Source: an optimization exercise on an open RTL-to-GDS flow (aim: small area and a short achievable clock period). Production flows keep margins and buffers that such runs may drop. RTL that was checked went through simulation tests only; none was proved equivalent to the original. The series may have gaps, and a smaller design here may also do less where the tests do not look. Only the layout flow was run in runs 1 to 4 and 7 to 10; the RTL was not checked for function there. No activity file was given, so power comes from the tool's default toggle rates.

==> run_1/layers.png <==
Scale: 1.5 px per um. Two of the layers only.
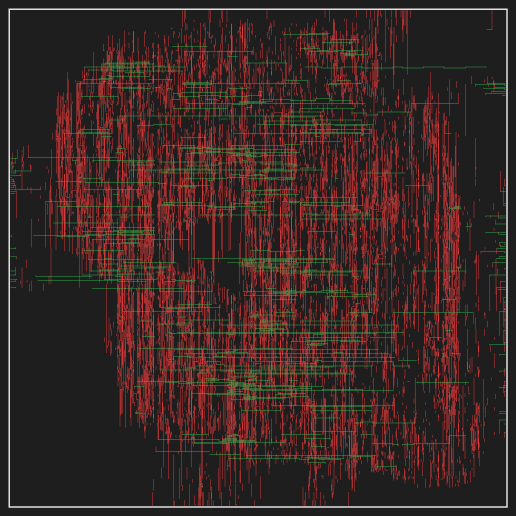
==> run_1/ff_map.png <==
Scale: 1.5 px per um.
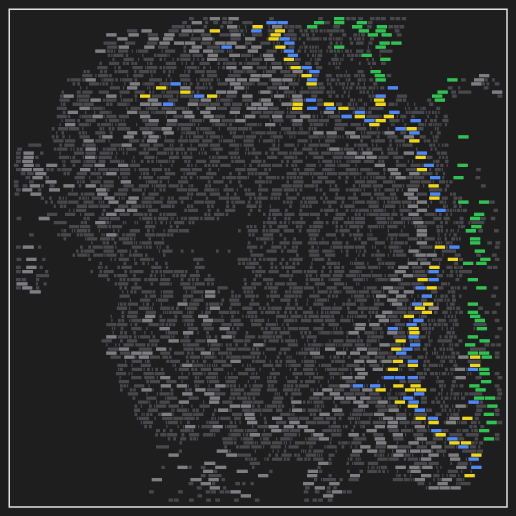
==> run_1/clock_nets.png <==
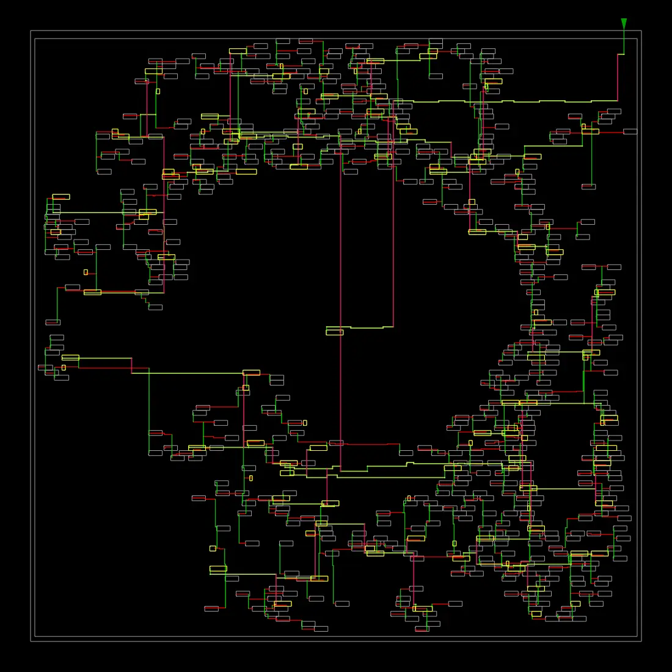
## flow/design.v in outline (module list and top-level ports)
// module chip_top: 6388 lines
module chip_top
  ( input          clk_i
  , input          reset_i
  , input          v_i
  , input  [31:0]  a_i
  , input  [31:0]  b_i
  , output         v_o
  , output [63:0]  c_o
  );
  // ...
==> flow/run.sh <==
#!/bin/bash
# synth_recipe.tcl (not shown) runs the flow's synth.tcl, then flattens the netlist and writes it again
# the make line also repeats each setting of config.mk as NAME=value (left out here)
make -C /OpenROAD-flow-scripts/flow DESIGN_CONFIG=/design/flow/config.mk WORK_HOME=/design/flow/orfs CLKGATE_MAP_FILE= SYNTH_SCRIPT=/design/flow/synth_recipe.tcl finish
==> flow/config.mk <==
export PLATFORM = sky130hd
export DESIGN_NAME = chip_top
export DESIGN_NICKNAME = chip_top
export VERILOG_FILES = /design/flow/design.v
export SDC_FILE = /design/flow/constraint.sdc
export NUM_CORES = 4
export LEC_CHECK = 0
export CAP_MARGIN = 20
export CORE_MARGIN = 2
export CORE_UTILIZATION = 40
export SLEW_MARGIN = 20
==> flow/constraint.sdc <==
create_clock -name core_clock -period 7.5 [get_ports {clk_i}]
set_input_delay 1.5000 -clock core_clock [delete_from_list [all_inputs] [get_ports {clk_i}]]
set_output_delay 1.5000 -clock core_clock [all_outputs]
set_load 0.01 [all_outputs]
==> run notes, run 1 <==
outcome timing/DRC/antenna clean; ys flop type dfxtp_1; Mean Syn Cell Area 10.7 um2; Worst path depth 10; static leakage 21.3 nW; r2r worst-path depth 10; Worst Max-Slew Pin Slew 1120 ps; WP data arrival 4740 ps; setup bufs post-CTS 0; asr flop ratio synth 0%; Filler cells 9931; Total Neg Setup Slack 0 ps; final period utilization 56.1%; CP Class register to register; Initial Utilization 40.5%; GR Overflow Total 0; Sw Ratio 44.2%; n_diodes 3; Final Hold Fails 0; Cell Rows 119; DPL Wire Length 82700 um; initial drt markers 1933; worst setup margin 3290 ps; #MultiIn Comb about 2500; fmax 0.238 GHz; Buffers, non-clock 180; Synth-to-Final Area Change 11.2%; share of cells above drive strength 1 5.32%; Int Pwr 10.6 mW; fraction of area in multi-input gates 58.9%; unrepaired setup endpoints after global routing no; Distinct cells, synth 69; sw power 8.44 mW; Final nets 5073; vias in the first global route 30000
About layers.png:
color	layer	wire length
green	M3	10200 um
red	M2	54.2 mm

About ff_map.png:
color	name in the netlist	placed flops
green	`c_r`	64
blue	`fy_r`	62
yellow	`fx_r`	63
P_seq: 4.76 mW
share of the core filled with cells: 45.0%

About clock_nets.png:
clk sink count: 553
clkbuf count: 89
worst clock skew: 34.6 ps
sequential cell count: 553
CTS Buf Count: 67

==> run 1: layer usage <==
layer	track usage, %	vias to the layer above	wire (um)
li1	-	11600	-
met2	36.2	1030	54200
met1	31.2	14200	51100
met5	0	-	13
met4	6.49	2	3160
met3	5.27	210	10200
==> run 1: logic make-up (layout without fill, tap and decap cells) <==
kind of cell	Yosys count	after routing
buf+inv	972	1050
flops	553	553
other cells	0	3
simple gates	1187	1187
xor+xnor	57	57
fa+ha+maj	993	993
compound gates	222	222
==> run 1: cells in the mapped netlist, types with 6 or more instances <==
cell and n:
fa_1 900, and2_1 812, inv_1 752, dfxtp_1 553
nand2_1 265, clkbuf_1 205, ha_1 93, a21oi_1 76
nor2_1 37, a21o_1 36, xnor2_1 31, o21ai_0 29
xor2_1 26, nand4_1 20, buf_2 12, nand3_1 12
o21bai_1 10, nor2b_1 9, and3_1 8, nor3_1 8
o21ai_1 6
==> run 1: placed cells by master, fill, tap and decap left out, types with 49 or more instances in the layout <==
master	netlist	layout
a21oi_1	76	76
and2_1	812	812
buf_4	0	49
clkbuf_16	0	67
clkdlybuf4s50_1	0	131
dfxtp_1	553	529
fa_1	900	900
ha_1	93	93
inv_1	752	752
nand2_1	265	265
==> run_1/m2.png <==
Scale: 2 px per um.
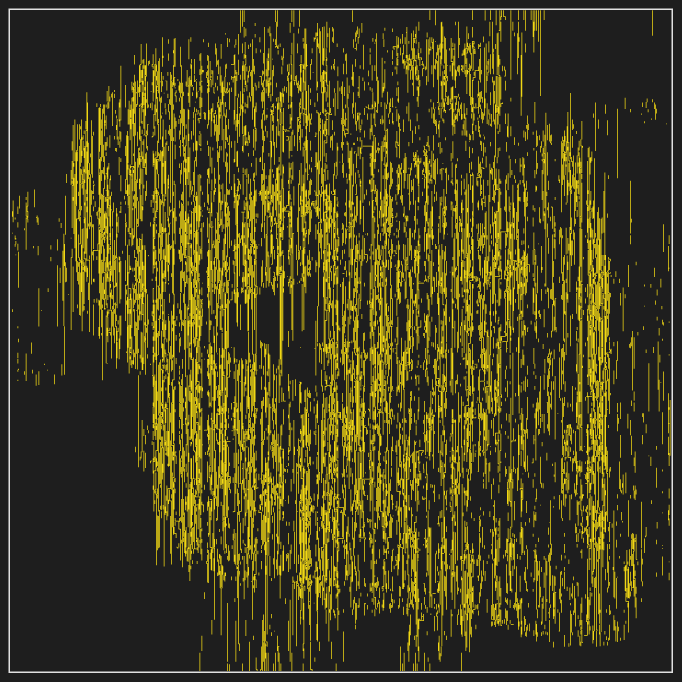

==> inputs of run 2 (changes only) <==
--- a/flow/config.mk
+++ b/flow/config.mk
@@ -8,4 +8,5 @@
 export CAP_MARGIN = 20
 export CORE_MARGIN = 2
 export CORE_UTILIZATION = 40
+export SETUP_SLACK_MARGIN = 4.0
 export SLEW_MARGIN = 20
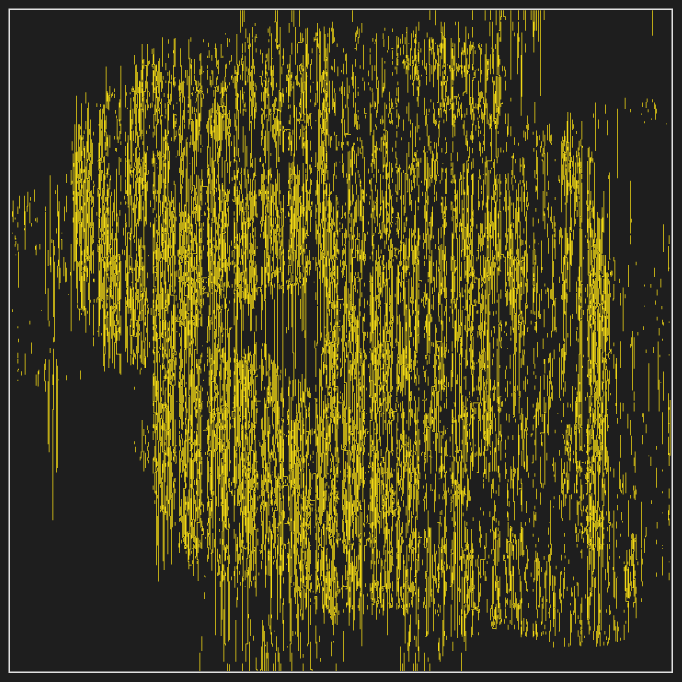
(run_2/m2.png)
Scale: 2 px per um.
share of all routed wire	45%
nets with wire on the layer	4440
wire length on this layer	60.2 mm
main direction	vertical
met2 GRT Util: 39.3%
Post-Route WL: 134000 um

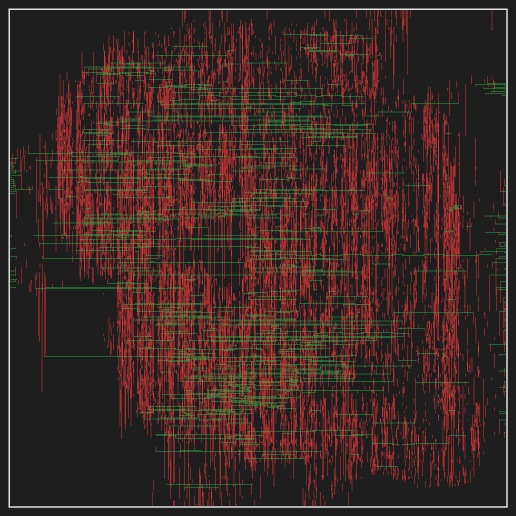
(run_2/layers.png)
Scale: 1.5 px per um. Two of the layers only.
color	layer	wire length
green	M3	13000 um
red	M2	60.2 mm
Routed WL per cell: 24.0 um
Vias: 28000

==> run notes, run 2 <==
vias per inst 5.02 (was 4.95); commonest non-fill, non-tap cells in the layout 862 x fa_1, 778 x and2_1, 746 x inv_1 (was 900 x fa_1, 812 x and2_1, 752 x inv_1); pwr/cell area 385 nW/um2 (was 402 nW/um2); Filler cells 9578 (was 9931); most common cell in the netlist fa_1 (unchanged); Buffers, non-clock 302 (was 180); multi-input logic area 28100 um2 (was 28000 um2); total I/O pin count 132 (unchanged); #MultiIn Comb 2459 (unchanged); PortBufs 131 (unchanged); static leakage 22.7 nW (was 21.3 nW); ys flop type dfxtp_1 (unchanged); DPL Wire Length 82700 um (unchanged); Synth-to-Final Area Change 18.0% (was 11.2%); unrepaired setup endpoints after global routing yes (was no); final slew viol count 0 (unchanged); Distinct cells, synth 69 (unchanged); vias in the first global route 30800 (was 30000); fraction of area in multi-input gates 55.8% (was 58.9%); Mean Syn Cell Area 10.7 um2 (unchanged); clk sink count 553 (unchanged); most common cell after layout, fill and taps aside fa_1 (unchanged); CTS tree yes (unchanged); Cell Rows 119 (unchanged); initial drt markers 2214 (was 1933); final period utilization 47.0% (was 56.1%); yosys warns 1 (unchanged); CTS Buf Count 67 (unchanged); Total Neg Setup Slack 0 ps (unchanged); fmax 0.284 GHz (was 0.238 GHz); outcome timing/DRC/antenna clean (unchanged); Worst Max-Slew Pin Slew 979 ps (was 1120 ps); WP data arrival 4050 ps (was 4740 ps); n_diodes 11 (was 3); share of cells above drive strength 1 10.8% (was 5.32%); Initial Utilization 40.5% (unchanged); CP Class register to register (unchanged); total power 19.4 mW (was 19.1 mW); r2r worst-path depth 10 (unchanged); ranking of synthesized cells by instance count 900 x fa_1, 812 x and2_1, 752 x inv_1 (unchanged); Final Hold Fails 0 (unchanged)
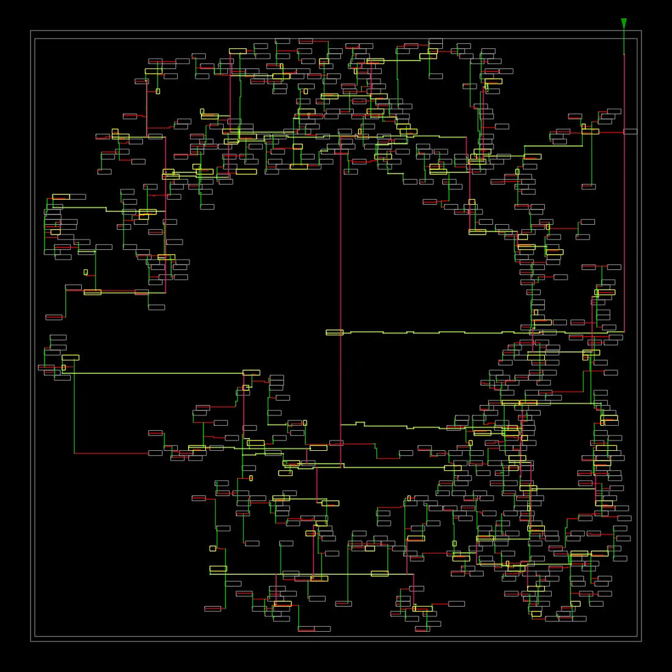
(run_2/clock_nets.png)
Clock Latency Late Sink: 670 ps
worst clock skew: 42.9 ps
Clk. pwr: 3.24 mW

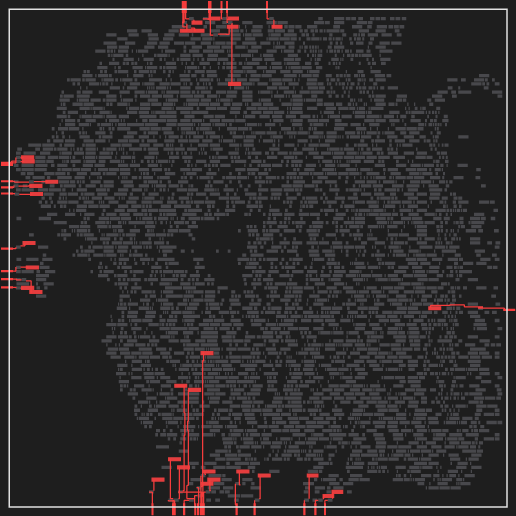
(run_2/port_trees.png)
Scale: 1.5 px per um.
color	port	direction	end cells	buffers	wire
red	`a_i`	input	32	32	835 um

run 2: cell count changes in the layout (fill, tap and decap cells not counted), moves of 7 or more:
cell and delta:
and2_1 -34, bufbuf_16 +28, and2_4 +34, dfxtp_1 -34, dfxtp_4 +49, dfxtp_2 -15, buf_12 +48, buf_4 +19
buf_6 +7, buf_16 +9, fa_2 +38, diode_2 +8, fa_1 -38
run 2: per-layer routing:
metal  global-route usage (%)  share of wire [%]  up-vias
met5                        0              0.047        -
met4                     9.05                3.8       10
met3                     6.56                9.7      283
met2                     39.3                 45     1222
met1                     33.8                 41    14600
li1                         -                  -    11900
run 2: where the power goes:
group          switching [mW]  internal, mW
logic                    6.71          4.75
registers               0.532          4.20
clock network            1.37          1.87
run 2: what timing repair did:
action | in CTS | in global routing
pin swaps | 60 | 65
resized for setup | 230 | 56
endpoints found under the setup margin | 81 | 24
hold buffers | 0 | 0
endpoints found under the hold margin | 0 | 0
setup buffers | 69 | 15
cloned | 32 | 6
run 2: stage by stage:
step	instance area (um2)	worst slack, ps	util [%]
global route	50400	3880	47.7
detailed placement	45300	3330	42.9
floorplan	42700	4030	-
CTS	50000	3930	47.4
global placement	45300	3420	42.9
finish	50400	3970	47.8
==> run_2/congestion_map.png <==
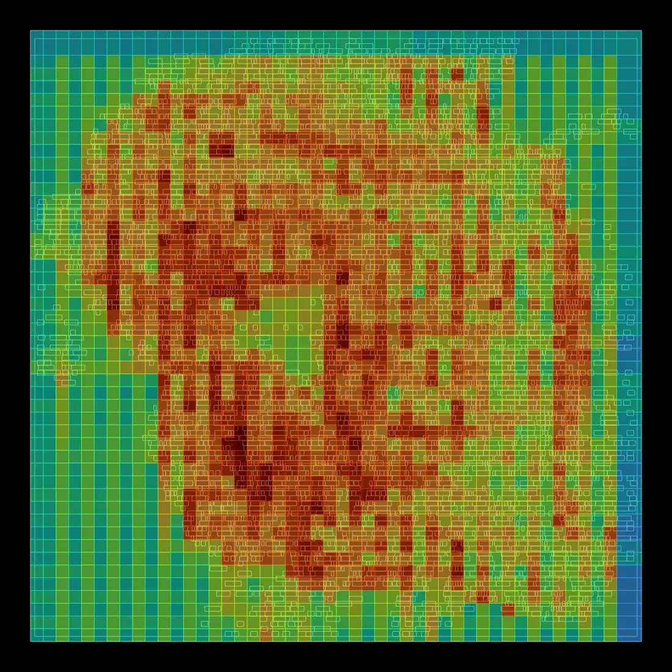

--- run 3: outline of the changes from run 2 ---
flow/design.v: 6388 -> 4085 lines; modules unchanged: 0
  chip_top: edited, 6388 -> 4085 lines
--- a/flow/config.mk
+++ b/flow/config.mk
@@ -6,7 +6,7 @@
 export NUM_CORES = 4
 export LEC_CHECK = 0
+export ABC_AREA = 1
 export CAP_MARGIN = 20
 export CORE_MARGIN = 2
 export CORE_UTILIZATION = 40
-export SETUP_SLACK_MARGIN = 4.0
 export SLEW_MARGIN = 20
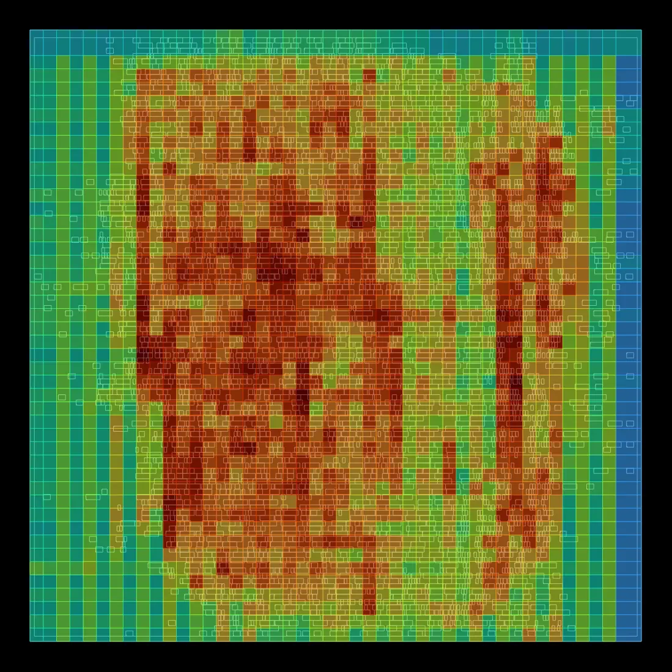
(run_3/congestion_map.png)
most used routing layer: met2
Routed WL per cell: 23.7 um
share of the core filled with cells: 45.5%
GR Layer Usage met1: 34.6%
Overall Global Routing Usage: 26.6%

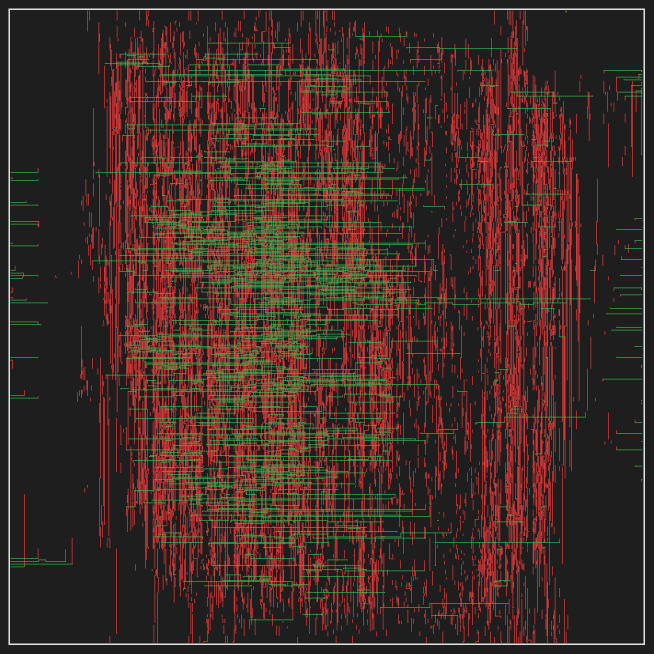
(run_3/layers.png)
Scale: 2 px per um. Two of the layers only.
color	layer	wire length
red	M2	56.2 mm
green	M3	16300 um
Post-Route WL: 133000 um
Vias: 29800

==> run notes, run 3 <==
ranking of synthesized cells by instance count 742 x inv_1, 675 x nand2_1, 619 x dfxtp_1 (was 900 x fa_1, 812 x and2_1, 752 x inv_1); CTS Hold Bufs 0 (unchanged); Routed met2 length 56200 um (was 60200 um); Total Neg Setup Slack 0 ps (unchanged); vias per inst 5.30 (was 5.02); outcome timing/DRC/antenna clean (unchanged); Filler cells 9187 (was 9578); setup bufs post-CTS 0 (was 69); commonest non-fill, non-tap cells in the layout 727 x inv_1, 675 x nand2_1, 618 x dfxtp_1 (was 862 x fa_1, 778 x and2_1, 746 x inv_1); wl on met1 53300 um (was 55500 um); clock share of power 17.2% (was 16.7%); worst clock skew 34.2 ps (was 42.9 ps); most common cell in the netlist inv_1 (was fa_1); Cell Rows 114 (was 119); post-route cell area 44100 um2 (was 50400 um2); Final Hold Fails 0 (unchanged); unrepaired setup endpoints after global routing no (was yes); CP Class register to register (unchanged); Sw Ratio 45.5% (was 44.4%); n_diodes 0 (was 11); clk sink count 619 (was 553); dpl ws 3800 ps (was 3330 ps); Clk. pwr 3.60 mW (was 3.24 mW); PortBufs 131 (unchanged); final period utilization 50.5% (was 47.0%); CTS Buf Count 72 (was 67); Final nets 4924 (was 5195); met2 GRT Util 39.3% (about the same); final slew viol count 0 (unchanged); Largest Pwr Group combinational cells (unchanged); fmax 0.264 GHz (was 0.284 GHz); sw power 9.49 mW (was 8.62 mW)
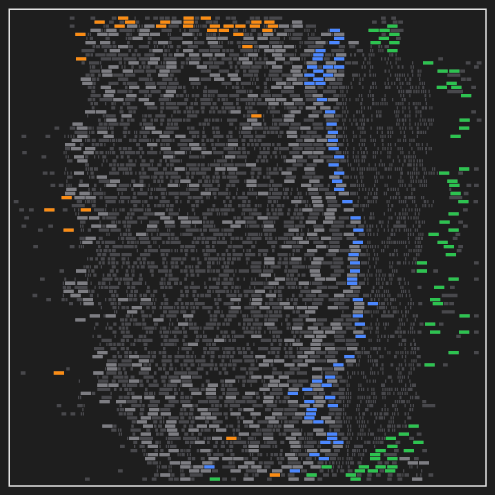
(run_3/ff_map.png)
Scale: 1.5 px per um.
color	name in the netlist	placed flops
blue	`fy_r`	63
green	`c_r`	64
orange	`a_r`	32
not colored	460
P_seq: 5.33 mW
Seq area share: 28.1%
Register Area: 12400 um2

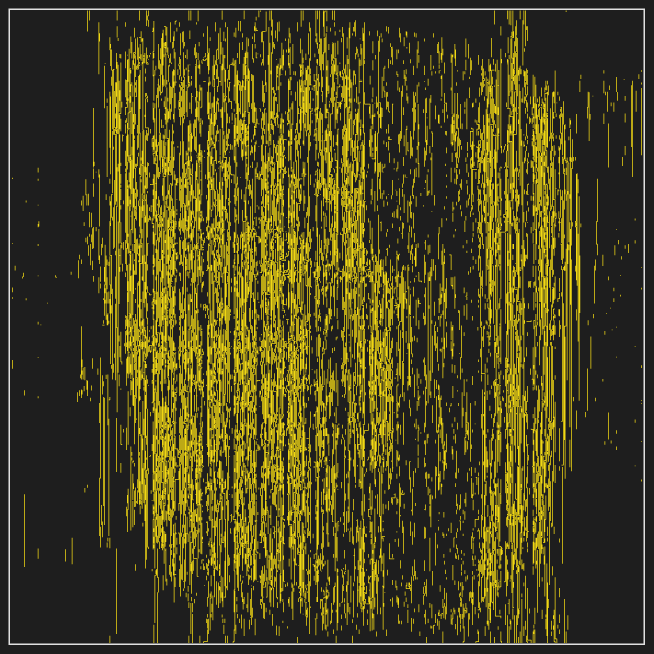
(run_3/m2.png)
Scale: 2 px per um.
nets with wire on the layer	3898
longest straight run	108 um
main direction	vertical
wire length on this layer	56.2 mm
share of all routed wire	42%

-- run 3: cell types whose count changed in the layout (fill, tap and decap cells not counted), sizes merged, moves of 32 or more --
cell   change
and2     -811
nand3     +48
nand2    +426
fa       -426
a21oi     -38
o21ai     -32
a21o      -37
nor2     +112
o22ai    +496
dfxtp     +66
xor2     +534
buf       -55
-- run 3: cell families (layout without fill, tap and decap cells) --
group | Yosys count | in the layout | synth area share (%)
adder cells (fa/ha/maj) | 567 | 567 | 27.2
flip-flops | 619 | 619 | 31.7
AO/OA/AOI/OAI | 549 | 549 | 8.63
AND/OR/NAND/NOR | 936 | 936 | 9.71
buffers and inverters | 1005 | 1098 | 9.80
XOR/XNOR | 563 | 563 | 12.6
multiplexers | 13 | 13 | 0.374
-- run 3: layout make-up --
type	instances	area [um2]	share of cell area, %
Clock buffer	99	2090	4.74
Clock inverter	30	319	0.724
Inverter	756	2840	6.44
Multi-Input combinational cell	2628	22900	52.0
Sequential cell	619	12400	28.1
Tap cell	1276	1600	3.62
Timing Repair Buffer	213	1930	4.37
==> run_3/port_trees.png <==
Scale: 2 px per um.
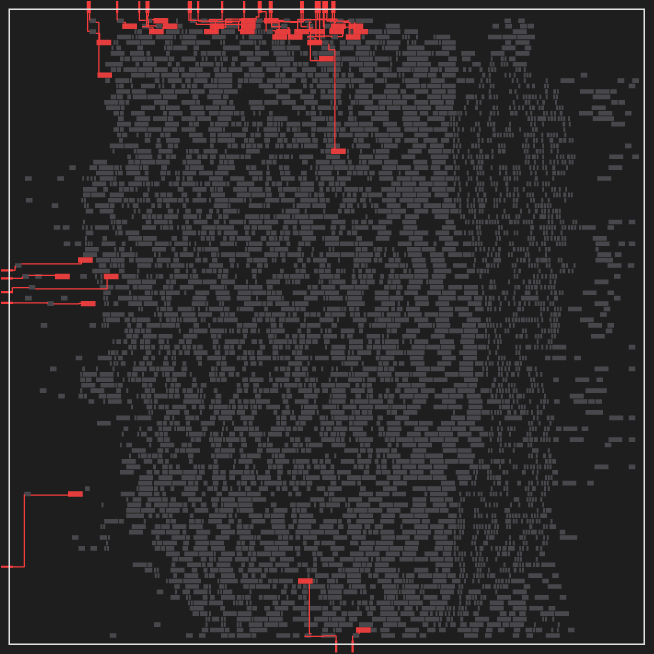

==> run 4: too many edits to list; what changed since run 3 <==
flow/design.v: 4085 -> 3849 lines; modules unchanged: 0
  chip_top: edited, 4085 -> 3849 lines
==> flow/flow/run.sh (new file) <==
#!/bin/bash
# Layout flow: the standard ORFS flow, with a cleaner synthesis netlist.
#  2. the same synthesis again with one change: Yosys's pre-mapping 'abc -fast'
#     (in synth's fine step) is skipped (-noabc), so extract_fa maps the
#     RTL's full adders without the inverters abc's restructuring leaves
#     between them.  Everything else (ORFS synth.tcl, synth_recipe.tcl,
#     -nofsm -noshare, flatten, renames, final abc mapping) is unchanged.
#  3. flow/polfix.py removes inverters left between self-dual cells.
#  4. the netlist is used only if its registers (names and cell types) are
#     exactly the standard synthesis's; otherwise the standard one is used.
#  5. bash standard.sh finish for the rest of the layout.
# Each tool's output goes to a log file of its own in this folder.
set -u
R=orfs/results/${FLOW_PLATFORM}/chip_top/base
bash standard.sh synth > 1_synth_standard.log 2>&1 || exit 1
cp $R/1_2_yosys.v $R/1_2_yosys_standard.v

# step 2: same make command as standard.sh, own WORK_HOME and synthesis script
sed '1s/yosys synth -nofsm -noshare /yosys synth -nofsm -noshare -noabc /' synth_recipe.tcl > synth_recipe_noabc.tcl
MK=$(grep -m1 '^make ' standard.sh | sed -e "s#SYNTH_SCRIPT=[^ ]*#SYNTH_SCRIPT=$PWD/synth_recipe_noabc.tcl#" -e "s#WORK_HOME=[^ ]*#WORK_HOME=$PWD/orfs_noabc#" -e 's#"${@:-finish}"#synth#')
echo "$MK" > 1_synth_noabc.cmd
ok=0
if bash -c "$MK" > 1_synth_noabc.log 2>&1; then
  N=orfs_noabc/results/${FLOW_PLATFORM}/chip_top/base/1_2_yosys.v
  if python3 flow/polfix.py $N $R/1_2_yosys_fixed.v > polfix.log 2>&1; then
    python3 - $R/1_2_yosys_standard.v $R/1_2_yosys_fixed.v > regcheck.log 2>&1 <<'PY' && ok=1
import re, sys
def regs(f):
    t = open(f).read()
    return sorted(re.findall(r'\n  (sky130_fd_sc_hd__(?:dfxtp|dfrtp|dfstp|dfbbp|dfrbp|dfxbp|edfxtp|sdf\w*|dl\w*)_\d+)\s+(\S+)', t))
a, b = regs(sys.argv[1]), regs(sys.argv[2])
print('registers: standard %d, new %d' % (len(a), len(b)))
sys.exit(0 if a == b and a else 1)
PY
  fi
fi
if [ $ok = 1 ]; then
  echo "using the -noabc netlist" >> regcheck.log
  cp $R/1_2_yosys_fixed.v $R/1_2_yosys.v
  rm -f $R/1_synth.odb $R/1_synth.sdc
else
  echo "using the standard netlist" >> regcheck.log
fi
bash standard.sh finish > 2_finish.log 2>&1
==> flow/flow/polfix.py (new file) <==
#!/usr/bin/env python3
"""Inverter clean-up on a sky130hd gate netlist (yosys write_verilog output).

Full adders, majority and xor3 gates and buffers are self-dual
(f(~x) = ~f(x)), so a cell's polarity can be flipped for free: invert all its
inputs and outputs.  Simple gates can be swapped for their complement
(and2 <-> nand2, ...).  A local search picks polarities that minimise
inverter area (plus the area change of swapped gates); then every inverter
is rebuilt: one per source net that some load needs inverted.
usage: polfix.py in.v out.v
"""
import re, sys, random

LIB = '/OpenROAD-flow-scripts/flow/platforms/sky130hd/lib/sky130_fd_sc_hd__tt_025C_1v80.lib'
INV_AREA = 3.7536

def lib_info():
    txt = open(LIB).read()
    area = {}; outs = {}
    for m in re.finditer(r'\n    cell \("?(sky130_fd_sc_hd__\w+)"?\) \{', txt):
        name = m.group(1)
        end = txt.find('\n    cell (', m.end())
        body = txt[m.end(): end if end > 0 else len(txt)]
        a = re.search(r'area : ([\d.]+)', body)
        area[name] = float(a.group(1)) if a else 0.0
        o = set()
        for pm in re.finditer(r'\n        pin \("?(\w+)"?\) \{(.*?)\n        \}', body, re.S):
            if re.search(r'direction : "?output', pm.group(2)):
                o.add(pm.group(1))
        outs[name] = o
    return area, outs

AREA, OUTS = lib_info()
P = 'sky130_fd_sc_hd__'
SELFDUAL = re.compile(P + r'(fa|maj3|buf|clkbuf)_\d+$')
XORC = re.compile(P + r'(xor2|xnor2|xor3|xnor3)_\d+$')
INV = re.compile(P + r'(inv|clkinv)_\d+$')
COMP = [('and2', 'nand2'), ('or2', 'nor2'), ('and3', 'nand3'), ('or3', 'nor3'), ('and4', 'nand4'),
        ('or4', 'nor4'), ('xor2', 'xnor2'), ('a21o', 'a21oi'), ('o21a', 'o21ai'), ('a22o', 'a22oi'),
        ('o22a', 'o22ai'), ('a211o', 'a211oi'), ('o211a', 'o211ai'), ('a31o', 'a31oi'), ('o31a', 'o31ai'),
        ('a32o', 'a32oi'), ('o32a', 'o32ai'), ('a221o', 'a221oi'), ('o221a', 'o221ai'), ('a2111o', 'a2111oi'),
        ('o2111a', 'o2111ai'), ('xor3', 'xnor3'), ('a311o', 'a311oi'), ('o311a', 'o311ai'), ('a41o', 'a41oi'), ('o41a', 'o41ai'),
        ('a21bo', 'a21boi'), ('o21ba', 'o21bai'), ('mux2', 'mux2i'), ('nor2b', 'or2b'), ('and2b', 'nand2b')]
def comp_of(typ):
    m = re.match(P + r'(\w+?)_(\d+)$', typ)
    if not m:
        return None
    base = m.group(1)
    for x, y in COMP:
        for u, v in ((x, y), (y, x)):
            if base == u:
                for d in (m.group(2), '1', '2', '0', '4'):
                    cand = P + v + '_' + d
                    if cand in AREA:
                        return cand
    return None

src_txt = open(sys.argv[1]).read()
mod_m = re.search(r'module chip_top\((.*?)\);', src_txt, re.S)
ports = set()
for m in re.finditer(r'\n  (input|output)\s+(\[(\d+):(\d+)\]\s+)?(\S+);', src_txt):
    if m.group(2):
        hi, lo = int(m.group(3)), int(m.group(4))
        for i in range(min(hi, lo), max(hi, lo) + 1):
            ports.add('%s[%d]' % (m.group(5), i))
    ports.add(m.group(5))

inst_re = re.compile(r'\n  (sky130_fd_sc_hd__\w+)\s+(\\\S+ |\S+)\s*\((.*?)\n  \);', re.S)
insts = []
for m in inst_re.finditer(src_txt):
    pins = [(p, n.strip()) for p, n in re.findall(r'\.(\w+)\(([^()]*)\)', m.group(3))]
    insts.append([m.group(1), m.group(2), pins])
first = inst_re.search(src_txt).start()
last = max(m.end() for m in inst_re.finditer(src_txt))
head, tail = src_txt[:first], src_txt[last:]
assert 'assign' not in src_txt[first:last]

def key(n):
    return n.replace(' ', '')
driver = {}
for idx, (typ, name, pins) in enumerate(insts):
    for p, n in pins:
        if p in OUTS[typ] and n:
            driver[key(n)] = (idx, p)

# inverters that may be removed: not touching ports
removable = set()
for idx, (typ, name, pins) in enumerate(insts):
    if INV.match(typ):
        d = dict(pins)
        if key(d['Y']) not in ports and key(d['A']) not in ports:
            removable.add(idx)

def resolve(n):
    par = 0
    seen = 0
    while True:
        d = driver.get(key(n))
        if d is None or d[0] not in removable:
            return n, par
        n = dict(insts[d[0]][2])['A']
        par ^= 1
        seen += 1
        assert seen < 100

kind = {}
for idx, (typ, name, pins) in enumerate(insts):
    if idx in removable:
        continue
    if any(key(n) in ports for p, n in pins if p in OUTS[typ]):
        continue   # drives a port: frozen
    if XORC.match(typ):
        kind[idx] = 'xor'
    elif SELFDUAL.match(typ):
        kind[idx] = 'sd'
    elif comp_of(typ):
        kind[idx] = 'comp'

# loads per source net
loads = {}       # src key -> list of [idx, pin_index, parity]
srcname = {}
cell_in = {}     # idx -> list of (srckey, load index)
for idx, (typ, name, pins) in enumerate(insts):
    if idx in removable:
        continue
    for pi, (p, n) in enumerate(pins):
        if p in OUTS[typ] or not n or "'" in n:
            continue
        s, par = resolve(n)
        k = key(s)
        srcname[k] = s
        loads.setdefault(k, []).append([idx, pi, par])
        cell_in.setdefault(idx, []).append((k, len(loads[k]) - 1))
cell_out = {}
for k in loads:
    d = driver.get(k)
    if d is not None:
        cell_out.setdefault(d[0], []).append(k)

x = {idx: 0 for idx in kind}
def xd(k):
    d = driver.get(k)
    return x.get(d[0], 0) if d else 0
def mism(k, ld):
    idx, pi, par = ld
    if kind.get(idx) == 'xor':
        return 0
    r = x.get(idx, 0) if kind.get(idx) == 'sd' else 0
    return par ^ r ^ xd(k)
mm = {k: sum(mism(k, ld) for ld in lds) for k, lds in loads.items()}
def comp_delta(idx):
    typ = insts[idx][0]
    if kind.get(idx) == 'xor':
        return 0.0
    return AREA[comp_of(typ)] - AREA[typ]

def flip_delta(idx):
    changes = {}
    for k in cell_out.get(idx, []):
        changes[k] = sum(1 for ld in loads[k] if kind.get(ld[0]) != 'xor') - mm[k]
    if kind[idx] == 'sd':
        for k, li in cell_in.get(idx, []):
            cur = changes.get(k, mm[k])
            # this load's status flips
            was = mism(k, loads[k][li])
            if k in cell_out.get(idx, []):
                was ^= 1
            changes[k] = cur + (-1 if was else 1)
    d = 0.0
    for k, new in changes.items():
        d += INV_AREA * ((new > 0) - (mm[k] > 0))
    if kind[idx] == 'comp':
        d += comp_delta(idx) * (1 if x[idx] == 0 else -1)
    return d, changes

def cost():
    c = sum(INV_AREA for k in mm if mm[k] > 0)
    c += sum(comp_delta(i) for i in x if x[i] and kind[i] == 'comp')
    return c

random.seed(1)
c0 = cost()
def topo_init():
    # topological initialisation: each self-dual cell follows the polarity its inputs arrive in
    indeg = {}
    succ = {}
    for idx in range(len(insts)):
        if idx in removable:
            continue
        for k, li in cell_in.get(idx, []):
            d = driver.get(k)
            if d is not None and d[0] not in removable:
                succ.setdefault(d[0], []).append(idx)
                indeg[idx] = indeg.get(idx, 0) + 1
    ready = [i for i in range(len(insts)) if i not in removable and indeg.get(i, 0) == 0]
    topo = []
    while ready:
        i = ready.pop()
        topo.append(i)
        for j in succ.get(i, []):
            indeg[j] -= 1
            if indeg[j] == 0:
                ready.append(j)
    for idx in topo:
        if kind.get(idx) == 'sd':
            votes = 0
            for k, li in cell_in.get(idx, []):
                par = loads[k][li][2]
                votes += 1 if (par ^ xd(k)) else -1
            if votes > 0:
                x[idx] = 1

def local_search():
    global mm
    order = list(kind)
    for it in range(50):
        random.shuffle(order)
        improved = 0
        for idx in order:
            d, ch = flip_delta(idx)
            if d < -1e-9 or (d < 1e-9 and random.random() < 0.3 and it < 30):
                x[idx] ^= 1
                for k, v in ch.items():
                    mm[k] = v
                if d < -1e-9:
                    improved += 1
        if not improved and it >= 30:
            break

def search(init_all):
    global mm
    for i in x:
        x[i] = 0
    if init_all:
        for i in x:
            x[i] = 1
    else:
        topo_init()
    mm = {k: sum(mism(k, ld) for ld in lds) for k, lds in loads.items()}
    local_search()
    return cost(), dict(x)

best = None
for init_all in (0, 1):
    random.seed(1)
    c, xs = search(init_all)
    sys.stderr.write('polfix: init %d -> cost %.0f\n' % (init_all, c))
    if best is None or c < best[0]:
        best = (c, xs)
x.update(best[1])
mm = {k: sum(mism(k, ld) for ld in lds) for k, lds in loads.items()}
c1 = cost()
ninv0 = len(removable)

# rebuild
out_insts = []
newwires = []
invnet = {}
cnt = 0
for k, lds in loads.items():
    if mm[k] > 0:
        cnt += 1
        nn = 'polinv_net_%d' % cnt
        invnet[k] = nn
        newwires.append(nn)
        out_insts.append((P + 'inv_1', 'polinv_%d' % cnt, [('A', srcname[k]), ('Y', nn)]))
newpins = {}
for k, lds in loads.items():
    for ld in lds:
        idx, pi, par = ld
        n = invnet[k] if mism(k, ld) else srcname[k]
        newpins[(idx, pi)] = n
ncomp = 0
for idx, (typ, name, pins) in enumerate(insts):
    if idx in removable:
        continue
    pl = []
    for pi, (p, n) in enumerate(pins):
        pl.append((p, newpins.get((idx, pi), n)))
    if kind.get(idx) == 'xor':
        flip = x[idx]
        for k, li in cell_in.get(idx, []):
            flip ^= loads[k][li][2] ^ xd(k)
        pl = []
        for pi, (p, n) in enumerate(pins):
            if (idx, pi) in newpins:
                ks = key(resolve(n)[0])
                n = srcname[ks]
            pl.append((p, n))
        if flip:
            nt = comp_of(typ)
            o_old = list(OUTS[typ])[0]; o_new = list(OUTS[nt])[0]
            pl = [((o_new if p == o_old else p), n) for p, n in pl]
            typ = nt
            ncomp += 1
        out_insts.append((typ, name, pl))
        continue
    if kind.get(idx) == 'comp' and x[idx]:
        nt = comp_of(typ)
        o_old = list(OUTS[typ])[0]; o_new = list(OUTS[nt])[0]
        pl = [((o_new if p == o_old else p), n) for p, n in pl]
        typ = nt
        ncomp += 1
    out_insts.append((typ, name, pl))

def esc(n):
    return n + ' ' if n.startswith('\\') else n
body = []
for typ, name, pl in out_insts:
    body.append('  %s %s (\n%s\n  );' % (typ, name, ',\n'.join('    .%s(%s)' % (p, esc(n)) for p, n in pl)))
head2 = head + ''.join('  wire %s;\n' % w for w in newwires)
open(sys.argv[2], 'w').write(head2 + '\n'.join(body) + tail)
sys.stderr.write('polfix: inverters %d -> %d, complemented gates %d, cost %.0f -> %.0f um2\n' % (ninv0, cnt, ncomp, c0, c1))
==> flow/standard.sh (new file) <==
#!/bin/bash
# synth_recipe.tcl (not shown) runs the flow's synth.tcl, then flattens the netlist and writes it again
# the make line also repeats each setting of config.mk as NAME=value (left out here)
make -C /OpenROAD-flow-scripts/flow DESIGN_CONFIG=/design/flow/config.mk WORK_HOME=/design/flow/orfs CLKGATE_MAP_FILE= SYNTH_SCRIPT=/design/flow/synth_recipe.tcl "${@:-finish}"
--- a/flow/config.mk
+++ b/flow/config.mk
@@ -6,7 +6,7 @@
 export NUM_CORES = 4
 export LEC_CHECK = 0
-export ABC_AREA = 1
 export CAP_MARGIN = 20
 export CORE_MARGIN = 2
 export CORE_UTILIZATION = 40
+export SETUP_SLACK_MARGIN = 4.5
 export SLEW_MARGIN = 20
removed: flow/run.sh
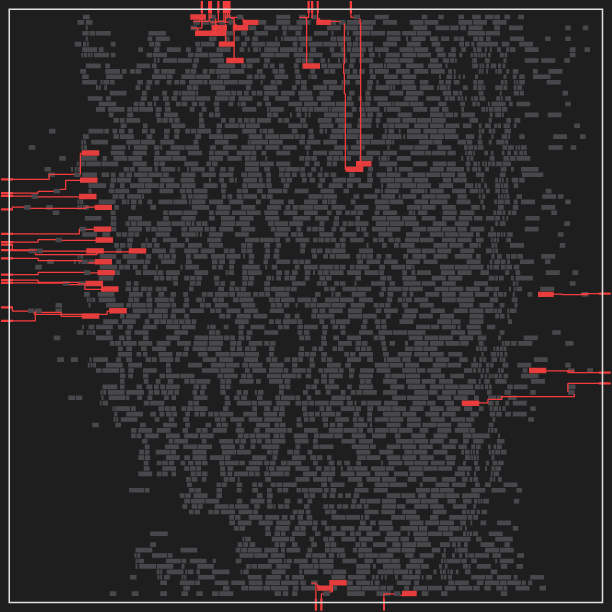
(run_4/port_trees.png)
Scale: 2 px per um.
color	port	direction	end cells	buffers	wire
red	`a_i`	input	32	32	1130 um
total I/O pin count: 132
PortBufs: 131

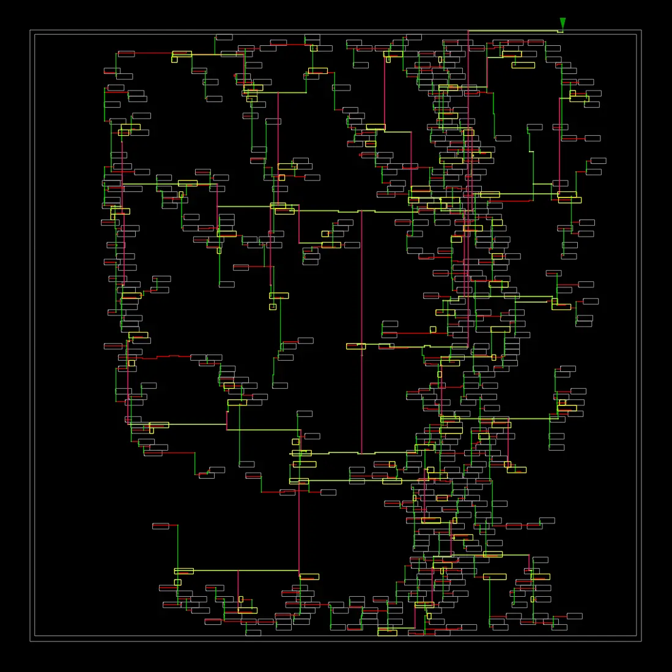
(run_4/clock_nets.png)
worst clock skew: 30.8 ps
clkbuf count: 68
clk sink count: 498
Clk. pwr: 2.75 mW
sequential cell count: 498

==> run notes, run 4 <==
yosys warns 1 (unchanged); #MultiIn Comb 2197 (was 2628); Clock Latency Late Sink 630 ps (was 640 ps); share of cells above drive strength 1 8.38% (was 6.19%); Filler cells 7813 (was 9187); Sw Ratio 43.1% (was 45.5%); outcome timing/DRC/antenna clean (unchanged); sw power 7.62 mW (was 9.49 mW); Register Area 10200 um2 (was 12400 um2); initial drt markers 2847 (was 3196); Total Neg Setup Slack 0 ps (unchanged); clk tree area frac 4.90% (was 5.46%); fmax 0.336 GHz (was 0.264 GHz); vias in the first global route 25800 (was 30100); most common cell after layout, fill and taps aside xnor2_1 (was inv_1); Seq pwr share 27.3% (was 25.6%); CTS Hold Bufs 0 (unchanged); Seq area share 26.8% (was 28.1%); Final Hold Fails 0 (unchanged); Vias 24300 (was 29800); inverters 59 (was 756); Synth Cell Area 34100 um2 (was 39100 um2); Int Pwr 10.0 mW (was 11.4 mW); commonest non-fill, non-tap cells in the layout 532 x xnor2_1, 496 x a22oi_1, 482 x fa_1 (was 727 x inv_1, 675 x nand2_1, 618 x dfxtp_1); Largest Pwr Group combinational cells (unchanged); final slew viol count 0 (unchanged); Final nets 3611 (was 4924); GR Overflow Total 0 (unchanged); WP data arrival 3430 ps (was 4310 ps); P_seq 4.82 mW (was 5.33 mW); Initial Utilization 40.2% (was 40.4%); Post-Route WL 110000 um (was 133000 um); Cell Rows 107 (was 114); n_diodes 2 (was 0); Logic power comb 10.1 mW (was 11.9 mW); r2r worst-path depth 5 (was 9); static leakage 14.3 nW (was 20.9 nW); CTS Buf Count 53 (was 72); fraction of area in multi-input gates 59.9% (was 52.0%); final period utilization 39.7% (was 50.5%); Tap Cells 1144 (was 1276); pwr/cell area 464 nW/um2 (was 473 nW/um2); Mean Syn Cell Area 11.1 um2 (was 9.20 um2); Overall Global Routing Usage 24.9% (was 26.6%); DPL Wire Length 65700 um (was 93200 um); combinational share of power 57.1% (was 57.2%); clock period minus worst slack 2980 ps (was 3790 ps); Synth-to-Final Area Change 11.7% (was 12.6%); clock share of power 15.6% (was 17.2%); CP Class register to register (unchanged)
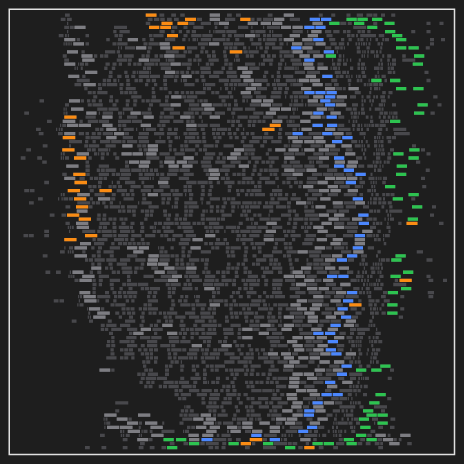
(run_4/ff_map.png)
Scale: 1.5 px per um.
color	name in the netlist	placed flops
green	`c_r`	64
orange	`a_r`	32
blue	`fy_r`	60
not colored	342

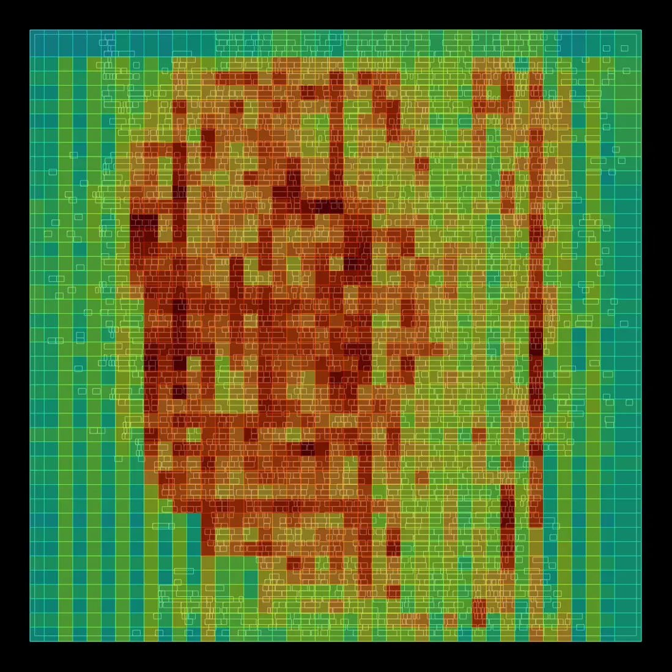
(run_4/congestion_map.png)
Routed WL per cell: 26.3 um
met3 Usage GRT: 8.22%

==> run 4: metrics by stage <==
| stage | instances | setup WS, ps | utilization [%] | total power [mW] | area [um2] |
|---|---|---|---|---|---|
| after global routing | 4164 | 4440 | 44.9 | 19.1 | 38100 |
| after CTS | 4162 | 4500 | 44.7 | 17.5 | 37900 |
| after global placement | 4061 | 4180 | 42.4 | 14.6 | 35900 |
| final | 4166 | 4520 | 44.9 | 17.7 | 38100 |
| after detailed placement | 4061 | 4130 | 42.4 | 14.7 | 35900 |
| after floorplan | 3072 | 4500 | - | 11.0 | 34100 |
==> run 4: per-layer routing <==
layer / share of wire, % / global-route usage, %
met1: 41 / 33.7
met2: 43 / 36.9
met3: 12 / 8.22
met4: 3.9 / 9.79
met5: 0.068 / 0.554
==> run 4: worst max-delay path, delay by kind of cell (launching register included) <==
| family | cells | cell delay [ps] |
|---|---|---|
| flip-flops | 1 | 310 |
| buffers and inverters | 1 | 640 |
| adder cells (fa/ha/maj) | 3 | 1570 |
| XOR/XNOR | 1 | 240 |
==> run 4: timing repair <==
item	CTS	global route
endpoints found under the setup margin	177	70
gates cloned	0	0
setup buffers	1	2
gates resized for setup	101	36
pin swaps	5	3
==> run_4/m2.png <==
Scale: 2 px per um.
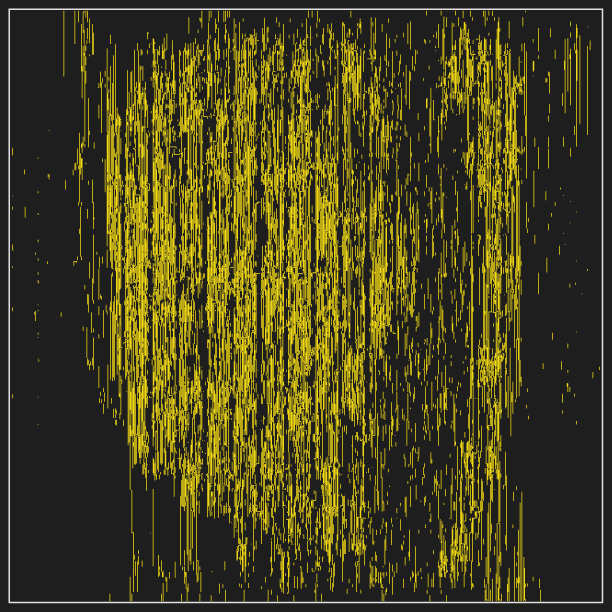

==> run 5: too many edits to list; what changed since run 4 <==
flow/design.v: 3849 -> 4007 lines; modules unchanged: 0
  chip_top: edited, 3849 -> 4007 lines
--- a/flow/config.mk
+++ b/flow/config.mk
@@ -9,4 +9,4 @@
 export CORE_MARGIN = 2
 export CORE_UTILIZATION = 40
-export SETUP_SLACK_MARGIN = 4.5
+export SETUP_SLACK_MARGIN = 4.8
 export SLEW_MARGIN = 20
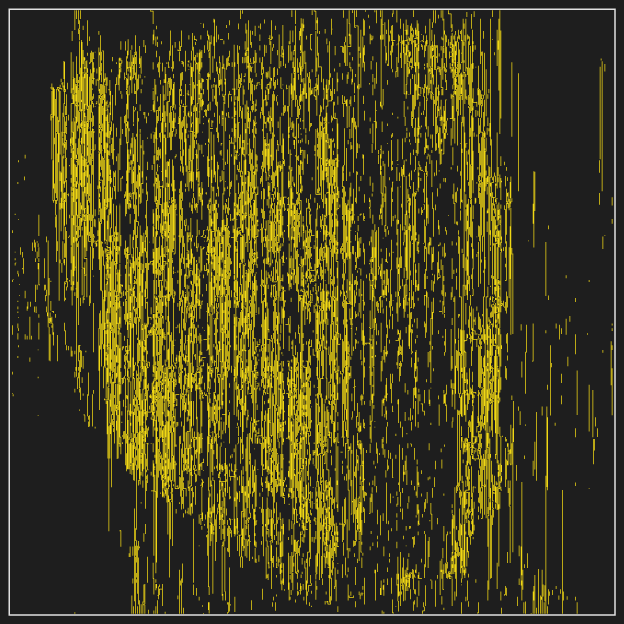
(run_5/m2.png)
Scale: 2 px per um.
longest straight run	84.7 um
wire length on this layer	48.2 mm
main direction	vertical
share of all routed wire	41%

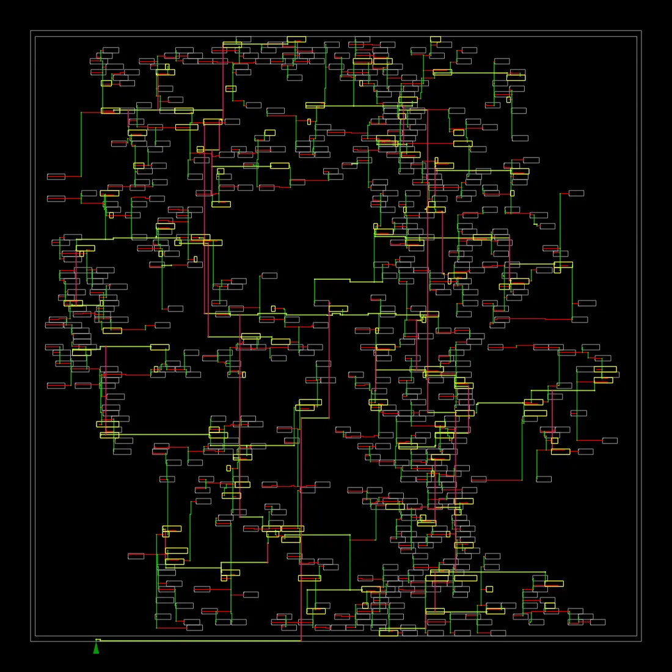
(run_5/clock_nets.png)
Clock Latency Late Sink: 640 ps
Clk. pwr: 3.70 mW
worst clock skew: 20.0 ps
CTS Buf Count: 72
sequential cell count: 578

==> run notes, run 5 <==
outcome timing/DRC/antenna clean (unchanged); Synth Cell Area 35600 um2 (was 34100 um2); r2r worst-path depth 11 (was 5); clock period minus worst slack 2890 ps (was 2980 ps); most common cell after layout, fill and taps aside xnor2_1 (unchanged); n_diodes 0 (was 2); PortBufs 131 (unchanged); met3 WL 14400 um (was 13600 um); Cell Rows 109 (was 107); share of cells above drive strength 1 12.1% (was 8.38%); met3 Usage GRT 7.99% (was 8.22%); total power 21.4 mW (was 17.7 mW); final period utilization 38.5% (was 39.7%); synthesized instance count 3140 (was 3072); Routed met2 length 48200 um (was 46800 um); vias in the first global route 26000 (was 25800); fmax 0.347 GHz (was 0.336 GHz); initial drt markers 2961 (was 2847); Total Neg Setup Slack 0 ps (unchanged); CP Class register to register (unchanged); Synth-to-Final Area Change 13.1% (was 11.7%); unrepaired setup endpoints after global routing yes (unchanged); Final nets 3702 (was 3611); share of the core filled with cells 45.6% (was 44.9%); Vias 25000 (was 24300); GR Overflow Total 0 (unchanged); vias per inst 5.82 (was 5.84); wl on met1 51000 um (was 44900 um); Mean Syn Cell Area 11.3 um2 (was 11.1 um2); Worst Max-Slew Pin Slew 1050 ps (was 876 ps); most used routing layer met1 (was met2); Max Used Layer met5 (unchanged); clk sink count 578 (was 498); DPL Wire Length 71200 um (was 65700 um); Post-Route WL 118000 um (was 110000 um); yosys warns 1 (unchanged); Overall Global Routing Usage 25.8% (was 24.9%); final slew viol count 0 (unchanged); pwr/cell area 532 nW/um2 (was 464 nW/um2); CTS Hold Bufs 0 (unchanged); static leakage 15.1 nW (was 14.3 nW); met2 GRT Util 35.9% (was 36.9%); Crit. End Element register (unchanged); Final Hold Fails 0 (unchanged); commonest non-fill, non-tap cells in the layout 536 x xnor2_1, 498 x a22oi_1, 484 x dfxtp_1 (was 532 x xnor2_1, 496 x a22oi_1, 482 x fa_1); total I/O pin count 132 (unchanged); WP data arrival 3400 ps (was 3430 ps); CTS tree yes (unchanged)
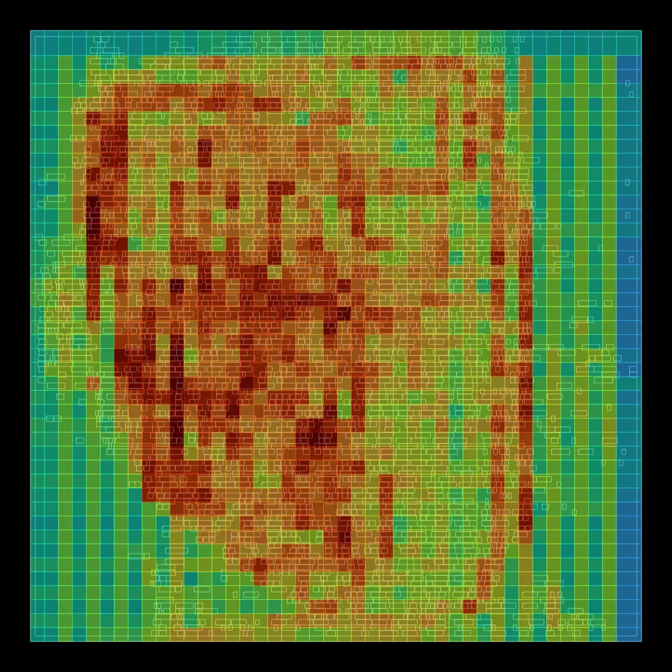
(run_5/congestion_map.png)
Routed WL per cell: 27.4 um
GR Layer Usage met1: 37.0%

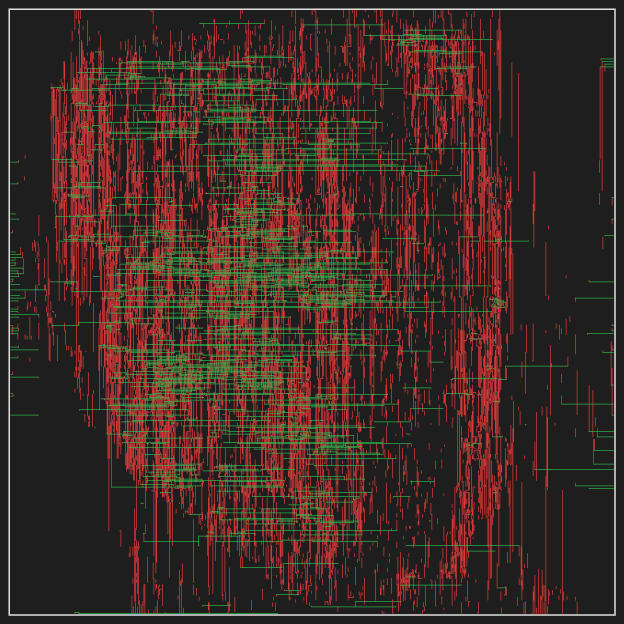
(run_5/layers.png)
Scale: 2 px per um. Two of the layers only.
color	layer	wire length
green	M3	14400 um
red	M2	48.2 mm

==> run 5: repair_timing <==
item / 4_1_cts / 5_1_grt
pin swaps: 14 / 15
setup endpoints to repair: 115 / 93
setup buffers: 7 / 4
gates resized for setup: 326 / 71
hold endpoints to repair: 0 / 0
==> run 5: report_power, final <==
part           switching (mW)  leakage [nW]  internal, mW
Combinational            6.86          9.01          5.19
Sequential              0.983          4.89          4.65
Clock                    1.45          1.24          2.25
Total                    9.30          15.1          12.1
==> run 5: final cells by class <==
class / count / area [um2]
timing repair buffer: 162 / 1260
clock inverter: 39 / 514
inverter: 62 / 238
clock buffer: 94 / 2000
sequential: 578 / 11800
fill: 8063 / 48000
tap: 1165 / 1460
multi-input combinational: 2189 / 22900
==> run 5: worst max-delay path, delay by kind of cell, from the launching register on <==
kind	cells	cell delay, ps
xor+xnor	1	140
fa+ha+maj	1	240
compound gates	7	1890
buf+inv	2	160
flops	1	340
==> run 5: stage by stage <==
stage               setup WS (ps)  cell area, um2  std cells
floorplan                    4650           35600       3140
global placement             4390           37400       4145
detailed placement           4360           37400       4145
CTS                          4660           39900       4285
global route                 4550           40200       4289
finish                       4610           40200       4289
==> run_5/port_trees.png <==
Scale: 2 px per um.
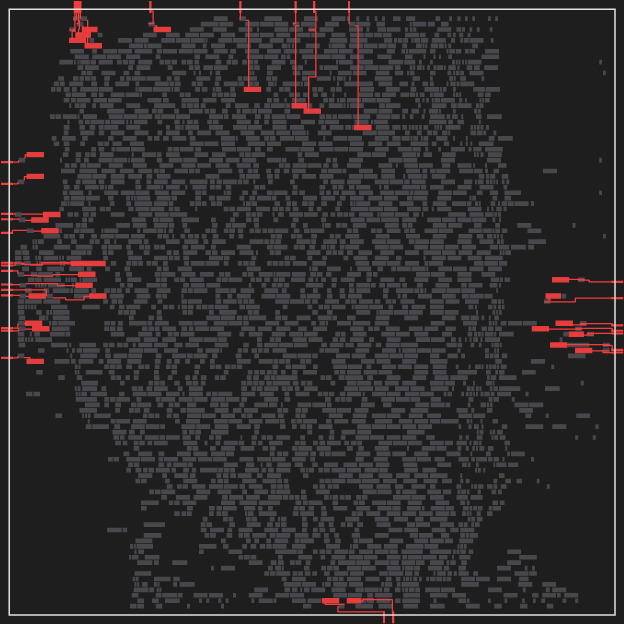

==> inputs of run 6 (changes only) <==
--- a/flow/flow/run.sh
+++ b/flow/flow/run.sh
@@ -1,10 +1,11 @@
 #!/bin/bash
 # Layout flow: the standard ORFS flow, with a cleaner synthesis netlist.
 #  2. the same synthesis again with one change: Yosys's pre-mapping 'abc -fast'
-#     (in synth's fine step) is skipped (-noabc), so extract_fa maps the
-#     RTL's full adders without the inverters abc's restructuring leaves
-#     between them.  Everything else (ORFS synth.tcl, synth_recipe.tcl,
-#     -nofsm -noshare, flatten, renames, final abc mapping) is unchanged.
+#     (in synth's fine step) is skipped (-noabc) except on the final adder,
+#     so extract_fa maps the RTL's full adders without the inverters abc's
+#     restructuring leaves between them.  Everything else (ORFS synth.tcl,
+#     synth_recipe.tcl, -nofsm -noshare, flatten, renames, final abc
+#     mapping) is unchanged.
 #  3. flow/polfix.py removes inverters left between self-dual cells.
 #  4. the netlist is used only if its registers (names and cell types) are
 #     exactly the standard synthesis's; otherwise the standard one is used.
@@ -16,7 +17,11 @@
 cp $R/1_2_yosys.v $R/1_2_yosys_standard.v
 
 # step 2: same make command as standard.sh, own WORK_HOME and synthesis script
-sed '1s/yosys synth -nofsm -noshare /yosys synth -nofsm -noshare -noabc /' synth_recipe.tcl > synth_recipe_noabc.tcl
+# own synthesis script: synth_recipe.tcl with its first line (the synth
+# wrapper) replaced; flow/synth_wrap.tcl adds -noabc to synth's fine step
+# and runs 'abc -fast' only on the final adder (the logic between the
+# carry-save registers fx_r/fy_r and prod_n), which maps better that way.
+{ cat flow/synth_wrap.tcl; tail -n +2 synth_recipe.tcl; } > synth_recipe_noabc.tcl
 MK=$(grep -m1 '^make ' standard.sh | sed -e "s#SYNTH_SCRIPT=[^ ]*#SYNTH_SCRIPT=$PWD/synth_recipe_noabc.tcl#" -e "s#WORK_HOME=[^ ]*#WORK_HOME=$PWD/orfs_noabc#" -e 's#"${@:-finish}"#synth#')
 echo "$MK" > 1_synth_noabc.cmd
 ok=0
==> flow/flow/synth_wrap.tcl (new file) <==
proc synth {args} {
  if {[lsearch -exact $args "fine:"] >= 0} {
    yosys synth -nofsm -noshare -noabc {*}$args
    yosys select -set adder w:fx_r w:fy_r %co* w:prod_n %ci* %i
    yosys abc -fast @adder
    yosys opt -fast
  } else {
    yosys synth -nofsm -noshare {*}$args
  }
}
--- a/flow/config.mk
+++ b/flow/config.mk
@@ -5,6 +5,7 @@
 export SDC_FILE = /design/flow/constraint.sdc
 export NUM_CORES = 4
 export LEC_CHECK = 0
+export ABC_AREA = 1
 export CAP_MARGIN = 20
 export CORE_MARGIN = 2
 export CORE_UTILIZATION = 40
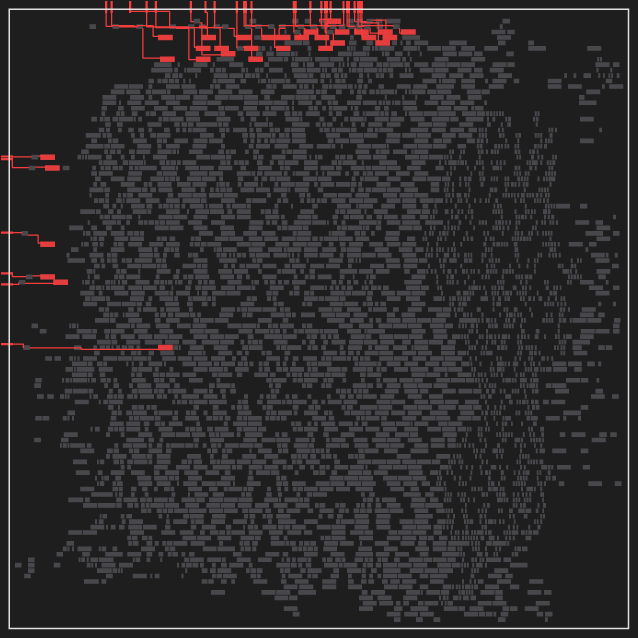
(run_6/port_trees.png)
Scale: 2 px per um.
color	port	direction	end cells	buffers	wire
red	`a_i`	input	32	32	822 um

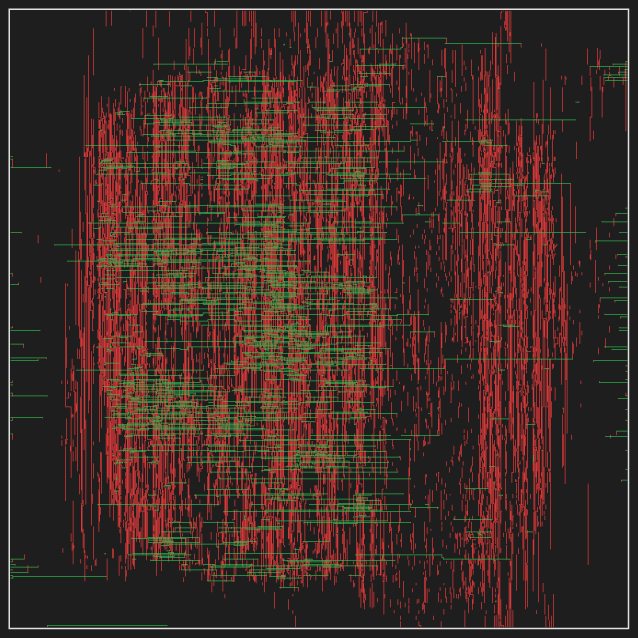
(run_6/layers.png)
Scale: 2 px per um. Two of the layers only.
color	layer	wire length
red	M2	55.3 mm
green	M3	15000 um
Post-Route WL: 127000 um
Routed WL per cell: 24.8 um
Vias: 28100

==> run notes, run 6 <==
Synth-to-Final Area Change 12.4% (was 13.1%); static leakage 18.5 nW (was 15.1 nW); n_diodes 0 (unchanged); Worst path slowest cell inv_2 (was a2111o_4); Crit. End Element register (unchanged); outcome timing/DRC/antenna clean (unchanged); Final nets 4485 (was 3702); synthesized instance count 3842 (was 3140); total I/O pin count 132 (unchanged); sw power 9.91 mW (was 9.30 mW); clock share of power 15.8% (was 17.3%); fmax 0.366 GHz (was 0.347 GHz); Sw Ratio 46.2% (was 43.5%); Cell Rows 111 (was 109); Worst path depth 5 (was 11); WP data arrival 3230 ps (was 3400 ps); PortBufs 131 (unchanged); yosys warns 1 (unchanged); unrepaired setup endpoints after global routing yes (unchanged); clock period minus worst slack 2730 ps (was 2890 ps); commonest non-fill, non-tap cells in the layout 597 x nand2_1, 560 x dfxtp_1, 496 x o22ai_1 (was 536 x xnor2_1, 498 x a22oi_1, 484 x dfxtp_1); Total Neg Setup Slack 0 ps (unchanged); pwr/cell area 513 nW/um2 (was 532 nW/um2); family with the most delay on the worst path adder cells (was compound AO/OA/AOI/OAI gates); Seq pwr share 24.3% (was 26.3%); worst setup margin 4770 ps (was 4610 ps); Mean Syn Cell Area 9.68 um2 (was 11.3 um2); CP bufs+invs 1 (was 2); Int Pwr 11.5 mW (was 12.1 mW); Worst Max-Slew Pin Slew 1020 ps (was 1050 ps); DPL Wire Length 82600 um (was 71200 um); CP Class register to register (unchanged); dpl ws 4510 ps (was 4360 ps); Overall Global Routing Usage 26.7% (was 25.8%); reg2reg setup slack 4770 ps (was 4610 ps); Synth Cell Area 37200 um2 (was 35600 um2); clk sink count 578 (unchanged); Initial Utilization 40.4% (was 40.3%)
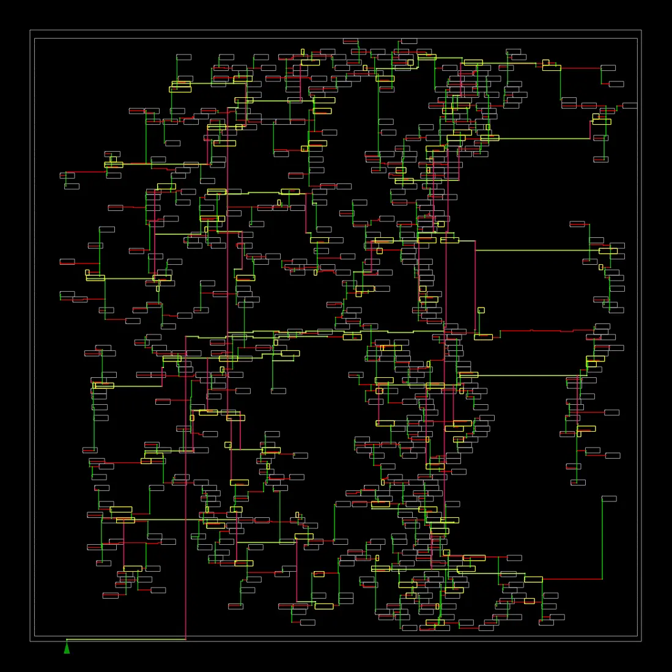
(run_6/clock_nets.png)
Clk. pwr: 3.38 mW
clkbuf count: 94
worst clock skew: 27.6 ps
CTS Buf Count: 68
Clock Latency Late Sink: 620 ps

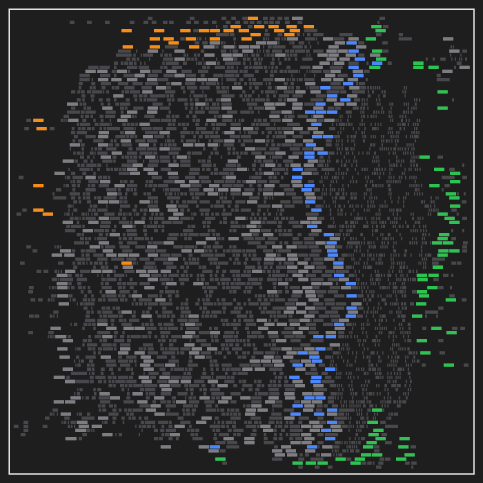
(run_6/ff_map.png)
Scale: 1.5 px per um.
color	name in the netlist	placed flops
green	`c_r`	64
blue	`fy_r`	61
orange	`a_r`	32
share of the core filled with cells: 45.5%
Register Area: 11600 um2
Seq area share: 27.7%
P_seq: 5.20 mW

-- run 6: power groups by stage --
stage	clock network [mW]	logic, mW	registers [mW]
after floorplan	0	7.31	5.17
after global placement	0	12.4	5.25
after detailed placement	0	12.6	5.27
after CTS	3.45	12.5	5.21
after global routing	3.59	14.1	5.32
final	3.38	12.9	5.20
-- run 6: what timing repair did --
item                                    CTS  global route
endpoints found under the setup margin  170            70
gates resized for setup                 176            47
setup buffers                             4             0
-- run 6: cell type report --
type	instances	area, um2
sequential	578	11600
multi-input combinational	2587	23000
fill	8770	50100
tap	1243	1560
inverter	418	1630
timing repair buffer	195	1760
clock inverter	30	339
clock buffer	94	1920
-- run 6: layer usage --
metal / up-vias / global-route usage, % / wire length, um
met3: 455 / 8.11 / 15000
met5: - / 0 / 44
li1: 12300 / - / -
met1: 13600 / 33.9 / 50400
met4: 6 / 14.3 / 6710
met2: 1846 / 41.0 / 55300
-- run 6: metrics by stage --
step	area, um2	power, mW	hold slack, ps	cells	utilization, %
floorplan	37200	12.5	310	3842	-
global placement	39500	17.7	313	5017	42.9
detailed placement	39500	17.8	312	5017	42.9
CTS	41800	21.2	325	5145	45.5
global route	41800	23.0	327	5145	45.5
finish	41800	21.4	326	5145	45.5
==> run_6/congestion_map.png <==
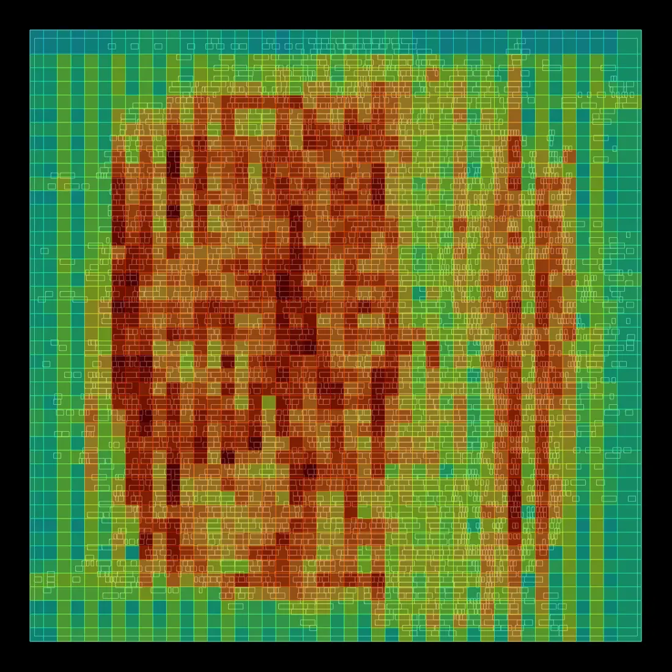

==> run 7: too many edits to list; what changed since run 6 <==
flow/design.v: 4007 -> 4583 lines; modules unchanged: 0
  chip_top: edited, 4007 -> 4583 lines
--- a/flow/flow/run.sh
+++ b/flow/flow/run.sh
@@ -2,9 +2,8 @@
 # Layout flow: the standard ORFS flow, with a cleaner synthesis netlist.
 #  2. the same synthesis again with one change: Yosys's pre-mapping 'abc -fast'
-#     (in synth's fine step) is skipped (-noabc) except on the final adder,
-#     so extract_fa maps the RTL's full adders without the inverters abc's
-#     restructuring leaves between them.  Everything else (ORFS synth.tcl,
-#     synth_recipe.tcl, -nofsm -noshare, flatten, renames, final abc
-#     mapping) is unchanged.
+#     (in synth's fine step) is skipped (-noabc), so extract_fa maps the
+#     RTL's full adders without the inverters abc's restructuring leaves
+#     between them.  Everything else (ORFS synth.tcl, synth_recipe.tcl,
+#     -nofsm -noshare, flatten, renames, final abc mapping) is unchanged.
 #  3. flow/polfix.py removes inverters left between self-dual cells.
 #  4. the netlist is used only if its registers (names and cell types) are
@@ -18,9 +17,5 @@
 
 # step 2: same make command as standard.sh, own WORK_HOME and synthesis script
-# own synthesis script: synth_recipe.tcl with its first line (the synth
-# wrapper) replaced; flow/synth_wrap.tcl adds -noabc to synth's fine step
-# and runs 'abc -fast' only on the final adder (the logic between the
-# carry-save registers fx_r/fy_r and prod_n), which maps better that way.
-{ cat flow/synth_wrap.tcl; tail -n +2 synth_recipe.tcl; } > synth_recipe_noabc.tcl
+sed '1s/yosys synth -nofsm -noshare /yosys synth -nofsm -noshare -noabc /' synth_recipe.tcl > synth_recipe_noabc.tcl
 MK=$(grep -m1 '^make ' standard.sh | sed -e "s#SYNTH_SCRIPT=[^ ]*#SYNTH_SCRIPT=$PWD/synth_recipe_noabc.tcl#" -e "s#WORK_HOME=[^ ]*#WORK_HOME=$PWD/orfs_noabc#" -e 's#"${@:-finish}"#synth#')
 echo "$MK" > 1_synth_noabc.cmd
--- a/flow/config.mk
+++ b/flow/config.mk
@@ -6,5 +6,4 @@
 export NUM_CORES = 4
 export LEC_CHECK = 0
-export ABC_AREA = 1
 export CAP_MARGIN = 20
 export CORE_MARGIN = 2
removed: flow/flow/synth_wrap.tcl
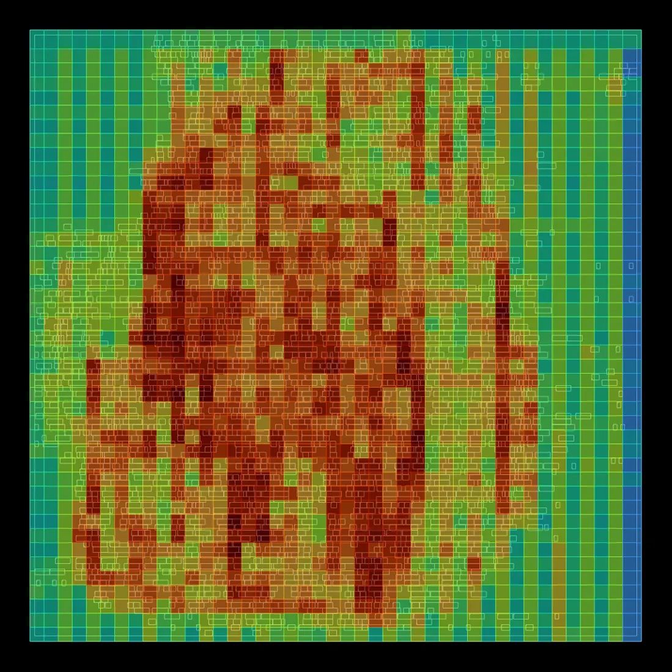
(run_7/congestion_map.png)
met2 GRT Util: 40.6%
Routed WL per cell: 28.9 um
met3 Usage GRT: 9.00%
Overall Global Routing Usage: 26.4%

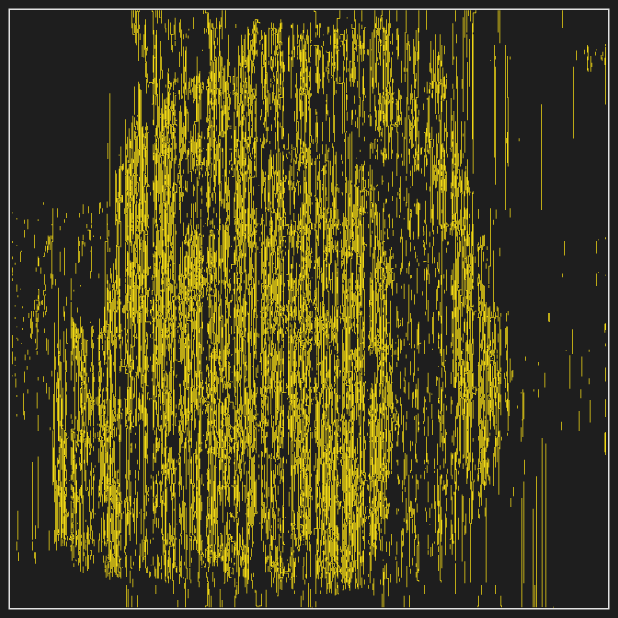
(run_7/m2.png)
Scale: 2 px per um.
wire length on this layer	52.9 mm
share of all routed wire	44%
longest straight run	89.8 um

==> run notes, run 7 <==
outcome timing/DRC/antenna clean (unchanged); Buffers, non-clock 183 (was 195); fraction of area in multi-input gates 56.5% (was 55.0%); inverters 61 (was 418); met3 WL 14200 um (was 15000 um); Seq area share 29.7% (was 27.7%); Min Hold Slack 327 ps (was 326 ps); Routed met2 length 52900 um (was 55300 um); total power 20.0 mW (was 21.4 mW); static leakage 15.0 nW (was 18.5 nW); vias per inst 5.96 (was 5.47); commonest non-fill, non-tap cells in the layout 502 x fa_1, 501 x xnor2_1, 496 x a22oi_1 (was 597 x nand2_1, 560 x dfxtp_1, 496 x o22ai_1); clk tree area frac 5.89% (was 5.41%); initial drt markers 2691 (was 2828); Int Pwr 11.5 mW (about the same); DPL Wire Length 70800 um (was 82600 um); total I/O pin count 132 (unchanged); yosys warns 1 (unchanged); most common cell after layout, fill and taps aside fa_1 (was nand2_1); share of cells above drive strength 1 14.7% (was 8.87%); placed cells 3961 (was 5017); Synth Cell Area 34800 um2 (was 37200 um2); sw power 8.53 mW (was 9.91 mW); Post-Route WL 119000 um (was 127000 um); Register Area 11800 um2 (was 11600 um2); clock period minus worst slack 2880 ps (was 2730 ps)
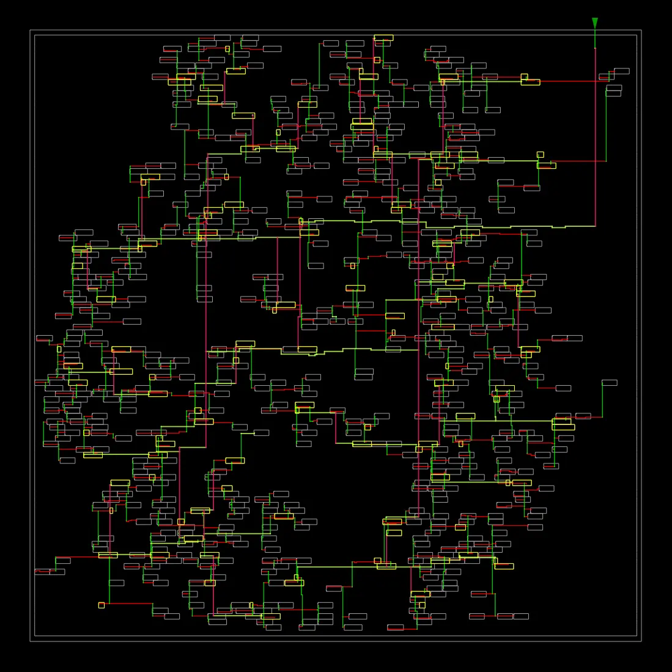
(run_7/clock_nets.png)
clk sink count: 578
CTS Buf Count: 70
Clk. pwr: 3.47 mW
Clock Latency Late Sink: 640 ps
clkbuf count: 83

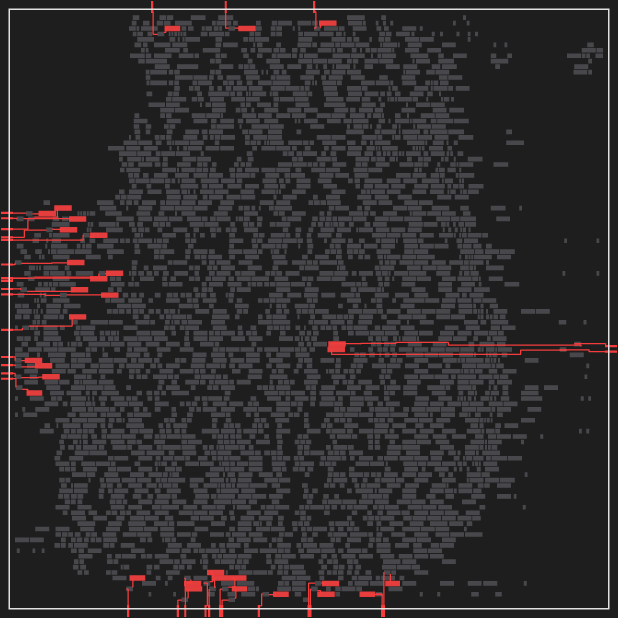
(run_7/port_trees.png)
Scale: 2 px per um.
color	port	direction	end cells	buffers	wire
red	`a_i`	input	32	32	937 um

==> run 7: what timing repair did <==
| action | in CTS | in global routing |
|---|---|---|
| pin swaps | 21 | 32 |
| endpoints found under the setup margin | 150 | 128 |
| setup buffers | 12 | 20 |
| gates resized for setup | 370 | 89 |
==> run 7: worst max-delay path, stage by stage (launching register included) <==
cell and delay (ps):
dfxtp_2 330, ha_4 250, a21oi_4 140, o221a_4 240
inv_6 50, o2111ai_4 260, a21oi_4 100, buf_12 150
a311oi_4 210, buf_6 160, o211ai_1 120, fa_2 400
xnor2_2 150, xnor2_1 210
==> run 7: power groups by stage <==
| stage | sequential (mW) | combinational (mW) | clock [mW] |
|---|---|---|---|
| 2_1_floorplan | 5.30 | 6.05 | 0 |
| 3_3_place_gp | 5.71 | 9.83 | 0 |
| 3_5_place_dp | 5.76 | 10.1 | 0 |
| 4_1_cts | 5.72 | 10.3 | 3.52 |
| 5_1_grt | 5.86 | 11.9 | 3.65 |
| 6_report | 5.75 | 10.8 | 3.47 |
==> run_7/ff_map.png <==
Scale: 1.5 px per um.
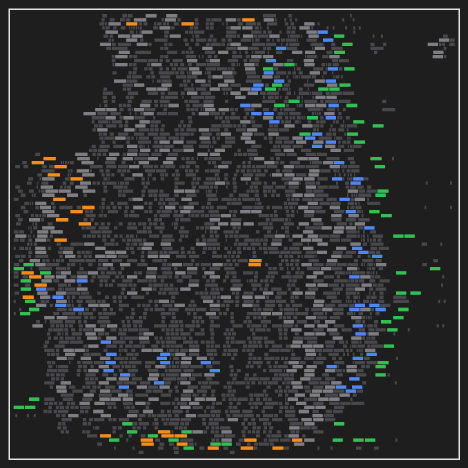

==> inputs of run 8 (changes only) <==
--- a/flow/config.mk
+++ b/flow/config.mk
@@ -8,5 +8,5 @@
 export CAP_MARGIN = 20
 export CORE_MARGIN = 2
 export CORE_UTILIZATION = 40
-export SETUP_SLACK_MARGIN = 4.8
+export SETUP_SLACK_MARGIN = 5.0
 export SLEW_MARGIN = 20
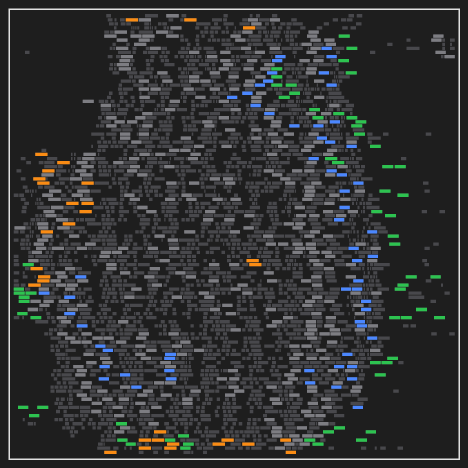
(run_8/ff_map.png)
Scale: 1.5 px per um.
color	name in the netlist	placed flops
blue	`fy_r`	61
orange	`a_r`	32
green	`c_r`	64
not colored	421
P_seq: 5.76 mW
share of the core filled with cells: 47.3%
Register Area: 11900 um2
Seq area share: 29.1%

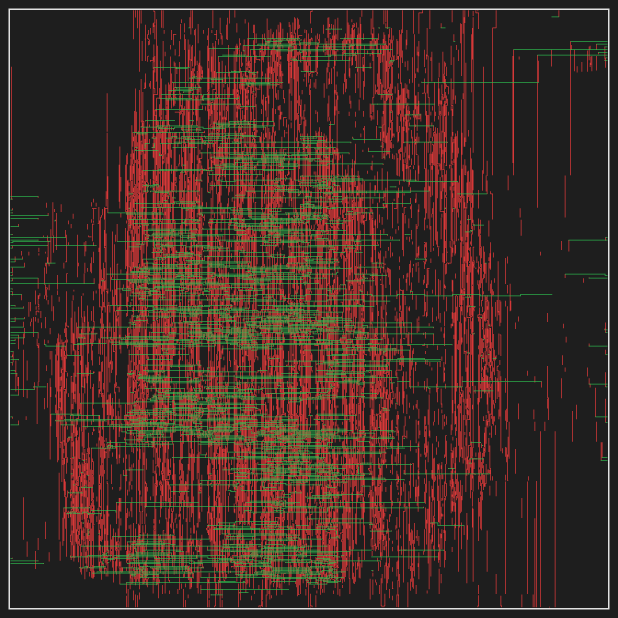
(run_8/layers.png)
Scale: 2 px per um. Two of the layers only.
color	layer	wire length
red	M2	55.4 mm
green	M3	16700 um

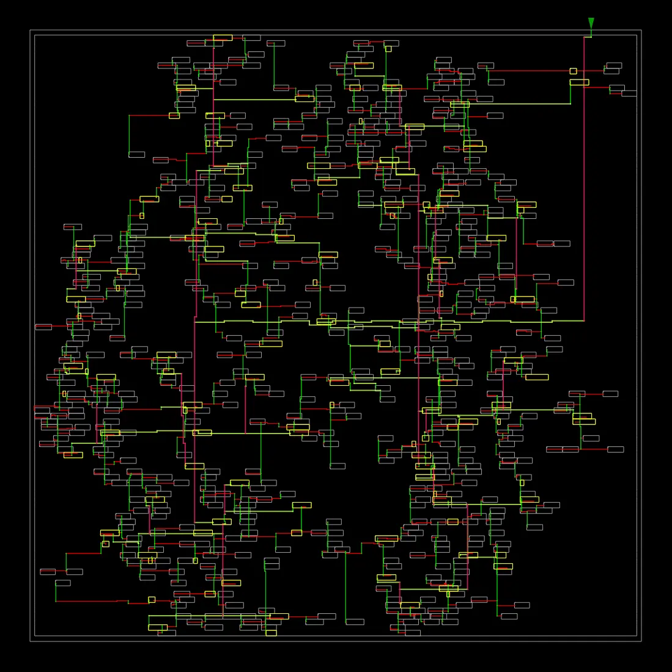
(run_8/clock_nets.png)
worst clock skew: 29.8 ps
Clock Latency Late Sink: 620 ps
Clk. pwr: 3.54 mW
CTS Buf Count: 69
clkbuf count: 95

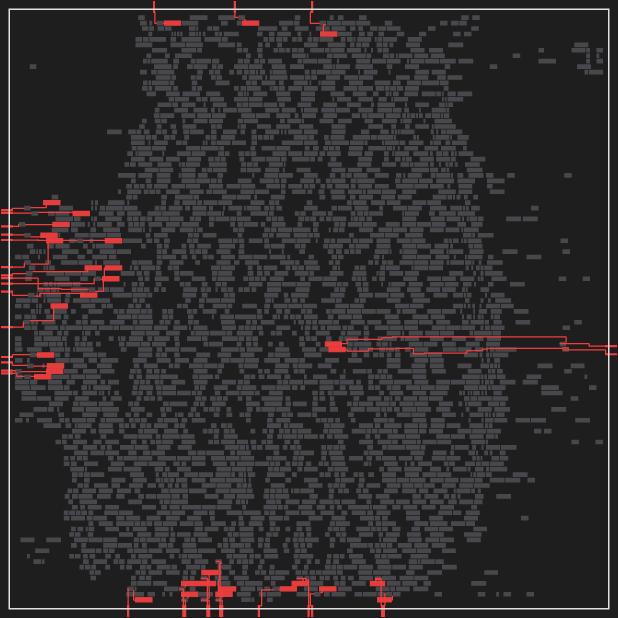
(run_8/port_trees.png)
Scale: 2 px per um.
color	port	direction	end cells	buffers	wire
red	`a_i`	input	32	32	998 um

==> run notes, run 8 <==
outcome timing/DRC/antenna clean (unchanged); clk sink count 578 (unchanged); GR Overflow Total 0 (unchanged); PortBufs 131 (unchanged); CTS tree yes (unchanged); family with the most delay on the worst path compound AO/OA/AOI/OAI gates (unchanged); Max Cap Violations 0 (unchanged); Final Wtd Congestion 0.908 (was 0.872); final period utilization 39.0% (was 38.4%); Worst path slowest cell fa_2 (unchanged); synthesized instance count 2946 (unchanged); reg2reg setup slack 4580 ps (was 4620 ps); worst setup margin 4580 ps (was 4620 ps); vias in the first global route 27300 (was 27200); Synth Cell Area 34800 um2 (unchanged); clock period minus worst slack 2920 ps (was 2880 ps); CP Class register to register (unchanged); static leakage 15.4 nW (was 15.0 nW); commonest non-fill, non-tap cells in the layout 502 x xnor2_1, 496 x a22oi_1, 480 x fa_1 (was 502 x fa_1, 501 x xnor2_1, 496 x a22oi_1); Cell Rows 108 (unchanged); Vias 25100 (was 24600); Overall Global Routing Usage 26.6% (was 26.4%); Min Hold Slack 327 ps (about the same); Post-Route WL 127000 um (was 119000 um); Final Hold Fails 0 (unchanged); placed cells 3965 (was 3961); Crit. End Element register (unchanged); DP Area 36800 um2 (was 36700 um2); CTS Hold Bufs 0 (unchanged); pwr/cell area 502 nW/um2 (about the same); Synth-to-Final Area Change 17.6% (was 14.4%); Worst Max-Slew Pin Slew 934 ps (was 1090 ps); WP data arrival 3400 ps (was 3420 ps); r2r worst-path depth 13 (unchanged); fmax 0.342 GHz (was 0.347 GHz); yosys warns 1 (unchanged); most common cell after layout, fill and taps aside xnor2_1 (was fa_1); n_diodes 0 (was 1); initial drt markers 3154 (was 2691); Layout Cells excl Fill 4143 (was 4122); Mean Syn Cell Area 11.8 um2 (unchanged); dpl ws 4050 ps (was 3890 ps); unrepaired setup endpoints after global routing yes (unchanged); final slew viol count 0 (unchanged); share of cells above drive strength 1 17.4% (was 14.7%); Routed WL per cell 30.6 um (was 28.9 um); crit-path most repeated cell a21oi_4 (unchanged); Initial Utilization 40.2% (unchanged); DPL Wire Length 71600 um (was 70800 um); total I/O pin count 132 (unchanged); Worst path max stage delay 340 ps (was 400 ps); vias per inst 6.05 (was 5.96); CP bufs+invs 4 (was 3); Worst path depth 13 (unchanged); crit path cell chain ha_4, a21oi_4, o221a_4, inv_6, buf_6, o221ai_4, nand3_4, buf_12, a21oi_4, buf_4, nand2_2, fa_2, xor2_1 (was ha_4, a21oi_4, o221a_4, inv_6, o2111ai_4, a21oi_4, buf_12, a311oi_4, buf_6, o211ai_1, fa_2, xnor2_2, xnor2_1)
## run 8: layer usage
layer | share of wire (%) | vias up | track usage (%)
li1 | - | 9873 | -
met1 | 37 | 12600 | 33.7
met2 | 44 | 2088 | 40.8
met3 | 13 | 553 | 8.24
met4 | 6.1 | 4 | 13.9
met5 | 0.023 | - | 0
## run 8: metrics by stage
step           total power [mW]  util, %
6_report                   20.5     47.3
5_1_grt                    22.0     47.3
4_1_cts                    19.9     46.1
3_5_place_dp               15.9     42.5
3_3_place_gp               15.7     42.5
2_1_floorplan              11.4        -
## run 8: power by group
part           switching (mW)  internal [mW]  total, mW
Combinational            6.13           5.09       11.2
Sequential               1.08           4.68       5.76
Clock                    1.39           2.15       3.54
Total                    8.60           11.9       20.5
## run 8: area by class of cell
type | instances | area (um2)
fillers | 7693 | 45600
clock buffers | 95 | 2030
flip-flops and latches | 578 | 11900
multi-input cells | 2016 | 22600
inverters | 61 | 246
well taps | 1155 | 1450
repair buffers | 209 | 2320
clock inverters | 29 | 360
## run 8: what timing repair did
action,in CTS,in global routing
setup buffers,16,38
gates resized for setup,514,104
endpoints found under the setup margin,352,166
pin swaps,30,36
==> run_8/congestion_map.png <==
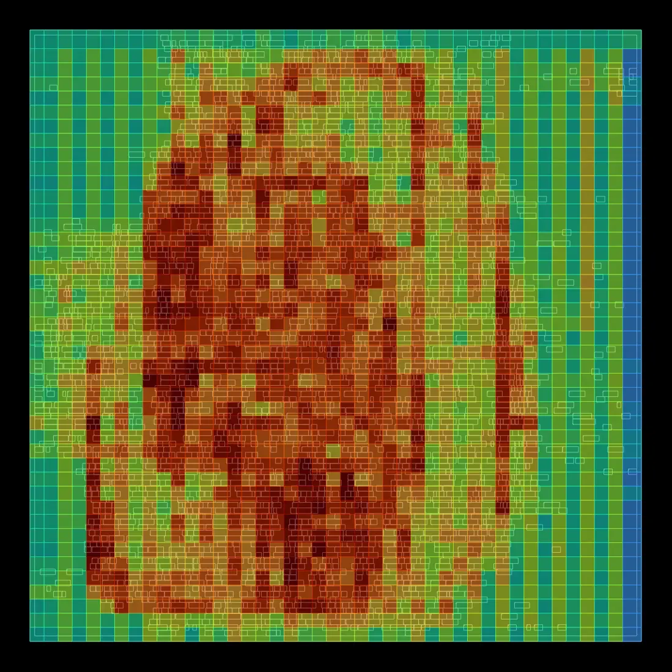

## Run 9: large edit since run 8, in outline
flow/design.v: 4583 -> 4841 lines; modules unchanged: 0
  chip_top: edited, 4583 -> 4841 lines
--- a/flow/config.mk
+++ b/flow/config.mk
@@ -9,4 +9,4 @@
 export CORE_MARGIN = 2
 export CORE_UTILIZATION = 40
-export SETUP_SLACK_MARGIN = 5.0
+export SETUP_SLACK_MARGIN = 4.8
 export SLEW_MARGIN = 20
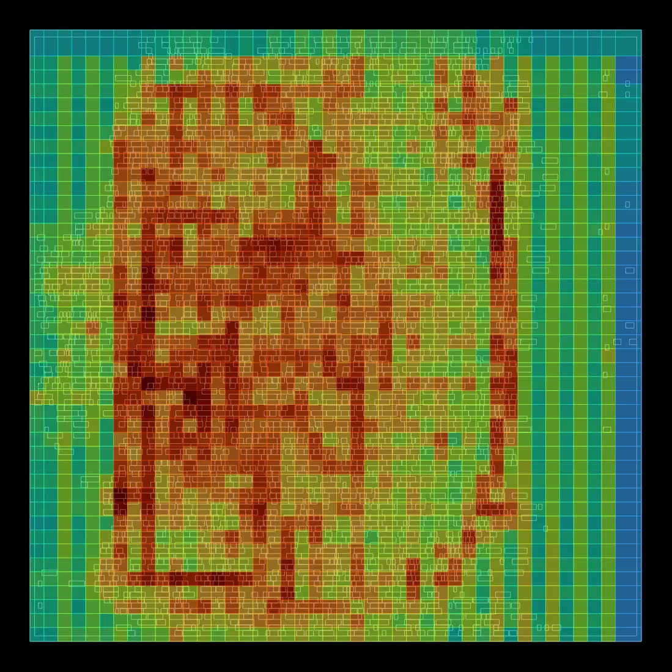
(run_9/congestion_map.png)
Overall Global Routing Usage: 25.5%
met3 Usage GRT: 9.30%
share of the core filled with cells: 45.9%
met2 GRT Util: 36.4%
Routed WL per cell: 27.3 um

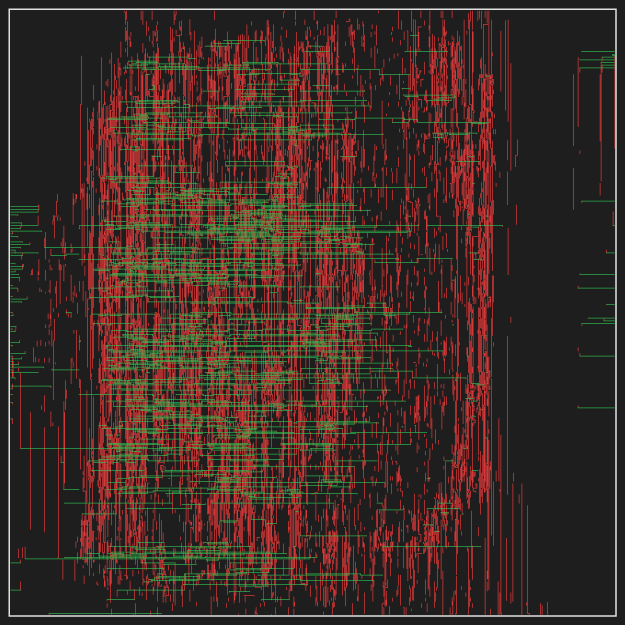
(run_9/layers.png)
Scale: 2 px per um. Two of the layers only.
color	layer	wire length
green	M3	15200 um
red	M2	48.6 mm
Vias: 24900
Post-Route WL: 117000 um

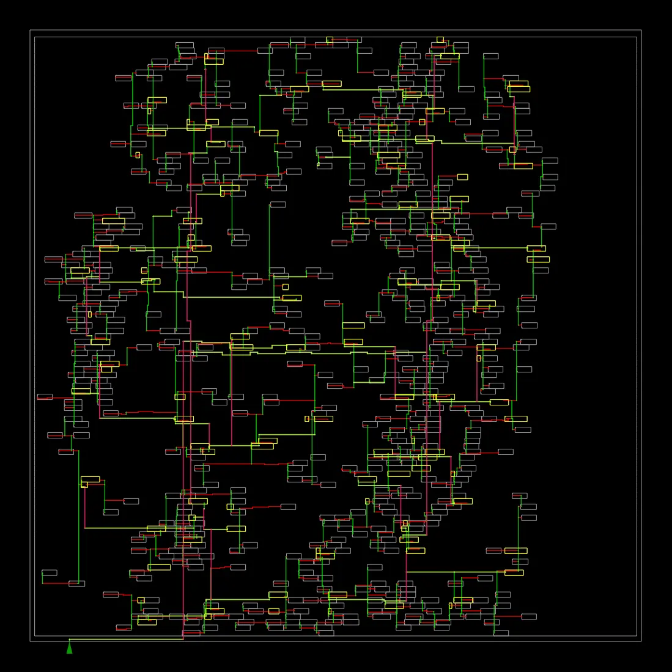
(run_9/clock_nets.png)
CTS Buf Count: 67
Clk. pwr: 3.56 mW

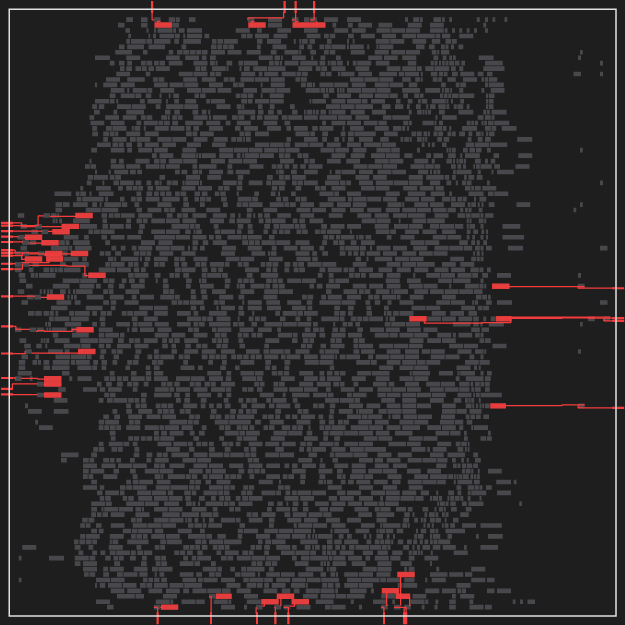
(run_9/port_trees.png)
Scale: 2 px per um.
color	port	direction	end cells	buffers	wire
red	`a_i`	input	32	32	804 um

==> run notes, run 9 <==
WP data arrival 1220 ps (was 3400 ps); Final Wtd Congestion 0.877 (was 0.908); CP Class register to output port (was register to register); initial drt markers 2759 (was 3154); CTS tree yes (unchanged); clk sink count 578 (unchanged); Final Hold Fails 0 (unchanged); post-CTS sizing 367 (was 514); setup bufs post-CTS 30 (was 16); pwr/cell area 519 nW/um2 (was 502 nW/um2); most used routing layer met2 (unchanged); yosys warns 1 (unchanged); Crit. End Element output port (was register); commonest non-fill, non-tap cells in the layout 536 x xnor2_1, 497 x a22oi_1, 481 x fa_1 (was 502 x xnor2_1, 496 x a22oi_1, 480 x fa_1); Routed met2 length 48600 um (was 55400 um); CP bufs+invs 1 (was 4); Synth Cell Area 35700 um2 (was 34800 um2); Total Neg Setup Slack 0 ps (unchanged); Worst path slowest cell dfxtp_1 (was fa_2); clock period minus worst slack 2720 ps (was 2920 ps); met3 WL 15200 um (was 16700 um); GR Overflow Total 0 (unchanged); synthesized instance count 3138 (was 2946); Max Cap Violations 0 (unchanged); CTS Hold Bufs 0 (unchanged); vias per inst 5.78 (was 6.05); Clock Latency Late Sink 640 ps (was 620 ps); Synth-to-Final Area Change 13.8% (was 17.6%); Mean Syn Cell Area 11.4 um2 (was 11.8 um2); Worst Max-Slew Pin Slew 1010 ps (was 934 ps); crit path cell chain clkdlybuf4s15_2 (was ha_4, a21oi_4, o221a_4, inv_6, buf_6, o221ai_4, nand3_4, buf_12, a21oi_4, buf_4, nand2_2, fa_2, xor2_1); vias in the first global route 25800 (was 27300); most common cell after layout, fill and taps aside xnor2_1 (unchanged); DPL Wire Length 72100 um (was 71600 um); final period utilization 36.3% (was 39.0%); wl on met1 49900 um (was 46800 um); worst clock skew 44.0 ps (was 29.8 ps); outcome timing/DRC/antenna clean (unchanged); family with the most delay on the worst path flip-flops (was compound AO/OA/AOI/OAI gates)
==> run 9: cell type report <==
type / instances / area (um2) / share of cell area (%)
Antenna cell: 1 / 2.50 / 0.00616
Multi-Input combinational cell: 2178 / 23100 / 57.0
Sequential cell: 578 / 11800 / 29.2
Timing Repair Buffer: 189 / 1520 / 3.75
Clock buffer: 84 / 1830 / 4.51
Inverter: 68 / 273 / 0.672
Clock inverter: 36 / 548 / 1.35
Tap cell: 1165 / 1460 / 3.59
==> run 9: stage by stage <==
step / total power, mW / area (um2) / worst slack, ps / util [%] / std cells
floorplan: 12.4 / 35700 / 4790 / - / 3138
global placement: 16.6 / 37500 / 4220 / 42.4 / 4141
detailed placement: 16.8 / 37500 / 4230 / 42.4 / 4141
CTS: 20.8 / 40400 / 4700 / 45.7 / 4291
global route: 22.7 / 40600 / 4670 / 45.9 / 4298
finish: 21.1 / 40600 / 4780 / 45.9 / 4299
==> run 9: power by group <==
part | internal [mW] | switching (mW) | leakage (nW) | total [mW]
logic | 5.25 | 6.61 | 9.20 | 11.9
clock network | 2.16 | 1.40 | 1.16 | 3.56
registers | 4.65 | 0.988 | 4.89 | 5.64
==> run_9/ff_map.png <==
Scale: 1.5 px per um.
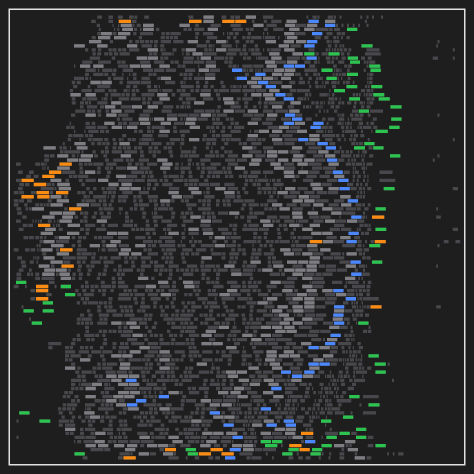

==> inputs of run 10 (changes only) <==
--- a/flow/config.mk
+++ b/flow/config.mk
@@ -5,6 +5,7 @@
 export SDC_FILE = /design/flow/constraint.sdc
 export NUM_CORES = 4
 export LEC_CHECK = 0
+export ABC_AREA = 1
 export CAP_MARGIN = 20
 export CORE_MARGIN = 2
 export CORE_UTILIZATION = 40
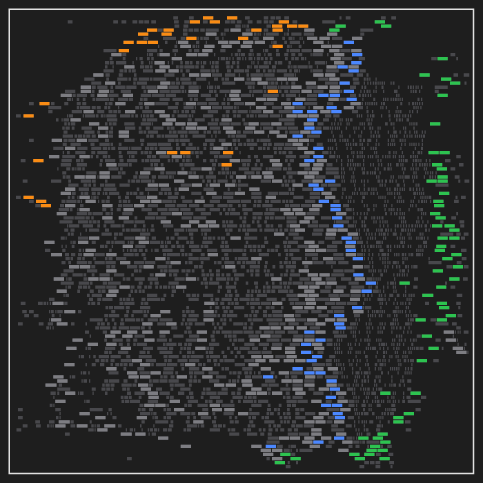
(run_10/ff_map.png)
Scale: 1.5 px per um.
color	name in the netlist	placed flops
green	`c_r`	64
orange	`a_r`	32
blue	`fy_r`	61

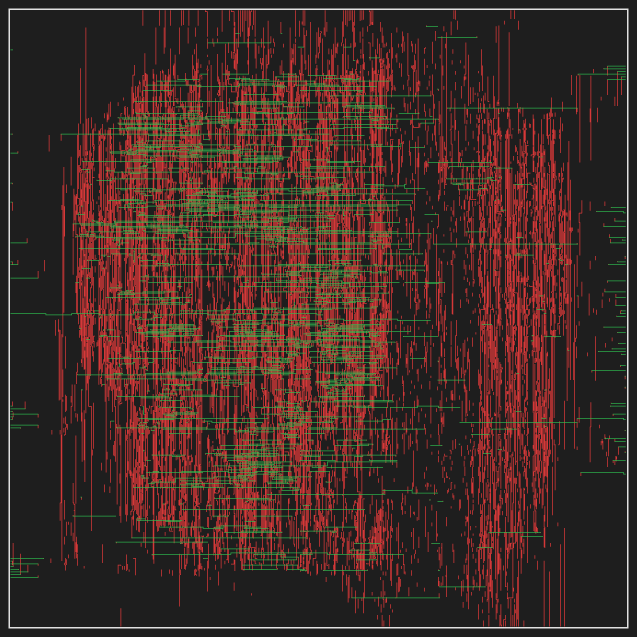
(run_10/layers.png)
Scale: 2 px per um. Two of the layers only.
color	layer	wire length
red	M2	56.2 mm
green	M3	13500 um

==> run notes, run 10 <==
Max Used Layer met5 (unchanged); initial drt markers 2702 (was 2759); Post-Route WL 126000 um (was 117000 um); share of cells above drive strength 1 7.57% (was 14.0%); Filler cells 8716 (was 8026); yosys warns 1 (unchanged); synthesized instance count 3851 (was 3138); final slew viol count 0 (unchanged); Final nets 4498 (was 3719); Layout Cells excl Fill 5154 (was 4299); CTS tree yes (unchanged); DPL Wire Length 83000 um (was 72100 um); CP Class register to register (was register to output port); final period utilization 35.6% (was 36.3%); post-CTS sizing 150 (was 367); reg2reg setup slack 4830 ps (was 4780 ps); setup bufs post-CTS 2 (was 30); Total Neg Setup Slack 0 ps (unchanged); fmax 0.375 GHz (was 0.368 GHz); Crit. End Element register (was output port); r2r worst-path depth 6 (was 12); PortBufs 131 (unchanged); vias per inst 5.44 (was 5.78); met3 WL 13500 um (was 15200 um); multi-input logic area 22900 um2 (was 23100 um2); static leakage 18.6 nW (was 15.3 nW); outcome timing/DRC/antenna clean (unchanged); pwr/cell area 523 nW/um2 (was 519 nW/um2); wl on met1 49000 um (was 49900 um); GR Overflow Total 0 (unchanged); Routed WL per cell 24.4 um (was 27.3 um); Clock Latency Late Sink 620 ps (was 640 ps); Synth-to-Final Area Change 12.5% (was 13.8%); Initial Utilization 40.4% (about the same); CTS Hold Bufs 0 (unchanged); total I/O pin count 132 (unchanged); placed cells 5029 (was 4141); vias in the first global route 29300 (was 25800); Synth Cell Area 37100 um2 (was 35700 um2); unrepaired setup endpoints after global routing no (was yes); total power 21.8 mW (was 21.1 mW); Worst Max-Slew Pin Slew 949 ps (was 1010 ps); most common cell after layout, fill and taps aside nand2_1 (was xnor2_1); Max Cap Violations 0 (unchanged); Routed met2 length 56200 um (was 48600 um); commonest non-fill, non-tap cells in the layout 625 x nand2_1, 561 x dfxtp_1, 496 x o22ai_1 (was 536 x xnor2_1, 497 x a22oi_1, 481 x fa_1); Final Hold Fails 0 (unchanged); Cell Rows 111 (was 109)
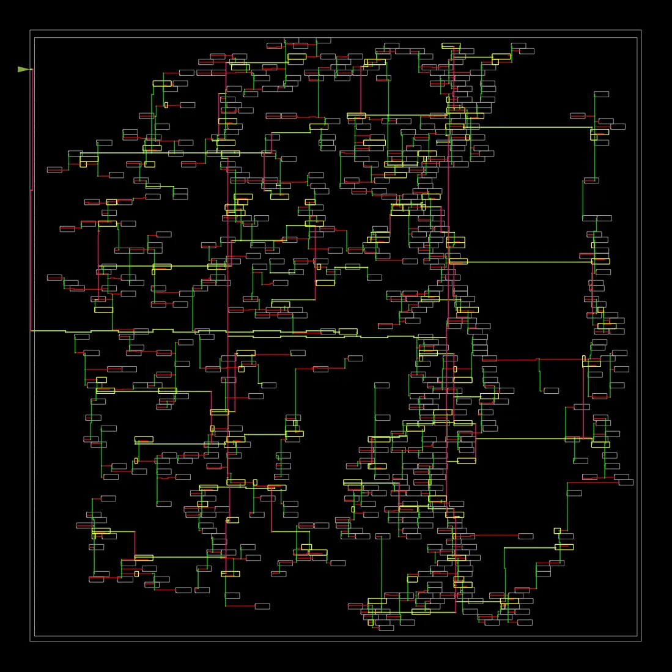
(run_10/clock_nets.png)
worst clock skew: 27.9 ps
clkbuf count: 98
CTS Buf Count: 71

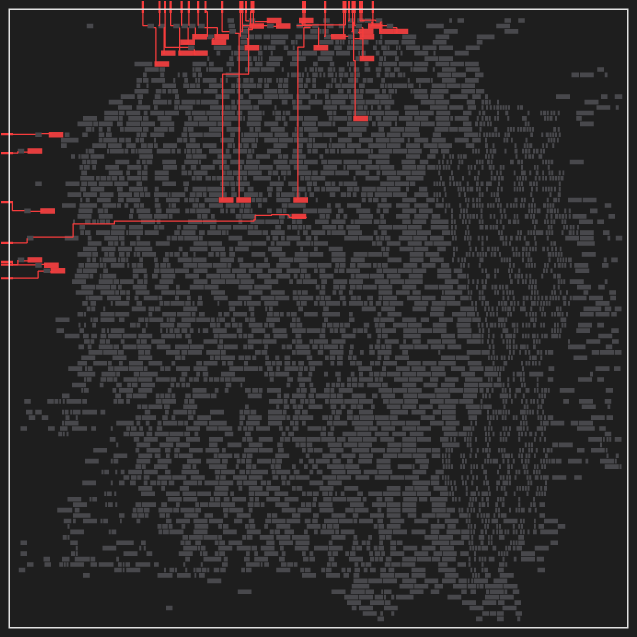
(run_10/port_trees.png)
Scale: 2 px per um.
color	port	direction	end cells	buffers	wire
red	`a_i`	input	32	32	1030 um

run 10: worst max-delay path, cell delays in order, from the launching register on:
cell	delay, ps
dfxtp_1	380
clkinvlp_4	360
buf_4	380
o22ai_1	230
xor2_1	230
fa_1	460
fa_1	460
run 10: routing by layer:
metal,vias up,global-route usage (%)
met3,445,6.92
li1,12300,-
met4,12,14.5
met1,13600,33.4
met2,1679,41.5
met5,-,0.152
run 10: stage by stage:
step	instance area [um2]	hold WS (ps)	setup WS [ps]	util, %
after floorplan	37100	310	5200	-
after global placement	39400	311	4570	42.9
after detailed placement	39400	312	4530	42.9
after CTS	41700	326	4700	45.5
after global routing	41700	330	4800	45.5
final	41700	326	4830	45.5
run 10: power breakdown:
part | internal, mW | switching [mW] | total [mW]
Combinational | 5.05 | 8.20 | 13.3
Clock | 2.03 | 1.37 | 3.39
Sequential | 4.61 | 0.599 | 5.21
run 10: layout make-up:
cell class | count | share of cell area (%)
multi-input combinational | 2587 | 54.8
sequential | 578 | 27.8
clock buffer | 98 | 4.94
timing repair buffer | 196 | 4.19
inverter | 427 | 3.97
tap | 1243 | 3.73
clock inverter | 23 | 0.563
antenna | 2 | 0.0120
==> run_10/congestion_map.png <==
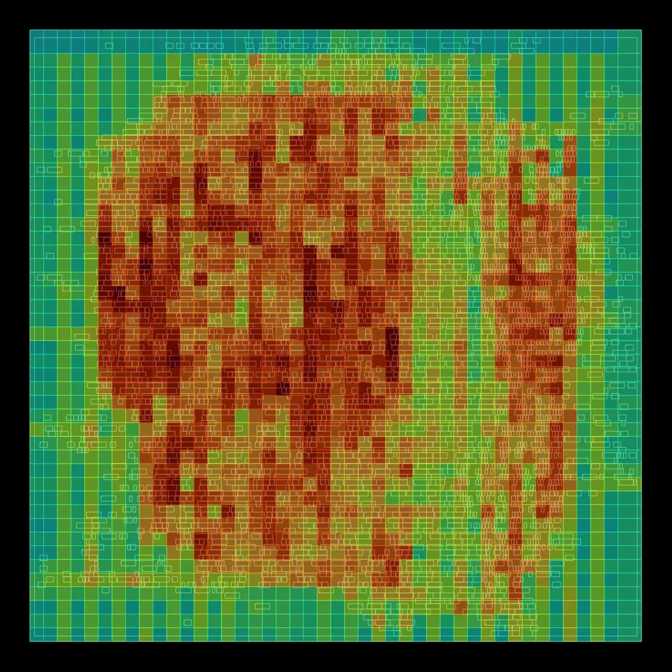

==> inputs of run 11 (changes only) <==
--- a/flow/design.v
+++ b/flow/design.v
@@ -7,56 +7,56 @@
   , output         v_o
   , output [63:0]  c_o
   );
-  reg [31:0] a_r;
-  reg one0;
-  reg two0;
+  reg [31:0] an_r;
+  reg onen0;
+  reg twon0;
   reg neg0;
-  reg one1;
-  reg two1;
+  reg onen1;
+  reg twon1;
   reg neg1;
-  reg one2;
-  reg two2;
+  reg onen2;
+  reg twon2;
   reg neg2;
-  reg one3;
-  reg two3;
+  reg onen3;
+  reg twon3;
   reg neg3;
-  reg one4;
-  reg two4;
+  reg onen4;
+  reg twon4;
   reg neg4;
-  reg one5;
-  reg two5;
+  reg onen5;
+  reg twon5;
   reg neg5;
-  reg one6;
-  reg two6;
+  reg onen6;
+  reg twon6;
   reg neg6;
-  reg one7;
-  reg two7;
+  reg onen7;
+  reg twon7;
   reg neg7;
-  reg one8;
-  reg two8;
+  reg onen8;
+  reg twon8;
   reg neg8;
-  reg one9;
-  reg two9;
+  reg onen9;
+  reg twon9;
   reg neg9;
-  reg one10;
-  reg two10;
+  reg onen10;
+  reg twon10;
   reg neg10;
-  reg one11;
-  reg two11;
+  reg onen11;
+  reg twon11;
   reg neg11;
-  reg one12;
-  reg two12;
+  reg onen12;
+  reg twon12;
   reg neg12;
-  reg one13;
-  reg two13;
+  reg onen13;
+  reg twon13;
   reg neg13;
-  reg one14;
-  reg two14;
+  reg onen14;
+  reg twon14;
   reg neg14;
-  reg one15;
-  reg two15;
+  reg onen15;
+  reg twon15;
   reg neg15;
-  reg b31;
+  reg b31n;
   reg [3:0] v_r;
   reg [63:0] c_r;
   reg [63:0] fx_r, fy_r;
@@ -1977,54 +1977,88 @@
   wire c1915;
   wire s1916;
   wire c1917;
-  wire one_n0 = b_i[0] ^ 1'b0;
-  wire two_n0 = (b_i[1] & ~b_i[0] & ~1'b0) | (~b_i[1] & b_i[0] & 1'b0);
+  wire onen_n0 = ~(b_i[0] ^ 1'b0);
+  wire twon_n0 = ~((b_i[1] & ~b_i[0] & ~1'b0) | (~b_i[1] & b_i[0] & 1'b0));
   wire neg_n0 = b_i[1];
-  wire one_n1 = b_i[2] ^ b_i[1];
-  wire two_n1 = (b_i[3] & ~b_i[2] & ~b_i[1]) | (~b_i[3] & b_i[2] & b_i[1]);
+  wire one0 = ~onen0;
+  wire two0 = ~twon0;
+  wire onen_n1 = ~(b_i[2] ^ b_i[1]);
+  wire twon_n1 = ~((b_i[3] & ~b_i[2] & ~b_i[1]) | (~b_i[3] & b_i[2] & b_i[1]));
   wire neg_n1 = b_i[3];
-  wire one_n2 = b_i[4] ^ b_i[3];
-  wire two_n2 = (b_i[5] & ~b_i[4] & ~b_i[3]) | (~b_i[5] & b_i[4] & b_i[3]);
+  wire one1 = ~onen1;
+  wire two1 = ~twon1;
+  wire onen_n2 = ~(b_i[4] ^ b_i[3]);
+  wire twon_n2 = ~((b_i[5] & ~b_i[4] & ~b_i[3]) | (~b_i[5] & b_i[4] & b_i[3]));
   wire neg_n2 = b_i[5];
-  wire one_n3 = b_i[6] ^ b_i[5];
-  wire two_n3 = (b_i[7] & ~b_i[6] & ~b_i[5]) | (~b_i[7] & b_i[6] & b_i[5]);
+  wire one2 = ~onen2;
+  wire two2 = ~twon2;
+  wire onen_n3 = ~(b_i[6] ^ b_i[5]);
+  wire twon_n3 = ~((b_i[7] & ~b_i[6] & ~b_i[5]) | (~b_i[7] & b_i[6] & b_i[5]));
   wire neg_n3 = b_i[7];
-  wire one_n4 = b_i[8] ^ b_i[7];
-  wire two_n4 = (b_i[9] & ~b_i[8] & ~b_i[7]) | (~b_i[9] & b_i[8] & b_i[7]);
+  wire one3 = ~onen3;
+  wire two3 = ~twon3;
+  wire onen_n4 = ~(b_i[8] ^ b_i[7]);
+  wire twon_n4 = ~((b_i[9] & ~b_i[8] & ~b_i[7]) | (~b_i[9] & b_i[8] & b_i[7]));
   wire neg_n4 = b_i[9];
-  wire one_n5 = b_i[10] ^ b_i[9];
-  wire two_n5 = (b_i[11] & ~b_i[10] & ~b_i[9]) | (~b_i[11] & b_i[10] & b_i[9]);
+  wire one4 = ~onen4;
+  wire two4 = ~twon4;
+  wire onen_n5 = ~(b_i[10] ^ b_i[9]);
+  wire twon_n5 = ~((b_i[11] & ~b_i[10] & ~b_i[9]) | (~b_i[11] & b_i[10] & b_i[9]));
   wire neg_n5 = b_i[11];
-  wire one_n6 = b_i[12] ^ b_i[11];
-  wire two_n6 = (b_i[13] & ~b_i[12] & ~b_i[11]) | (~b_i[13] & b_i[12] & b_i[11]);
+  wire one5 = ~onen5;
+  wire two5 = ~twon5;
+  wire onen_n6 = ~(b_i[12] ^ b_i[11]);
+  wire twon_n6 = ~((b_i[13] & ~b_i[12] & ~b_i[11]) | (~b_i[13] & b_i[12] & b_i[11]));
   wire neg_n6 = b_i[13];
-  wire one_n7 = b_i[14] ^ b_i[13];
-  wire two_n7 = (b_i[15] & ~b_i[14] & ~b_i[13]) | (~b_i[15] & b_i[14] & b_i[13]);
+  wire one6 = ~onen6;
+  wire two6 = ~twon6;
+  wire onen_n7 = ~(b_i[14] ^ b_i[13]);
+  wire twon_n7 = ~((b_i[15] & ~b_i[14] & ~b_i[13]) | (~b_i[15] & b_i[14] & b_i[13]));
   wire neg_n7 = b_i[15];
-  wire one_n8 = b_i[16] ^ b_i[15];
-  wire two_n8 = (b_i[17] & ~b_i[16] & ~b_i[15]) | (~b_i[17] & b_i[16] & b_i[15]);
+  wire one7 = ~onen7;
+  wire two7 = ~twon7;
+  wire onen_n8 = ~(b_i[16] ^ b_i[15]);
+  wire twon_n8 = ~((b_i[17] & ~b_i[16] & ~b_i[15]) | (~b_i[17] & b_i[16] & b_i[15]));
   wire neg_n8 = b_i[17];
-  wire one_n9 = b_i[18] ^ b_i[17];
-  wire two_n9 = (b_i[19] & ~b_i[18] & ~b_i[17]) | (~b_i[19] & b_i[18] & b_i[17]);
+  wire one8 = ~onen8;
+  wire two8 = ~twon8;
+  wire onen_n9 = ~(b_i[18] ^ b_i[17]);
+  wire twon_n9 = ~((b_i[19] & ~b_i[18] & ~b_i[17]) | (~b_i[19] & b_i[18] & b_i[17]));
   wire neg_n9 = b_i[19];
-  wire one_n10 = b_i[20] ^ b_i[19];
-  wire two_n10 = (b_i[21] & ~b_i[20] & ~b_i[19]) | (~b_i[21] & b_i[20] & b_i[19]);
+  wire one9 = ~onen9;
+  wire two9 = ~twon9;
+  wire onen_n10 = ~(b_i[20] ^ b_i[19]);
+  wire twon_n10 = ~((b_i[21] & ~b_i[20] & ~b_i[19]) | (~b_i[21] & b_i[20] & b_i[19]));
   wire neg_n10 = b_i[21];
-  wire one_n11 = b_i[22] ^ b_i[21];
-  wire two_n11 = (b_i[23] & ~b_i[22] & ~b_i[21]) | (~b_i[23] & b_i[22] & b_i[21]);
+  wire one10 = ~onen10;
+  wire two10 = ~twon10;
+  wire onen_n11 = ~(b_i[22] ^ b_i[21]);
+  wire twon_n11 = ~((b_i[23] & ~b_i[22] & ~b_i[21]) | (~b_i[23] & b_i[22] & b_i[21]));
   wire neg_n11 = b_i[23];
-  wire one_n12 = b_i[24] ^ b_i[23];
-  wire two_n12 = (b_i[25] & ~b_i[24] & ~b_i[23]) | (~b_i[25] & b_i[24] & b_i[23]);
+  wire one11 = ~onen11;
+  wire two11 = ~twon11;
+  wire onen_n12 = ~(b_i[24] ^ b_i[23]);
+  wire twon_n12 = ~((b_i[25] & ~b_i[24] & ~b_i[23]) | (~b_i[25] & b_i[24] & b_i[23]));
   wire neg_n12 = b_i[25];
-  wire one_n13 = b_i[26] ^ b_i[25];
-  wire two_n13 = (b_i[27] & ~b_i[26] & ~b_i[25]) | (~b_i[27] & b_i[26] & b_i[25]);
+  wire one12 = ~onen12;
+  wire two12 = ~twon12;
+  wire onen_n13 = ~(b_i[26] ^ b_i[25]);
+  wire twon_n13 = ~((b_i[27] & ~b_i[26] & ~b_i[25]) | (~b_i[27] & b_i[26] & b_i[25]));
   wire neg_n13 = b_i[27];
-  wire one_n14 = b_i[28] ^ b_i[27];
-  wire two_n14 = (b_i[29] & ~b_i[28] & ~b_i[27]) | (~b_i[29] & b_i[28] & b_i[27]);
+  wire one13 = ~onen13;
+  wire two13 = ~twon13;
+  wire onen_n14 = ~(b_i[28] ^ b_i[27]);
+  wire twon_n14 = ~((b_i[29] & ~b_i[28] & ~b_i[27]) | (~b_i[29] & b_i[28] & b_i[27]));
   wire neg_n14 = b_i[29];
-  wire one_n15 = b_i[30] ^ b_i[29];
-  wire two_n15 = (b_i[31] & ~b_i[30] & ~b_i[29]) | (~b_i[31] & b_i[30] & b_i[29]);
+  wire one14 = ~onen14;
+  wire two14 = ~twon14;
+  wire onen_n15 = ~(b_i[30] ^ b_i[29]);
+  wire twon_n15 = ~((b_i[31] & ~b_i[30] & ~b_i[29]) | (~b_i[31] & b_i[30] & b_i[29]));
   wire neg_n15 = b_i[31];
+  wire one15 = ~onen15;
+  wire two15 = ~twon15;
+  wire b31 = ~b31n;
+  wire [31:0] a_r = ~an_r;
   assign x1 = ((one0 & a_r[0])) ^ neg0;
   assign x2 = ((one0 & a_r[1]) | (two0 & a_r[0])) ^ neg0;
   assign x3 = ((one0 & a_r[2]) | (two0 & a_r[1])) ^ neg0;
@@ -4477,56 +4511,56 @@
   always @(posedge clk_i) begin
     if (reset_i) v_r <= 4'b0;
     else v_r <= {v_r[2:0], v_i};
-    a_r <= a_i;
-    one0 <= one_n0;
-    two0 <= two_n0;
+    an_r <= ~a_i;
+    onen0 <= onen_n0;
+    twon0 <= twon_n0;
     neg0 <= neg_n0;
-    one1 <= one_n1;
-    two1 <= two_n1;
+    onen1 <= onen_n1;
+    twon1 <= twon_n1;
     neg1 <= neg_n1;
-    one2 <= one_n2;
-    two2 <= two_n2;
+    onen2 <= onen_n2;
+    twon2 <= twon_n2;
     neg2 <= neg_n2;
-    one3 <= one_n3;
-    two3 <= two_n3;
+    onen3 <= onen_n3;
+    twon3 <= twon_n3;
     neg3 <= neg_n3;
-    one4 <= one_n4;
-    two4 <= two_n4;
+    onen4 <= onen_n4;
+    twon4 <= twon_n4;
     neg4 <= neg_n4;
-    one5 <= one_n5;
-    two5 <= two_n5;
+    onen5 <= onen_n5;
+    twon5 <= twon_n5;
     neg5 <= neg_n5;
-    one6 <= one_n6;
-    two6 <= two_n6;
+    onen6 <= onen_n6;
+    twon6 <= twon_n6;
     neg6 <= neg_n6;
-    one7 <= one_n7;
-    two7 <= two_n7;
+    onen7 <= onen_n7;
+    twon7 <= twon_n7;
     neg7 <= neg_n7;
-    one8 <= one_n8;
-    two8 <= two_n8;
+    onen8 <= onen_n8;
+    twon8 <= twon_n8;
     neg8 <= neg_n8;
-    one9 <= one_n9;
-    two9 <= two_n9;
+    onen9 <= onen_n9;
+    twon9 <= twon_n9;
     neg9 <= neg_n9;
-    one10 <= one_n10;
-    two10 <= two_n10;
+    onen10 <= onen_n10;
+    twon10 <= twon_n10;
     neg10 <= neg_n10;
-    one11 <= one_n11;
-    two11 <= two_n11;
+    onen11 <= onen_n11;
+    twon11 <= twon_n11;
     neg11 <= neg_n11;
-    one12 <= one_n12;
-    two12 <= two_n12;
+    onen12 <= onen_n12;
+    twon12 <= twon_n12;
     neg12 <= neg_n12;
-    one13 <= one_n13;
-    two13 <= two_n13;
+    onen13 <= onen_n13;
+    twon13 <= twon_n13;
     neg13 <= neg_n13;
-    one14 <= one_n14;
-    two14 <= two_n14;
+    onen14 <= onen_n14;
+    twon14 <= twon_n14;
     neg14 <= neg_n14;
-    one15 <= one_n15;
-    two15 <= two_n15;
+    onen15 <= onen_n15;
+    twon15 <= twon_n15;
     neg15 <= neg_n15;
-    b31 <= b_i[31];
+    b31n <= ~b_i[31];
     r1_1197 <= x1;
     r1_1198 <= neg0;
     r1_1199 <= x2;
--- a/flow/flow/run.sh
+++ b/flow/flow/run.sh
@@ -1,10 +1,11 @@
 #!/bin/bash
 # Layout flow: the standard ORFS flow, with a cleaner synthesis netlist.
 #  2. the same synthesis again with one change: Yosys's pre-mapping 'abc -fast'
-#     (in synth's fine step) is skipped (-noabc), so extract_fa maps the
-#     RTL's full adders without the inverters abc's restructuring leaves
-#     between them.  Everything else (ORFS synth.tcl, synth_recipe.tcl,
-#     -nofsm -noshare, flatten, renames, final abc mapping) is unchanged.
+#     (in synth's fine step) is skipped (-noabc) except on the final adder,
+#     so extract_fa maps the RTL's full adders without the inverters abc's
+#     restructuring leaves between them.  Everything else (ORFS synth.tcl,
+#     synth_recipe.tcl, -nofsm -noshare, flatten, renames, final abc
+#     mapping) is unchanged.
 #  3. flow/polfix.py removes inverters left between self-dual cells.
 #  4. the netlist is used only if its registers (names and cell types) are
 #     exactly the standard synthesis's; otherwise the standard one is used.
@@ -16,7 +17,11 @@
 cp $R/1_2_yosys.v $R/1_2_yosys_standard.v
 
 # step 2: same make command as standard.sh, own WORK_HOME and synthesis script
-sed '1s/yosys synth -nofsm -noshare /yosys synth -nofsm -noshare -noabc /' synth_recipe.tcl > synth_recipe_noabc.tcl
+# own synthesis script: synth_recipe.tcl with its first line (the synth
+# wrapper) replaced; flow/synth_wrap.tcl adds -noabc to synth's fine step
+# and runs 'abc -fast' only on the final adder (the logic between the
+# carry-save registers fx_r/fy_r and prod_n), which maps better that way.
+{ cat flow/synth_wrap.tcl; tail -n +2 synth_recipe.tcl; } > synth_recipe_noabc.tcl
 MK=$(grep -m1 '^make ' standard.sh | sed -e "s#SYNTH_SCRIPT=[^ ]*#SYNTH_SCRIPT=$PWD/synth_recipe_noabc.tcl#" -e "s#WORK_HOME=[^ ]*#WORK_HOME=$PWD/orfs_noabc#" -e 's#"${@:-finish}"#synth#')
 echo "$MK" > 1_synth_noabc.cmd
 ok=0
==> flow/flow/synth_wrap.tcl (new file) <==
proc synth {args} {
  if {[lsearch -exact $args "fine:"] >= 0} {
    yosys synth -nofsm -noshare -noabc {*}$args
    yosys select -set adder w:fx_r w:fy_r %co* w:prod_n %ci* %i
    yosys abc -fast @adder
    yosys opt -fast
  } else {
    yosys synth -nofsm -noshare {*}$args
  }
}
--- a/flow/config.mk
+++ b/flow/config.mk
@@ -5,7 +5,6 @@
 export SDC_FILE = /design/flow/constraint.sdc
 export NUM_CORES = 4
 export LEC_CHECK = 0
-export ABC_AREA = 1
 export CAP_MARGIN = 20
 export CORE_MARGIN = 2
 export CORE_UTILIZATION = 40
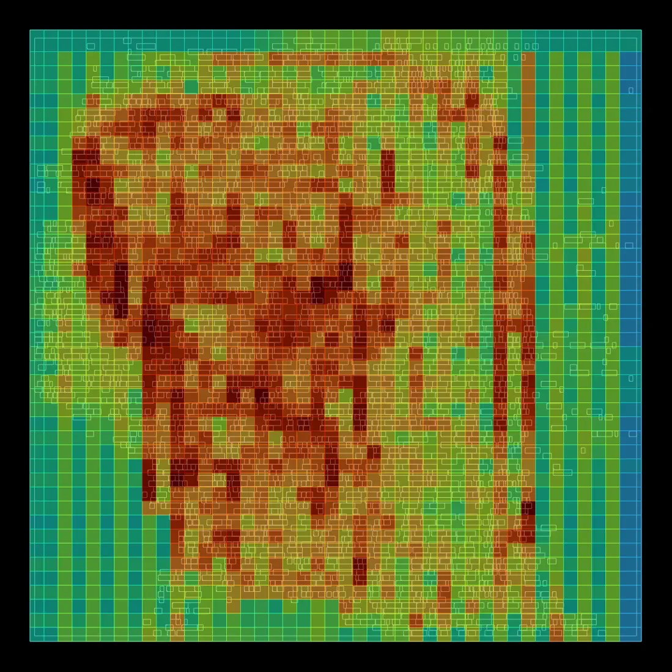
(run_11/congestion_map.png)
met3 Usage GRT: 7.56%
share of the core filled with cells: 45.7%
GR Layer Usage met1: 36.3%
Routed WL per cell: 27.1 um
Overall Global Routing Usage: 25.7%

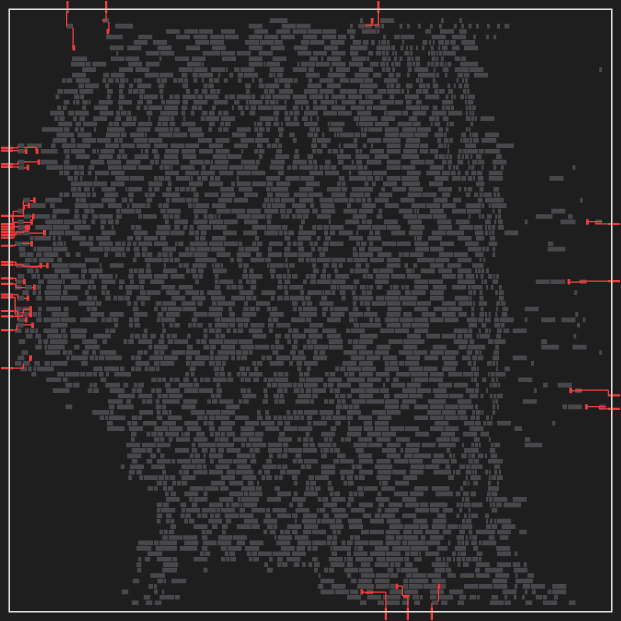
(run_11/port_trees.png)
Scale: 2 px per um.
color	port	direction	end cells	buffers	wire
red	`a_i`	input	32	32	417 um

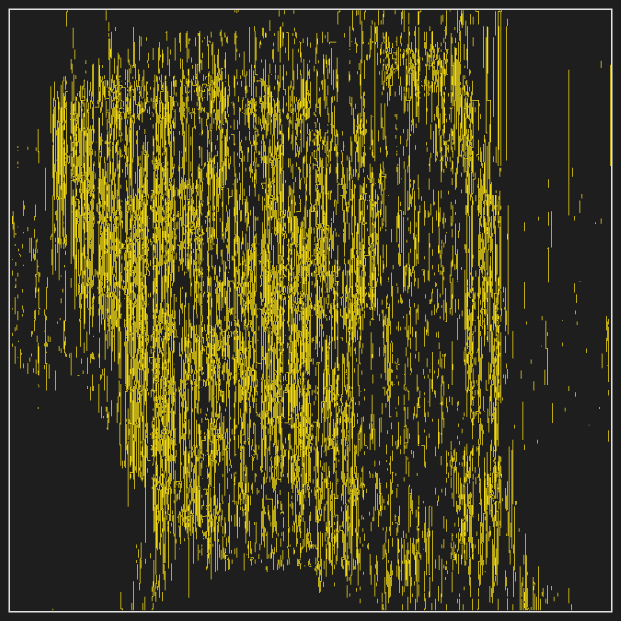
(run_11/m2.png)
Scale: 2 px per um.
longest straight run	79.0 um
nets with wire on the layer	3022
met2 GRT Util: 36.5%
Vias: 25400
Post-Route WL: 116000 um

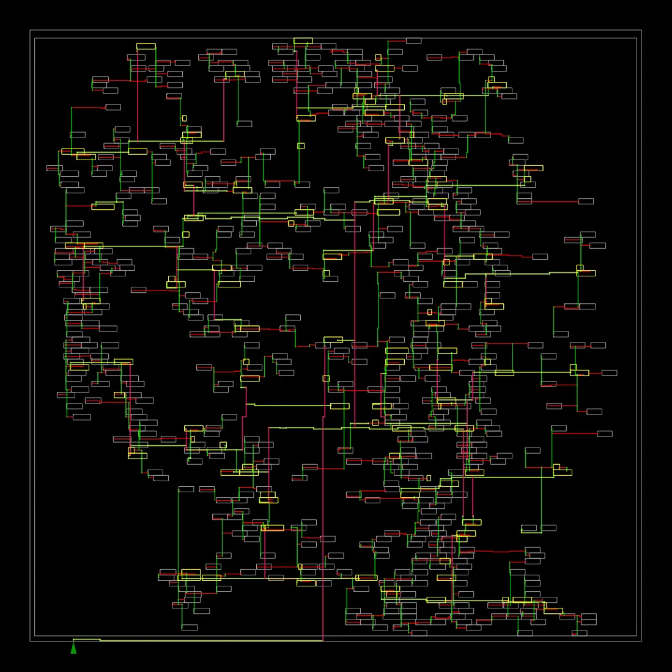
(run_11/clock_nets.png)
clk sink count: 579
clkbuf count: 83

==> run notes, run 11 <==
outcome timing/DRC/antenna clean (unchanged); reg2reg setup slack 4760 ps (was 4830 ps); vias per inst 5.91 (was 5.44); setup bufs post-CTS 6 (was 2); Final Wtd Congestion 0.871 (was 0.952); Worst path depth 4 (was 6); most common cell after layout, fill and taps aside xor2_1 (was nand2_1); dpl ws 4320 ps (was 4530 ps); static leakage 16.0 nW (was 18.6 nW); Synth Cell Area 35200 um2 (was 37100 um2); Total Neg Setup Slack 0 ps (unchanged); Final nets 3725 (was 4498); r2r worst-path depth 4 (was 6); Min Hold Slack 309 ps (was 326 ps); pwr/cell area 533 nW/um2 (was 523 nW/um2); GR Overflow Total 0 (unchanged); Layout Cells excl Fill 4294 (was 5154); Worst path slowest cell dfxtp_2 (was fa_1); Crit. End Element register (unchanged); initial drt markers 2962 (was 2702); n_diodes 0 (was 2); Worst path max stage delay 1040 ps (was 460 ps); unrepaired setup endpoints after global routing yes (was no); final period utilization 36.5% (was 35.6%); final slew viol count 0 (unchanged); WP data arrival 3190 ps (was 3140 ps); synthesized instance count 3163 (was 3851); Synth-to-Final Area Change 13.0% (was 12.5%); clock period minus worst slack 2740 ps (was 2670 ps); worst clock skew 33.6 ps (was 27.9 ps); Max Cap Violations 0 (unchanged)
==> run 11: cell types whose count changed in the layout (fill, tap and decap cells not counted), sizes merged, moves of 37 or more <==
| cell | delta |
|---|---|
| a21oi | +57 |
| inv | -307 |
| nand2 | -577 |
| nand3 | -41 |
| nor2 | -41 |
| o21ai | +37 |
==> run 11: per-layer routing <==
layer / wire, um / vias to the layer above / global-route usage [%] / part of all wire [%]
met5: 0 / - / 0 / 0
met4: 5220 / 0 / 10.8 / 4.5
met3: 14100 / 456 / 7.56 / 12
met2: 48000 / 1786 / 36.5 / 41
met1: 48900 / 12600 / 36.3 / 42
li1: - / 10600 / - / -
==> run 11: layout make-up <==
cell class,instances,area (um2)
clock inverter,38,459
tap,1155,1450
inverter,95,357
clock buffer,83,1870
timing repair buffer,174,1410
fill,7916,47200
sequential,579,11800
multi-input combinational,2170,22400
==> run 11: power breakdown <==
| part | total (mW) | leakage (nW) | internal (mW) | switching, mW |
|---|---|---|---|---|
| Clock | 3.47 | 1.12 | 2.04 | 1.43 |
| Combinational | 12.1 | 9.95 | 5.18 | 6.91 |
| Sequential | 5.62 | 4.89 | 4.65 | 0.974 |
| Total | 21.2 | 16.0 | 11.9 | 9.31 |

-- what the ideal ports hide --
How much do the figures lean on ideal ports? The routed layouts below were timed once more, with nothing changed but the port constraints. Step 1: set_driving_cell puts a clkbuf_16 on clk_i and a buf_2 on each other input, an assumption about the parent block. Step 2, shift: input delay + t, output delay - t, t = (earliest + latest rising clock arrival at the registers) / 2. This alone moves slack from input paths to output paths. Three values: no drivers, after step 1, after step 2; two values: the first two.
| run | t, ns | slack for setup (ns) |
|---|---|---|
| run 1 | 0.715 | 3.290 / 3.290 / 3.290 |
| run 2 | 0.718 | 3.973 / 3.973 / 3.973 |
| run 3 | 0.696 | 3.711 / 3.711 / 3.711 |
| run 4 | 0.676 | 4.521 / 4.474 / 4.521 |
| run 5 | 0.698 | 4.615 / 4.615 / 4.615 |
| run 6 | 0.680 | 4.770 / 4.770 / 4.729 |
| run 7 | 0.702 | 4.620 / 4.620 / 4.620 |
| run 8 | 0.672 | 4.577 / 4.577 / 4.577 |
| run 9 | 0.685 | 4.780 / 4.714 / 4.785 |
| run 10 | 0.675 | 4.830 / 4.778 / 4.779 |
| run 11 | 0.677 | 4.761 / 4.761 / 4.761 |
After both steps every run listed still meets setup and hold.
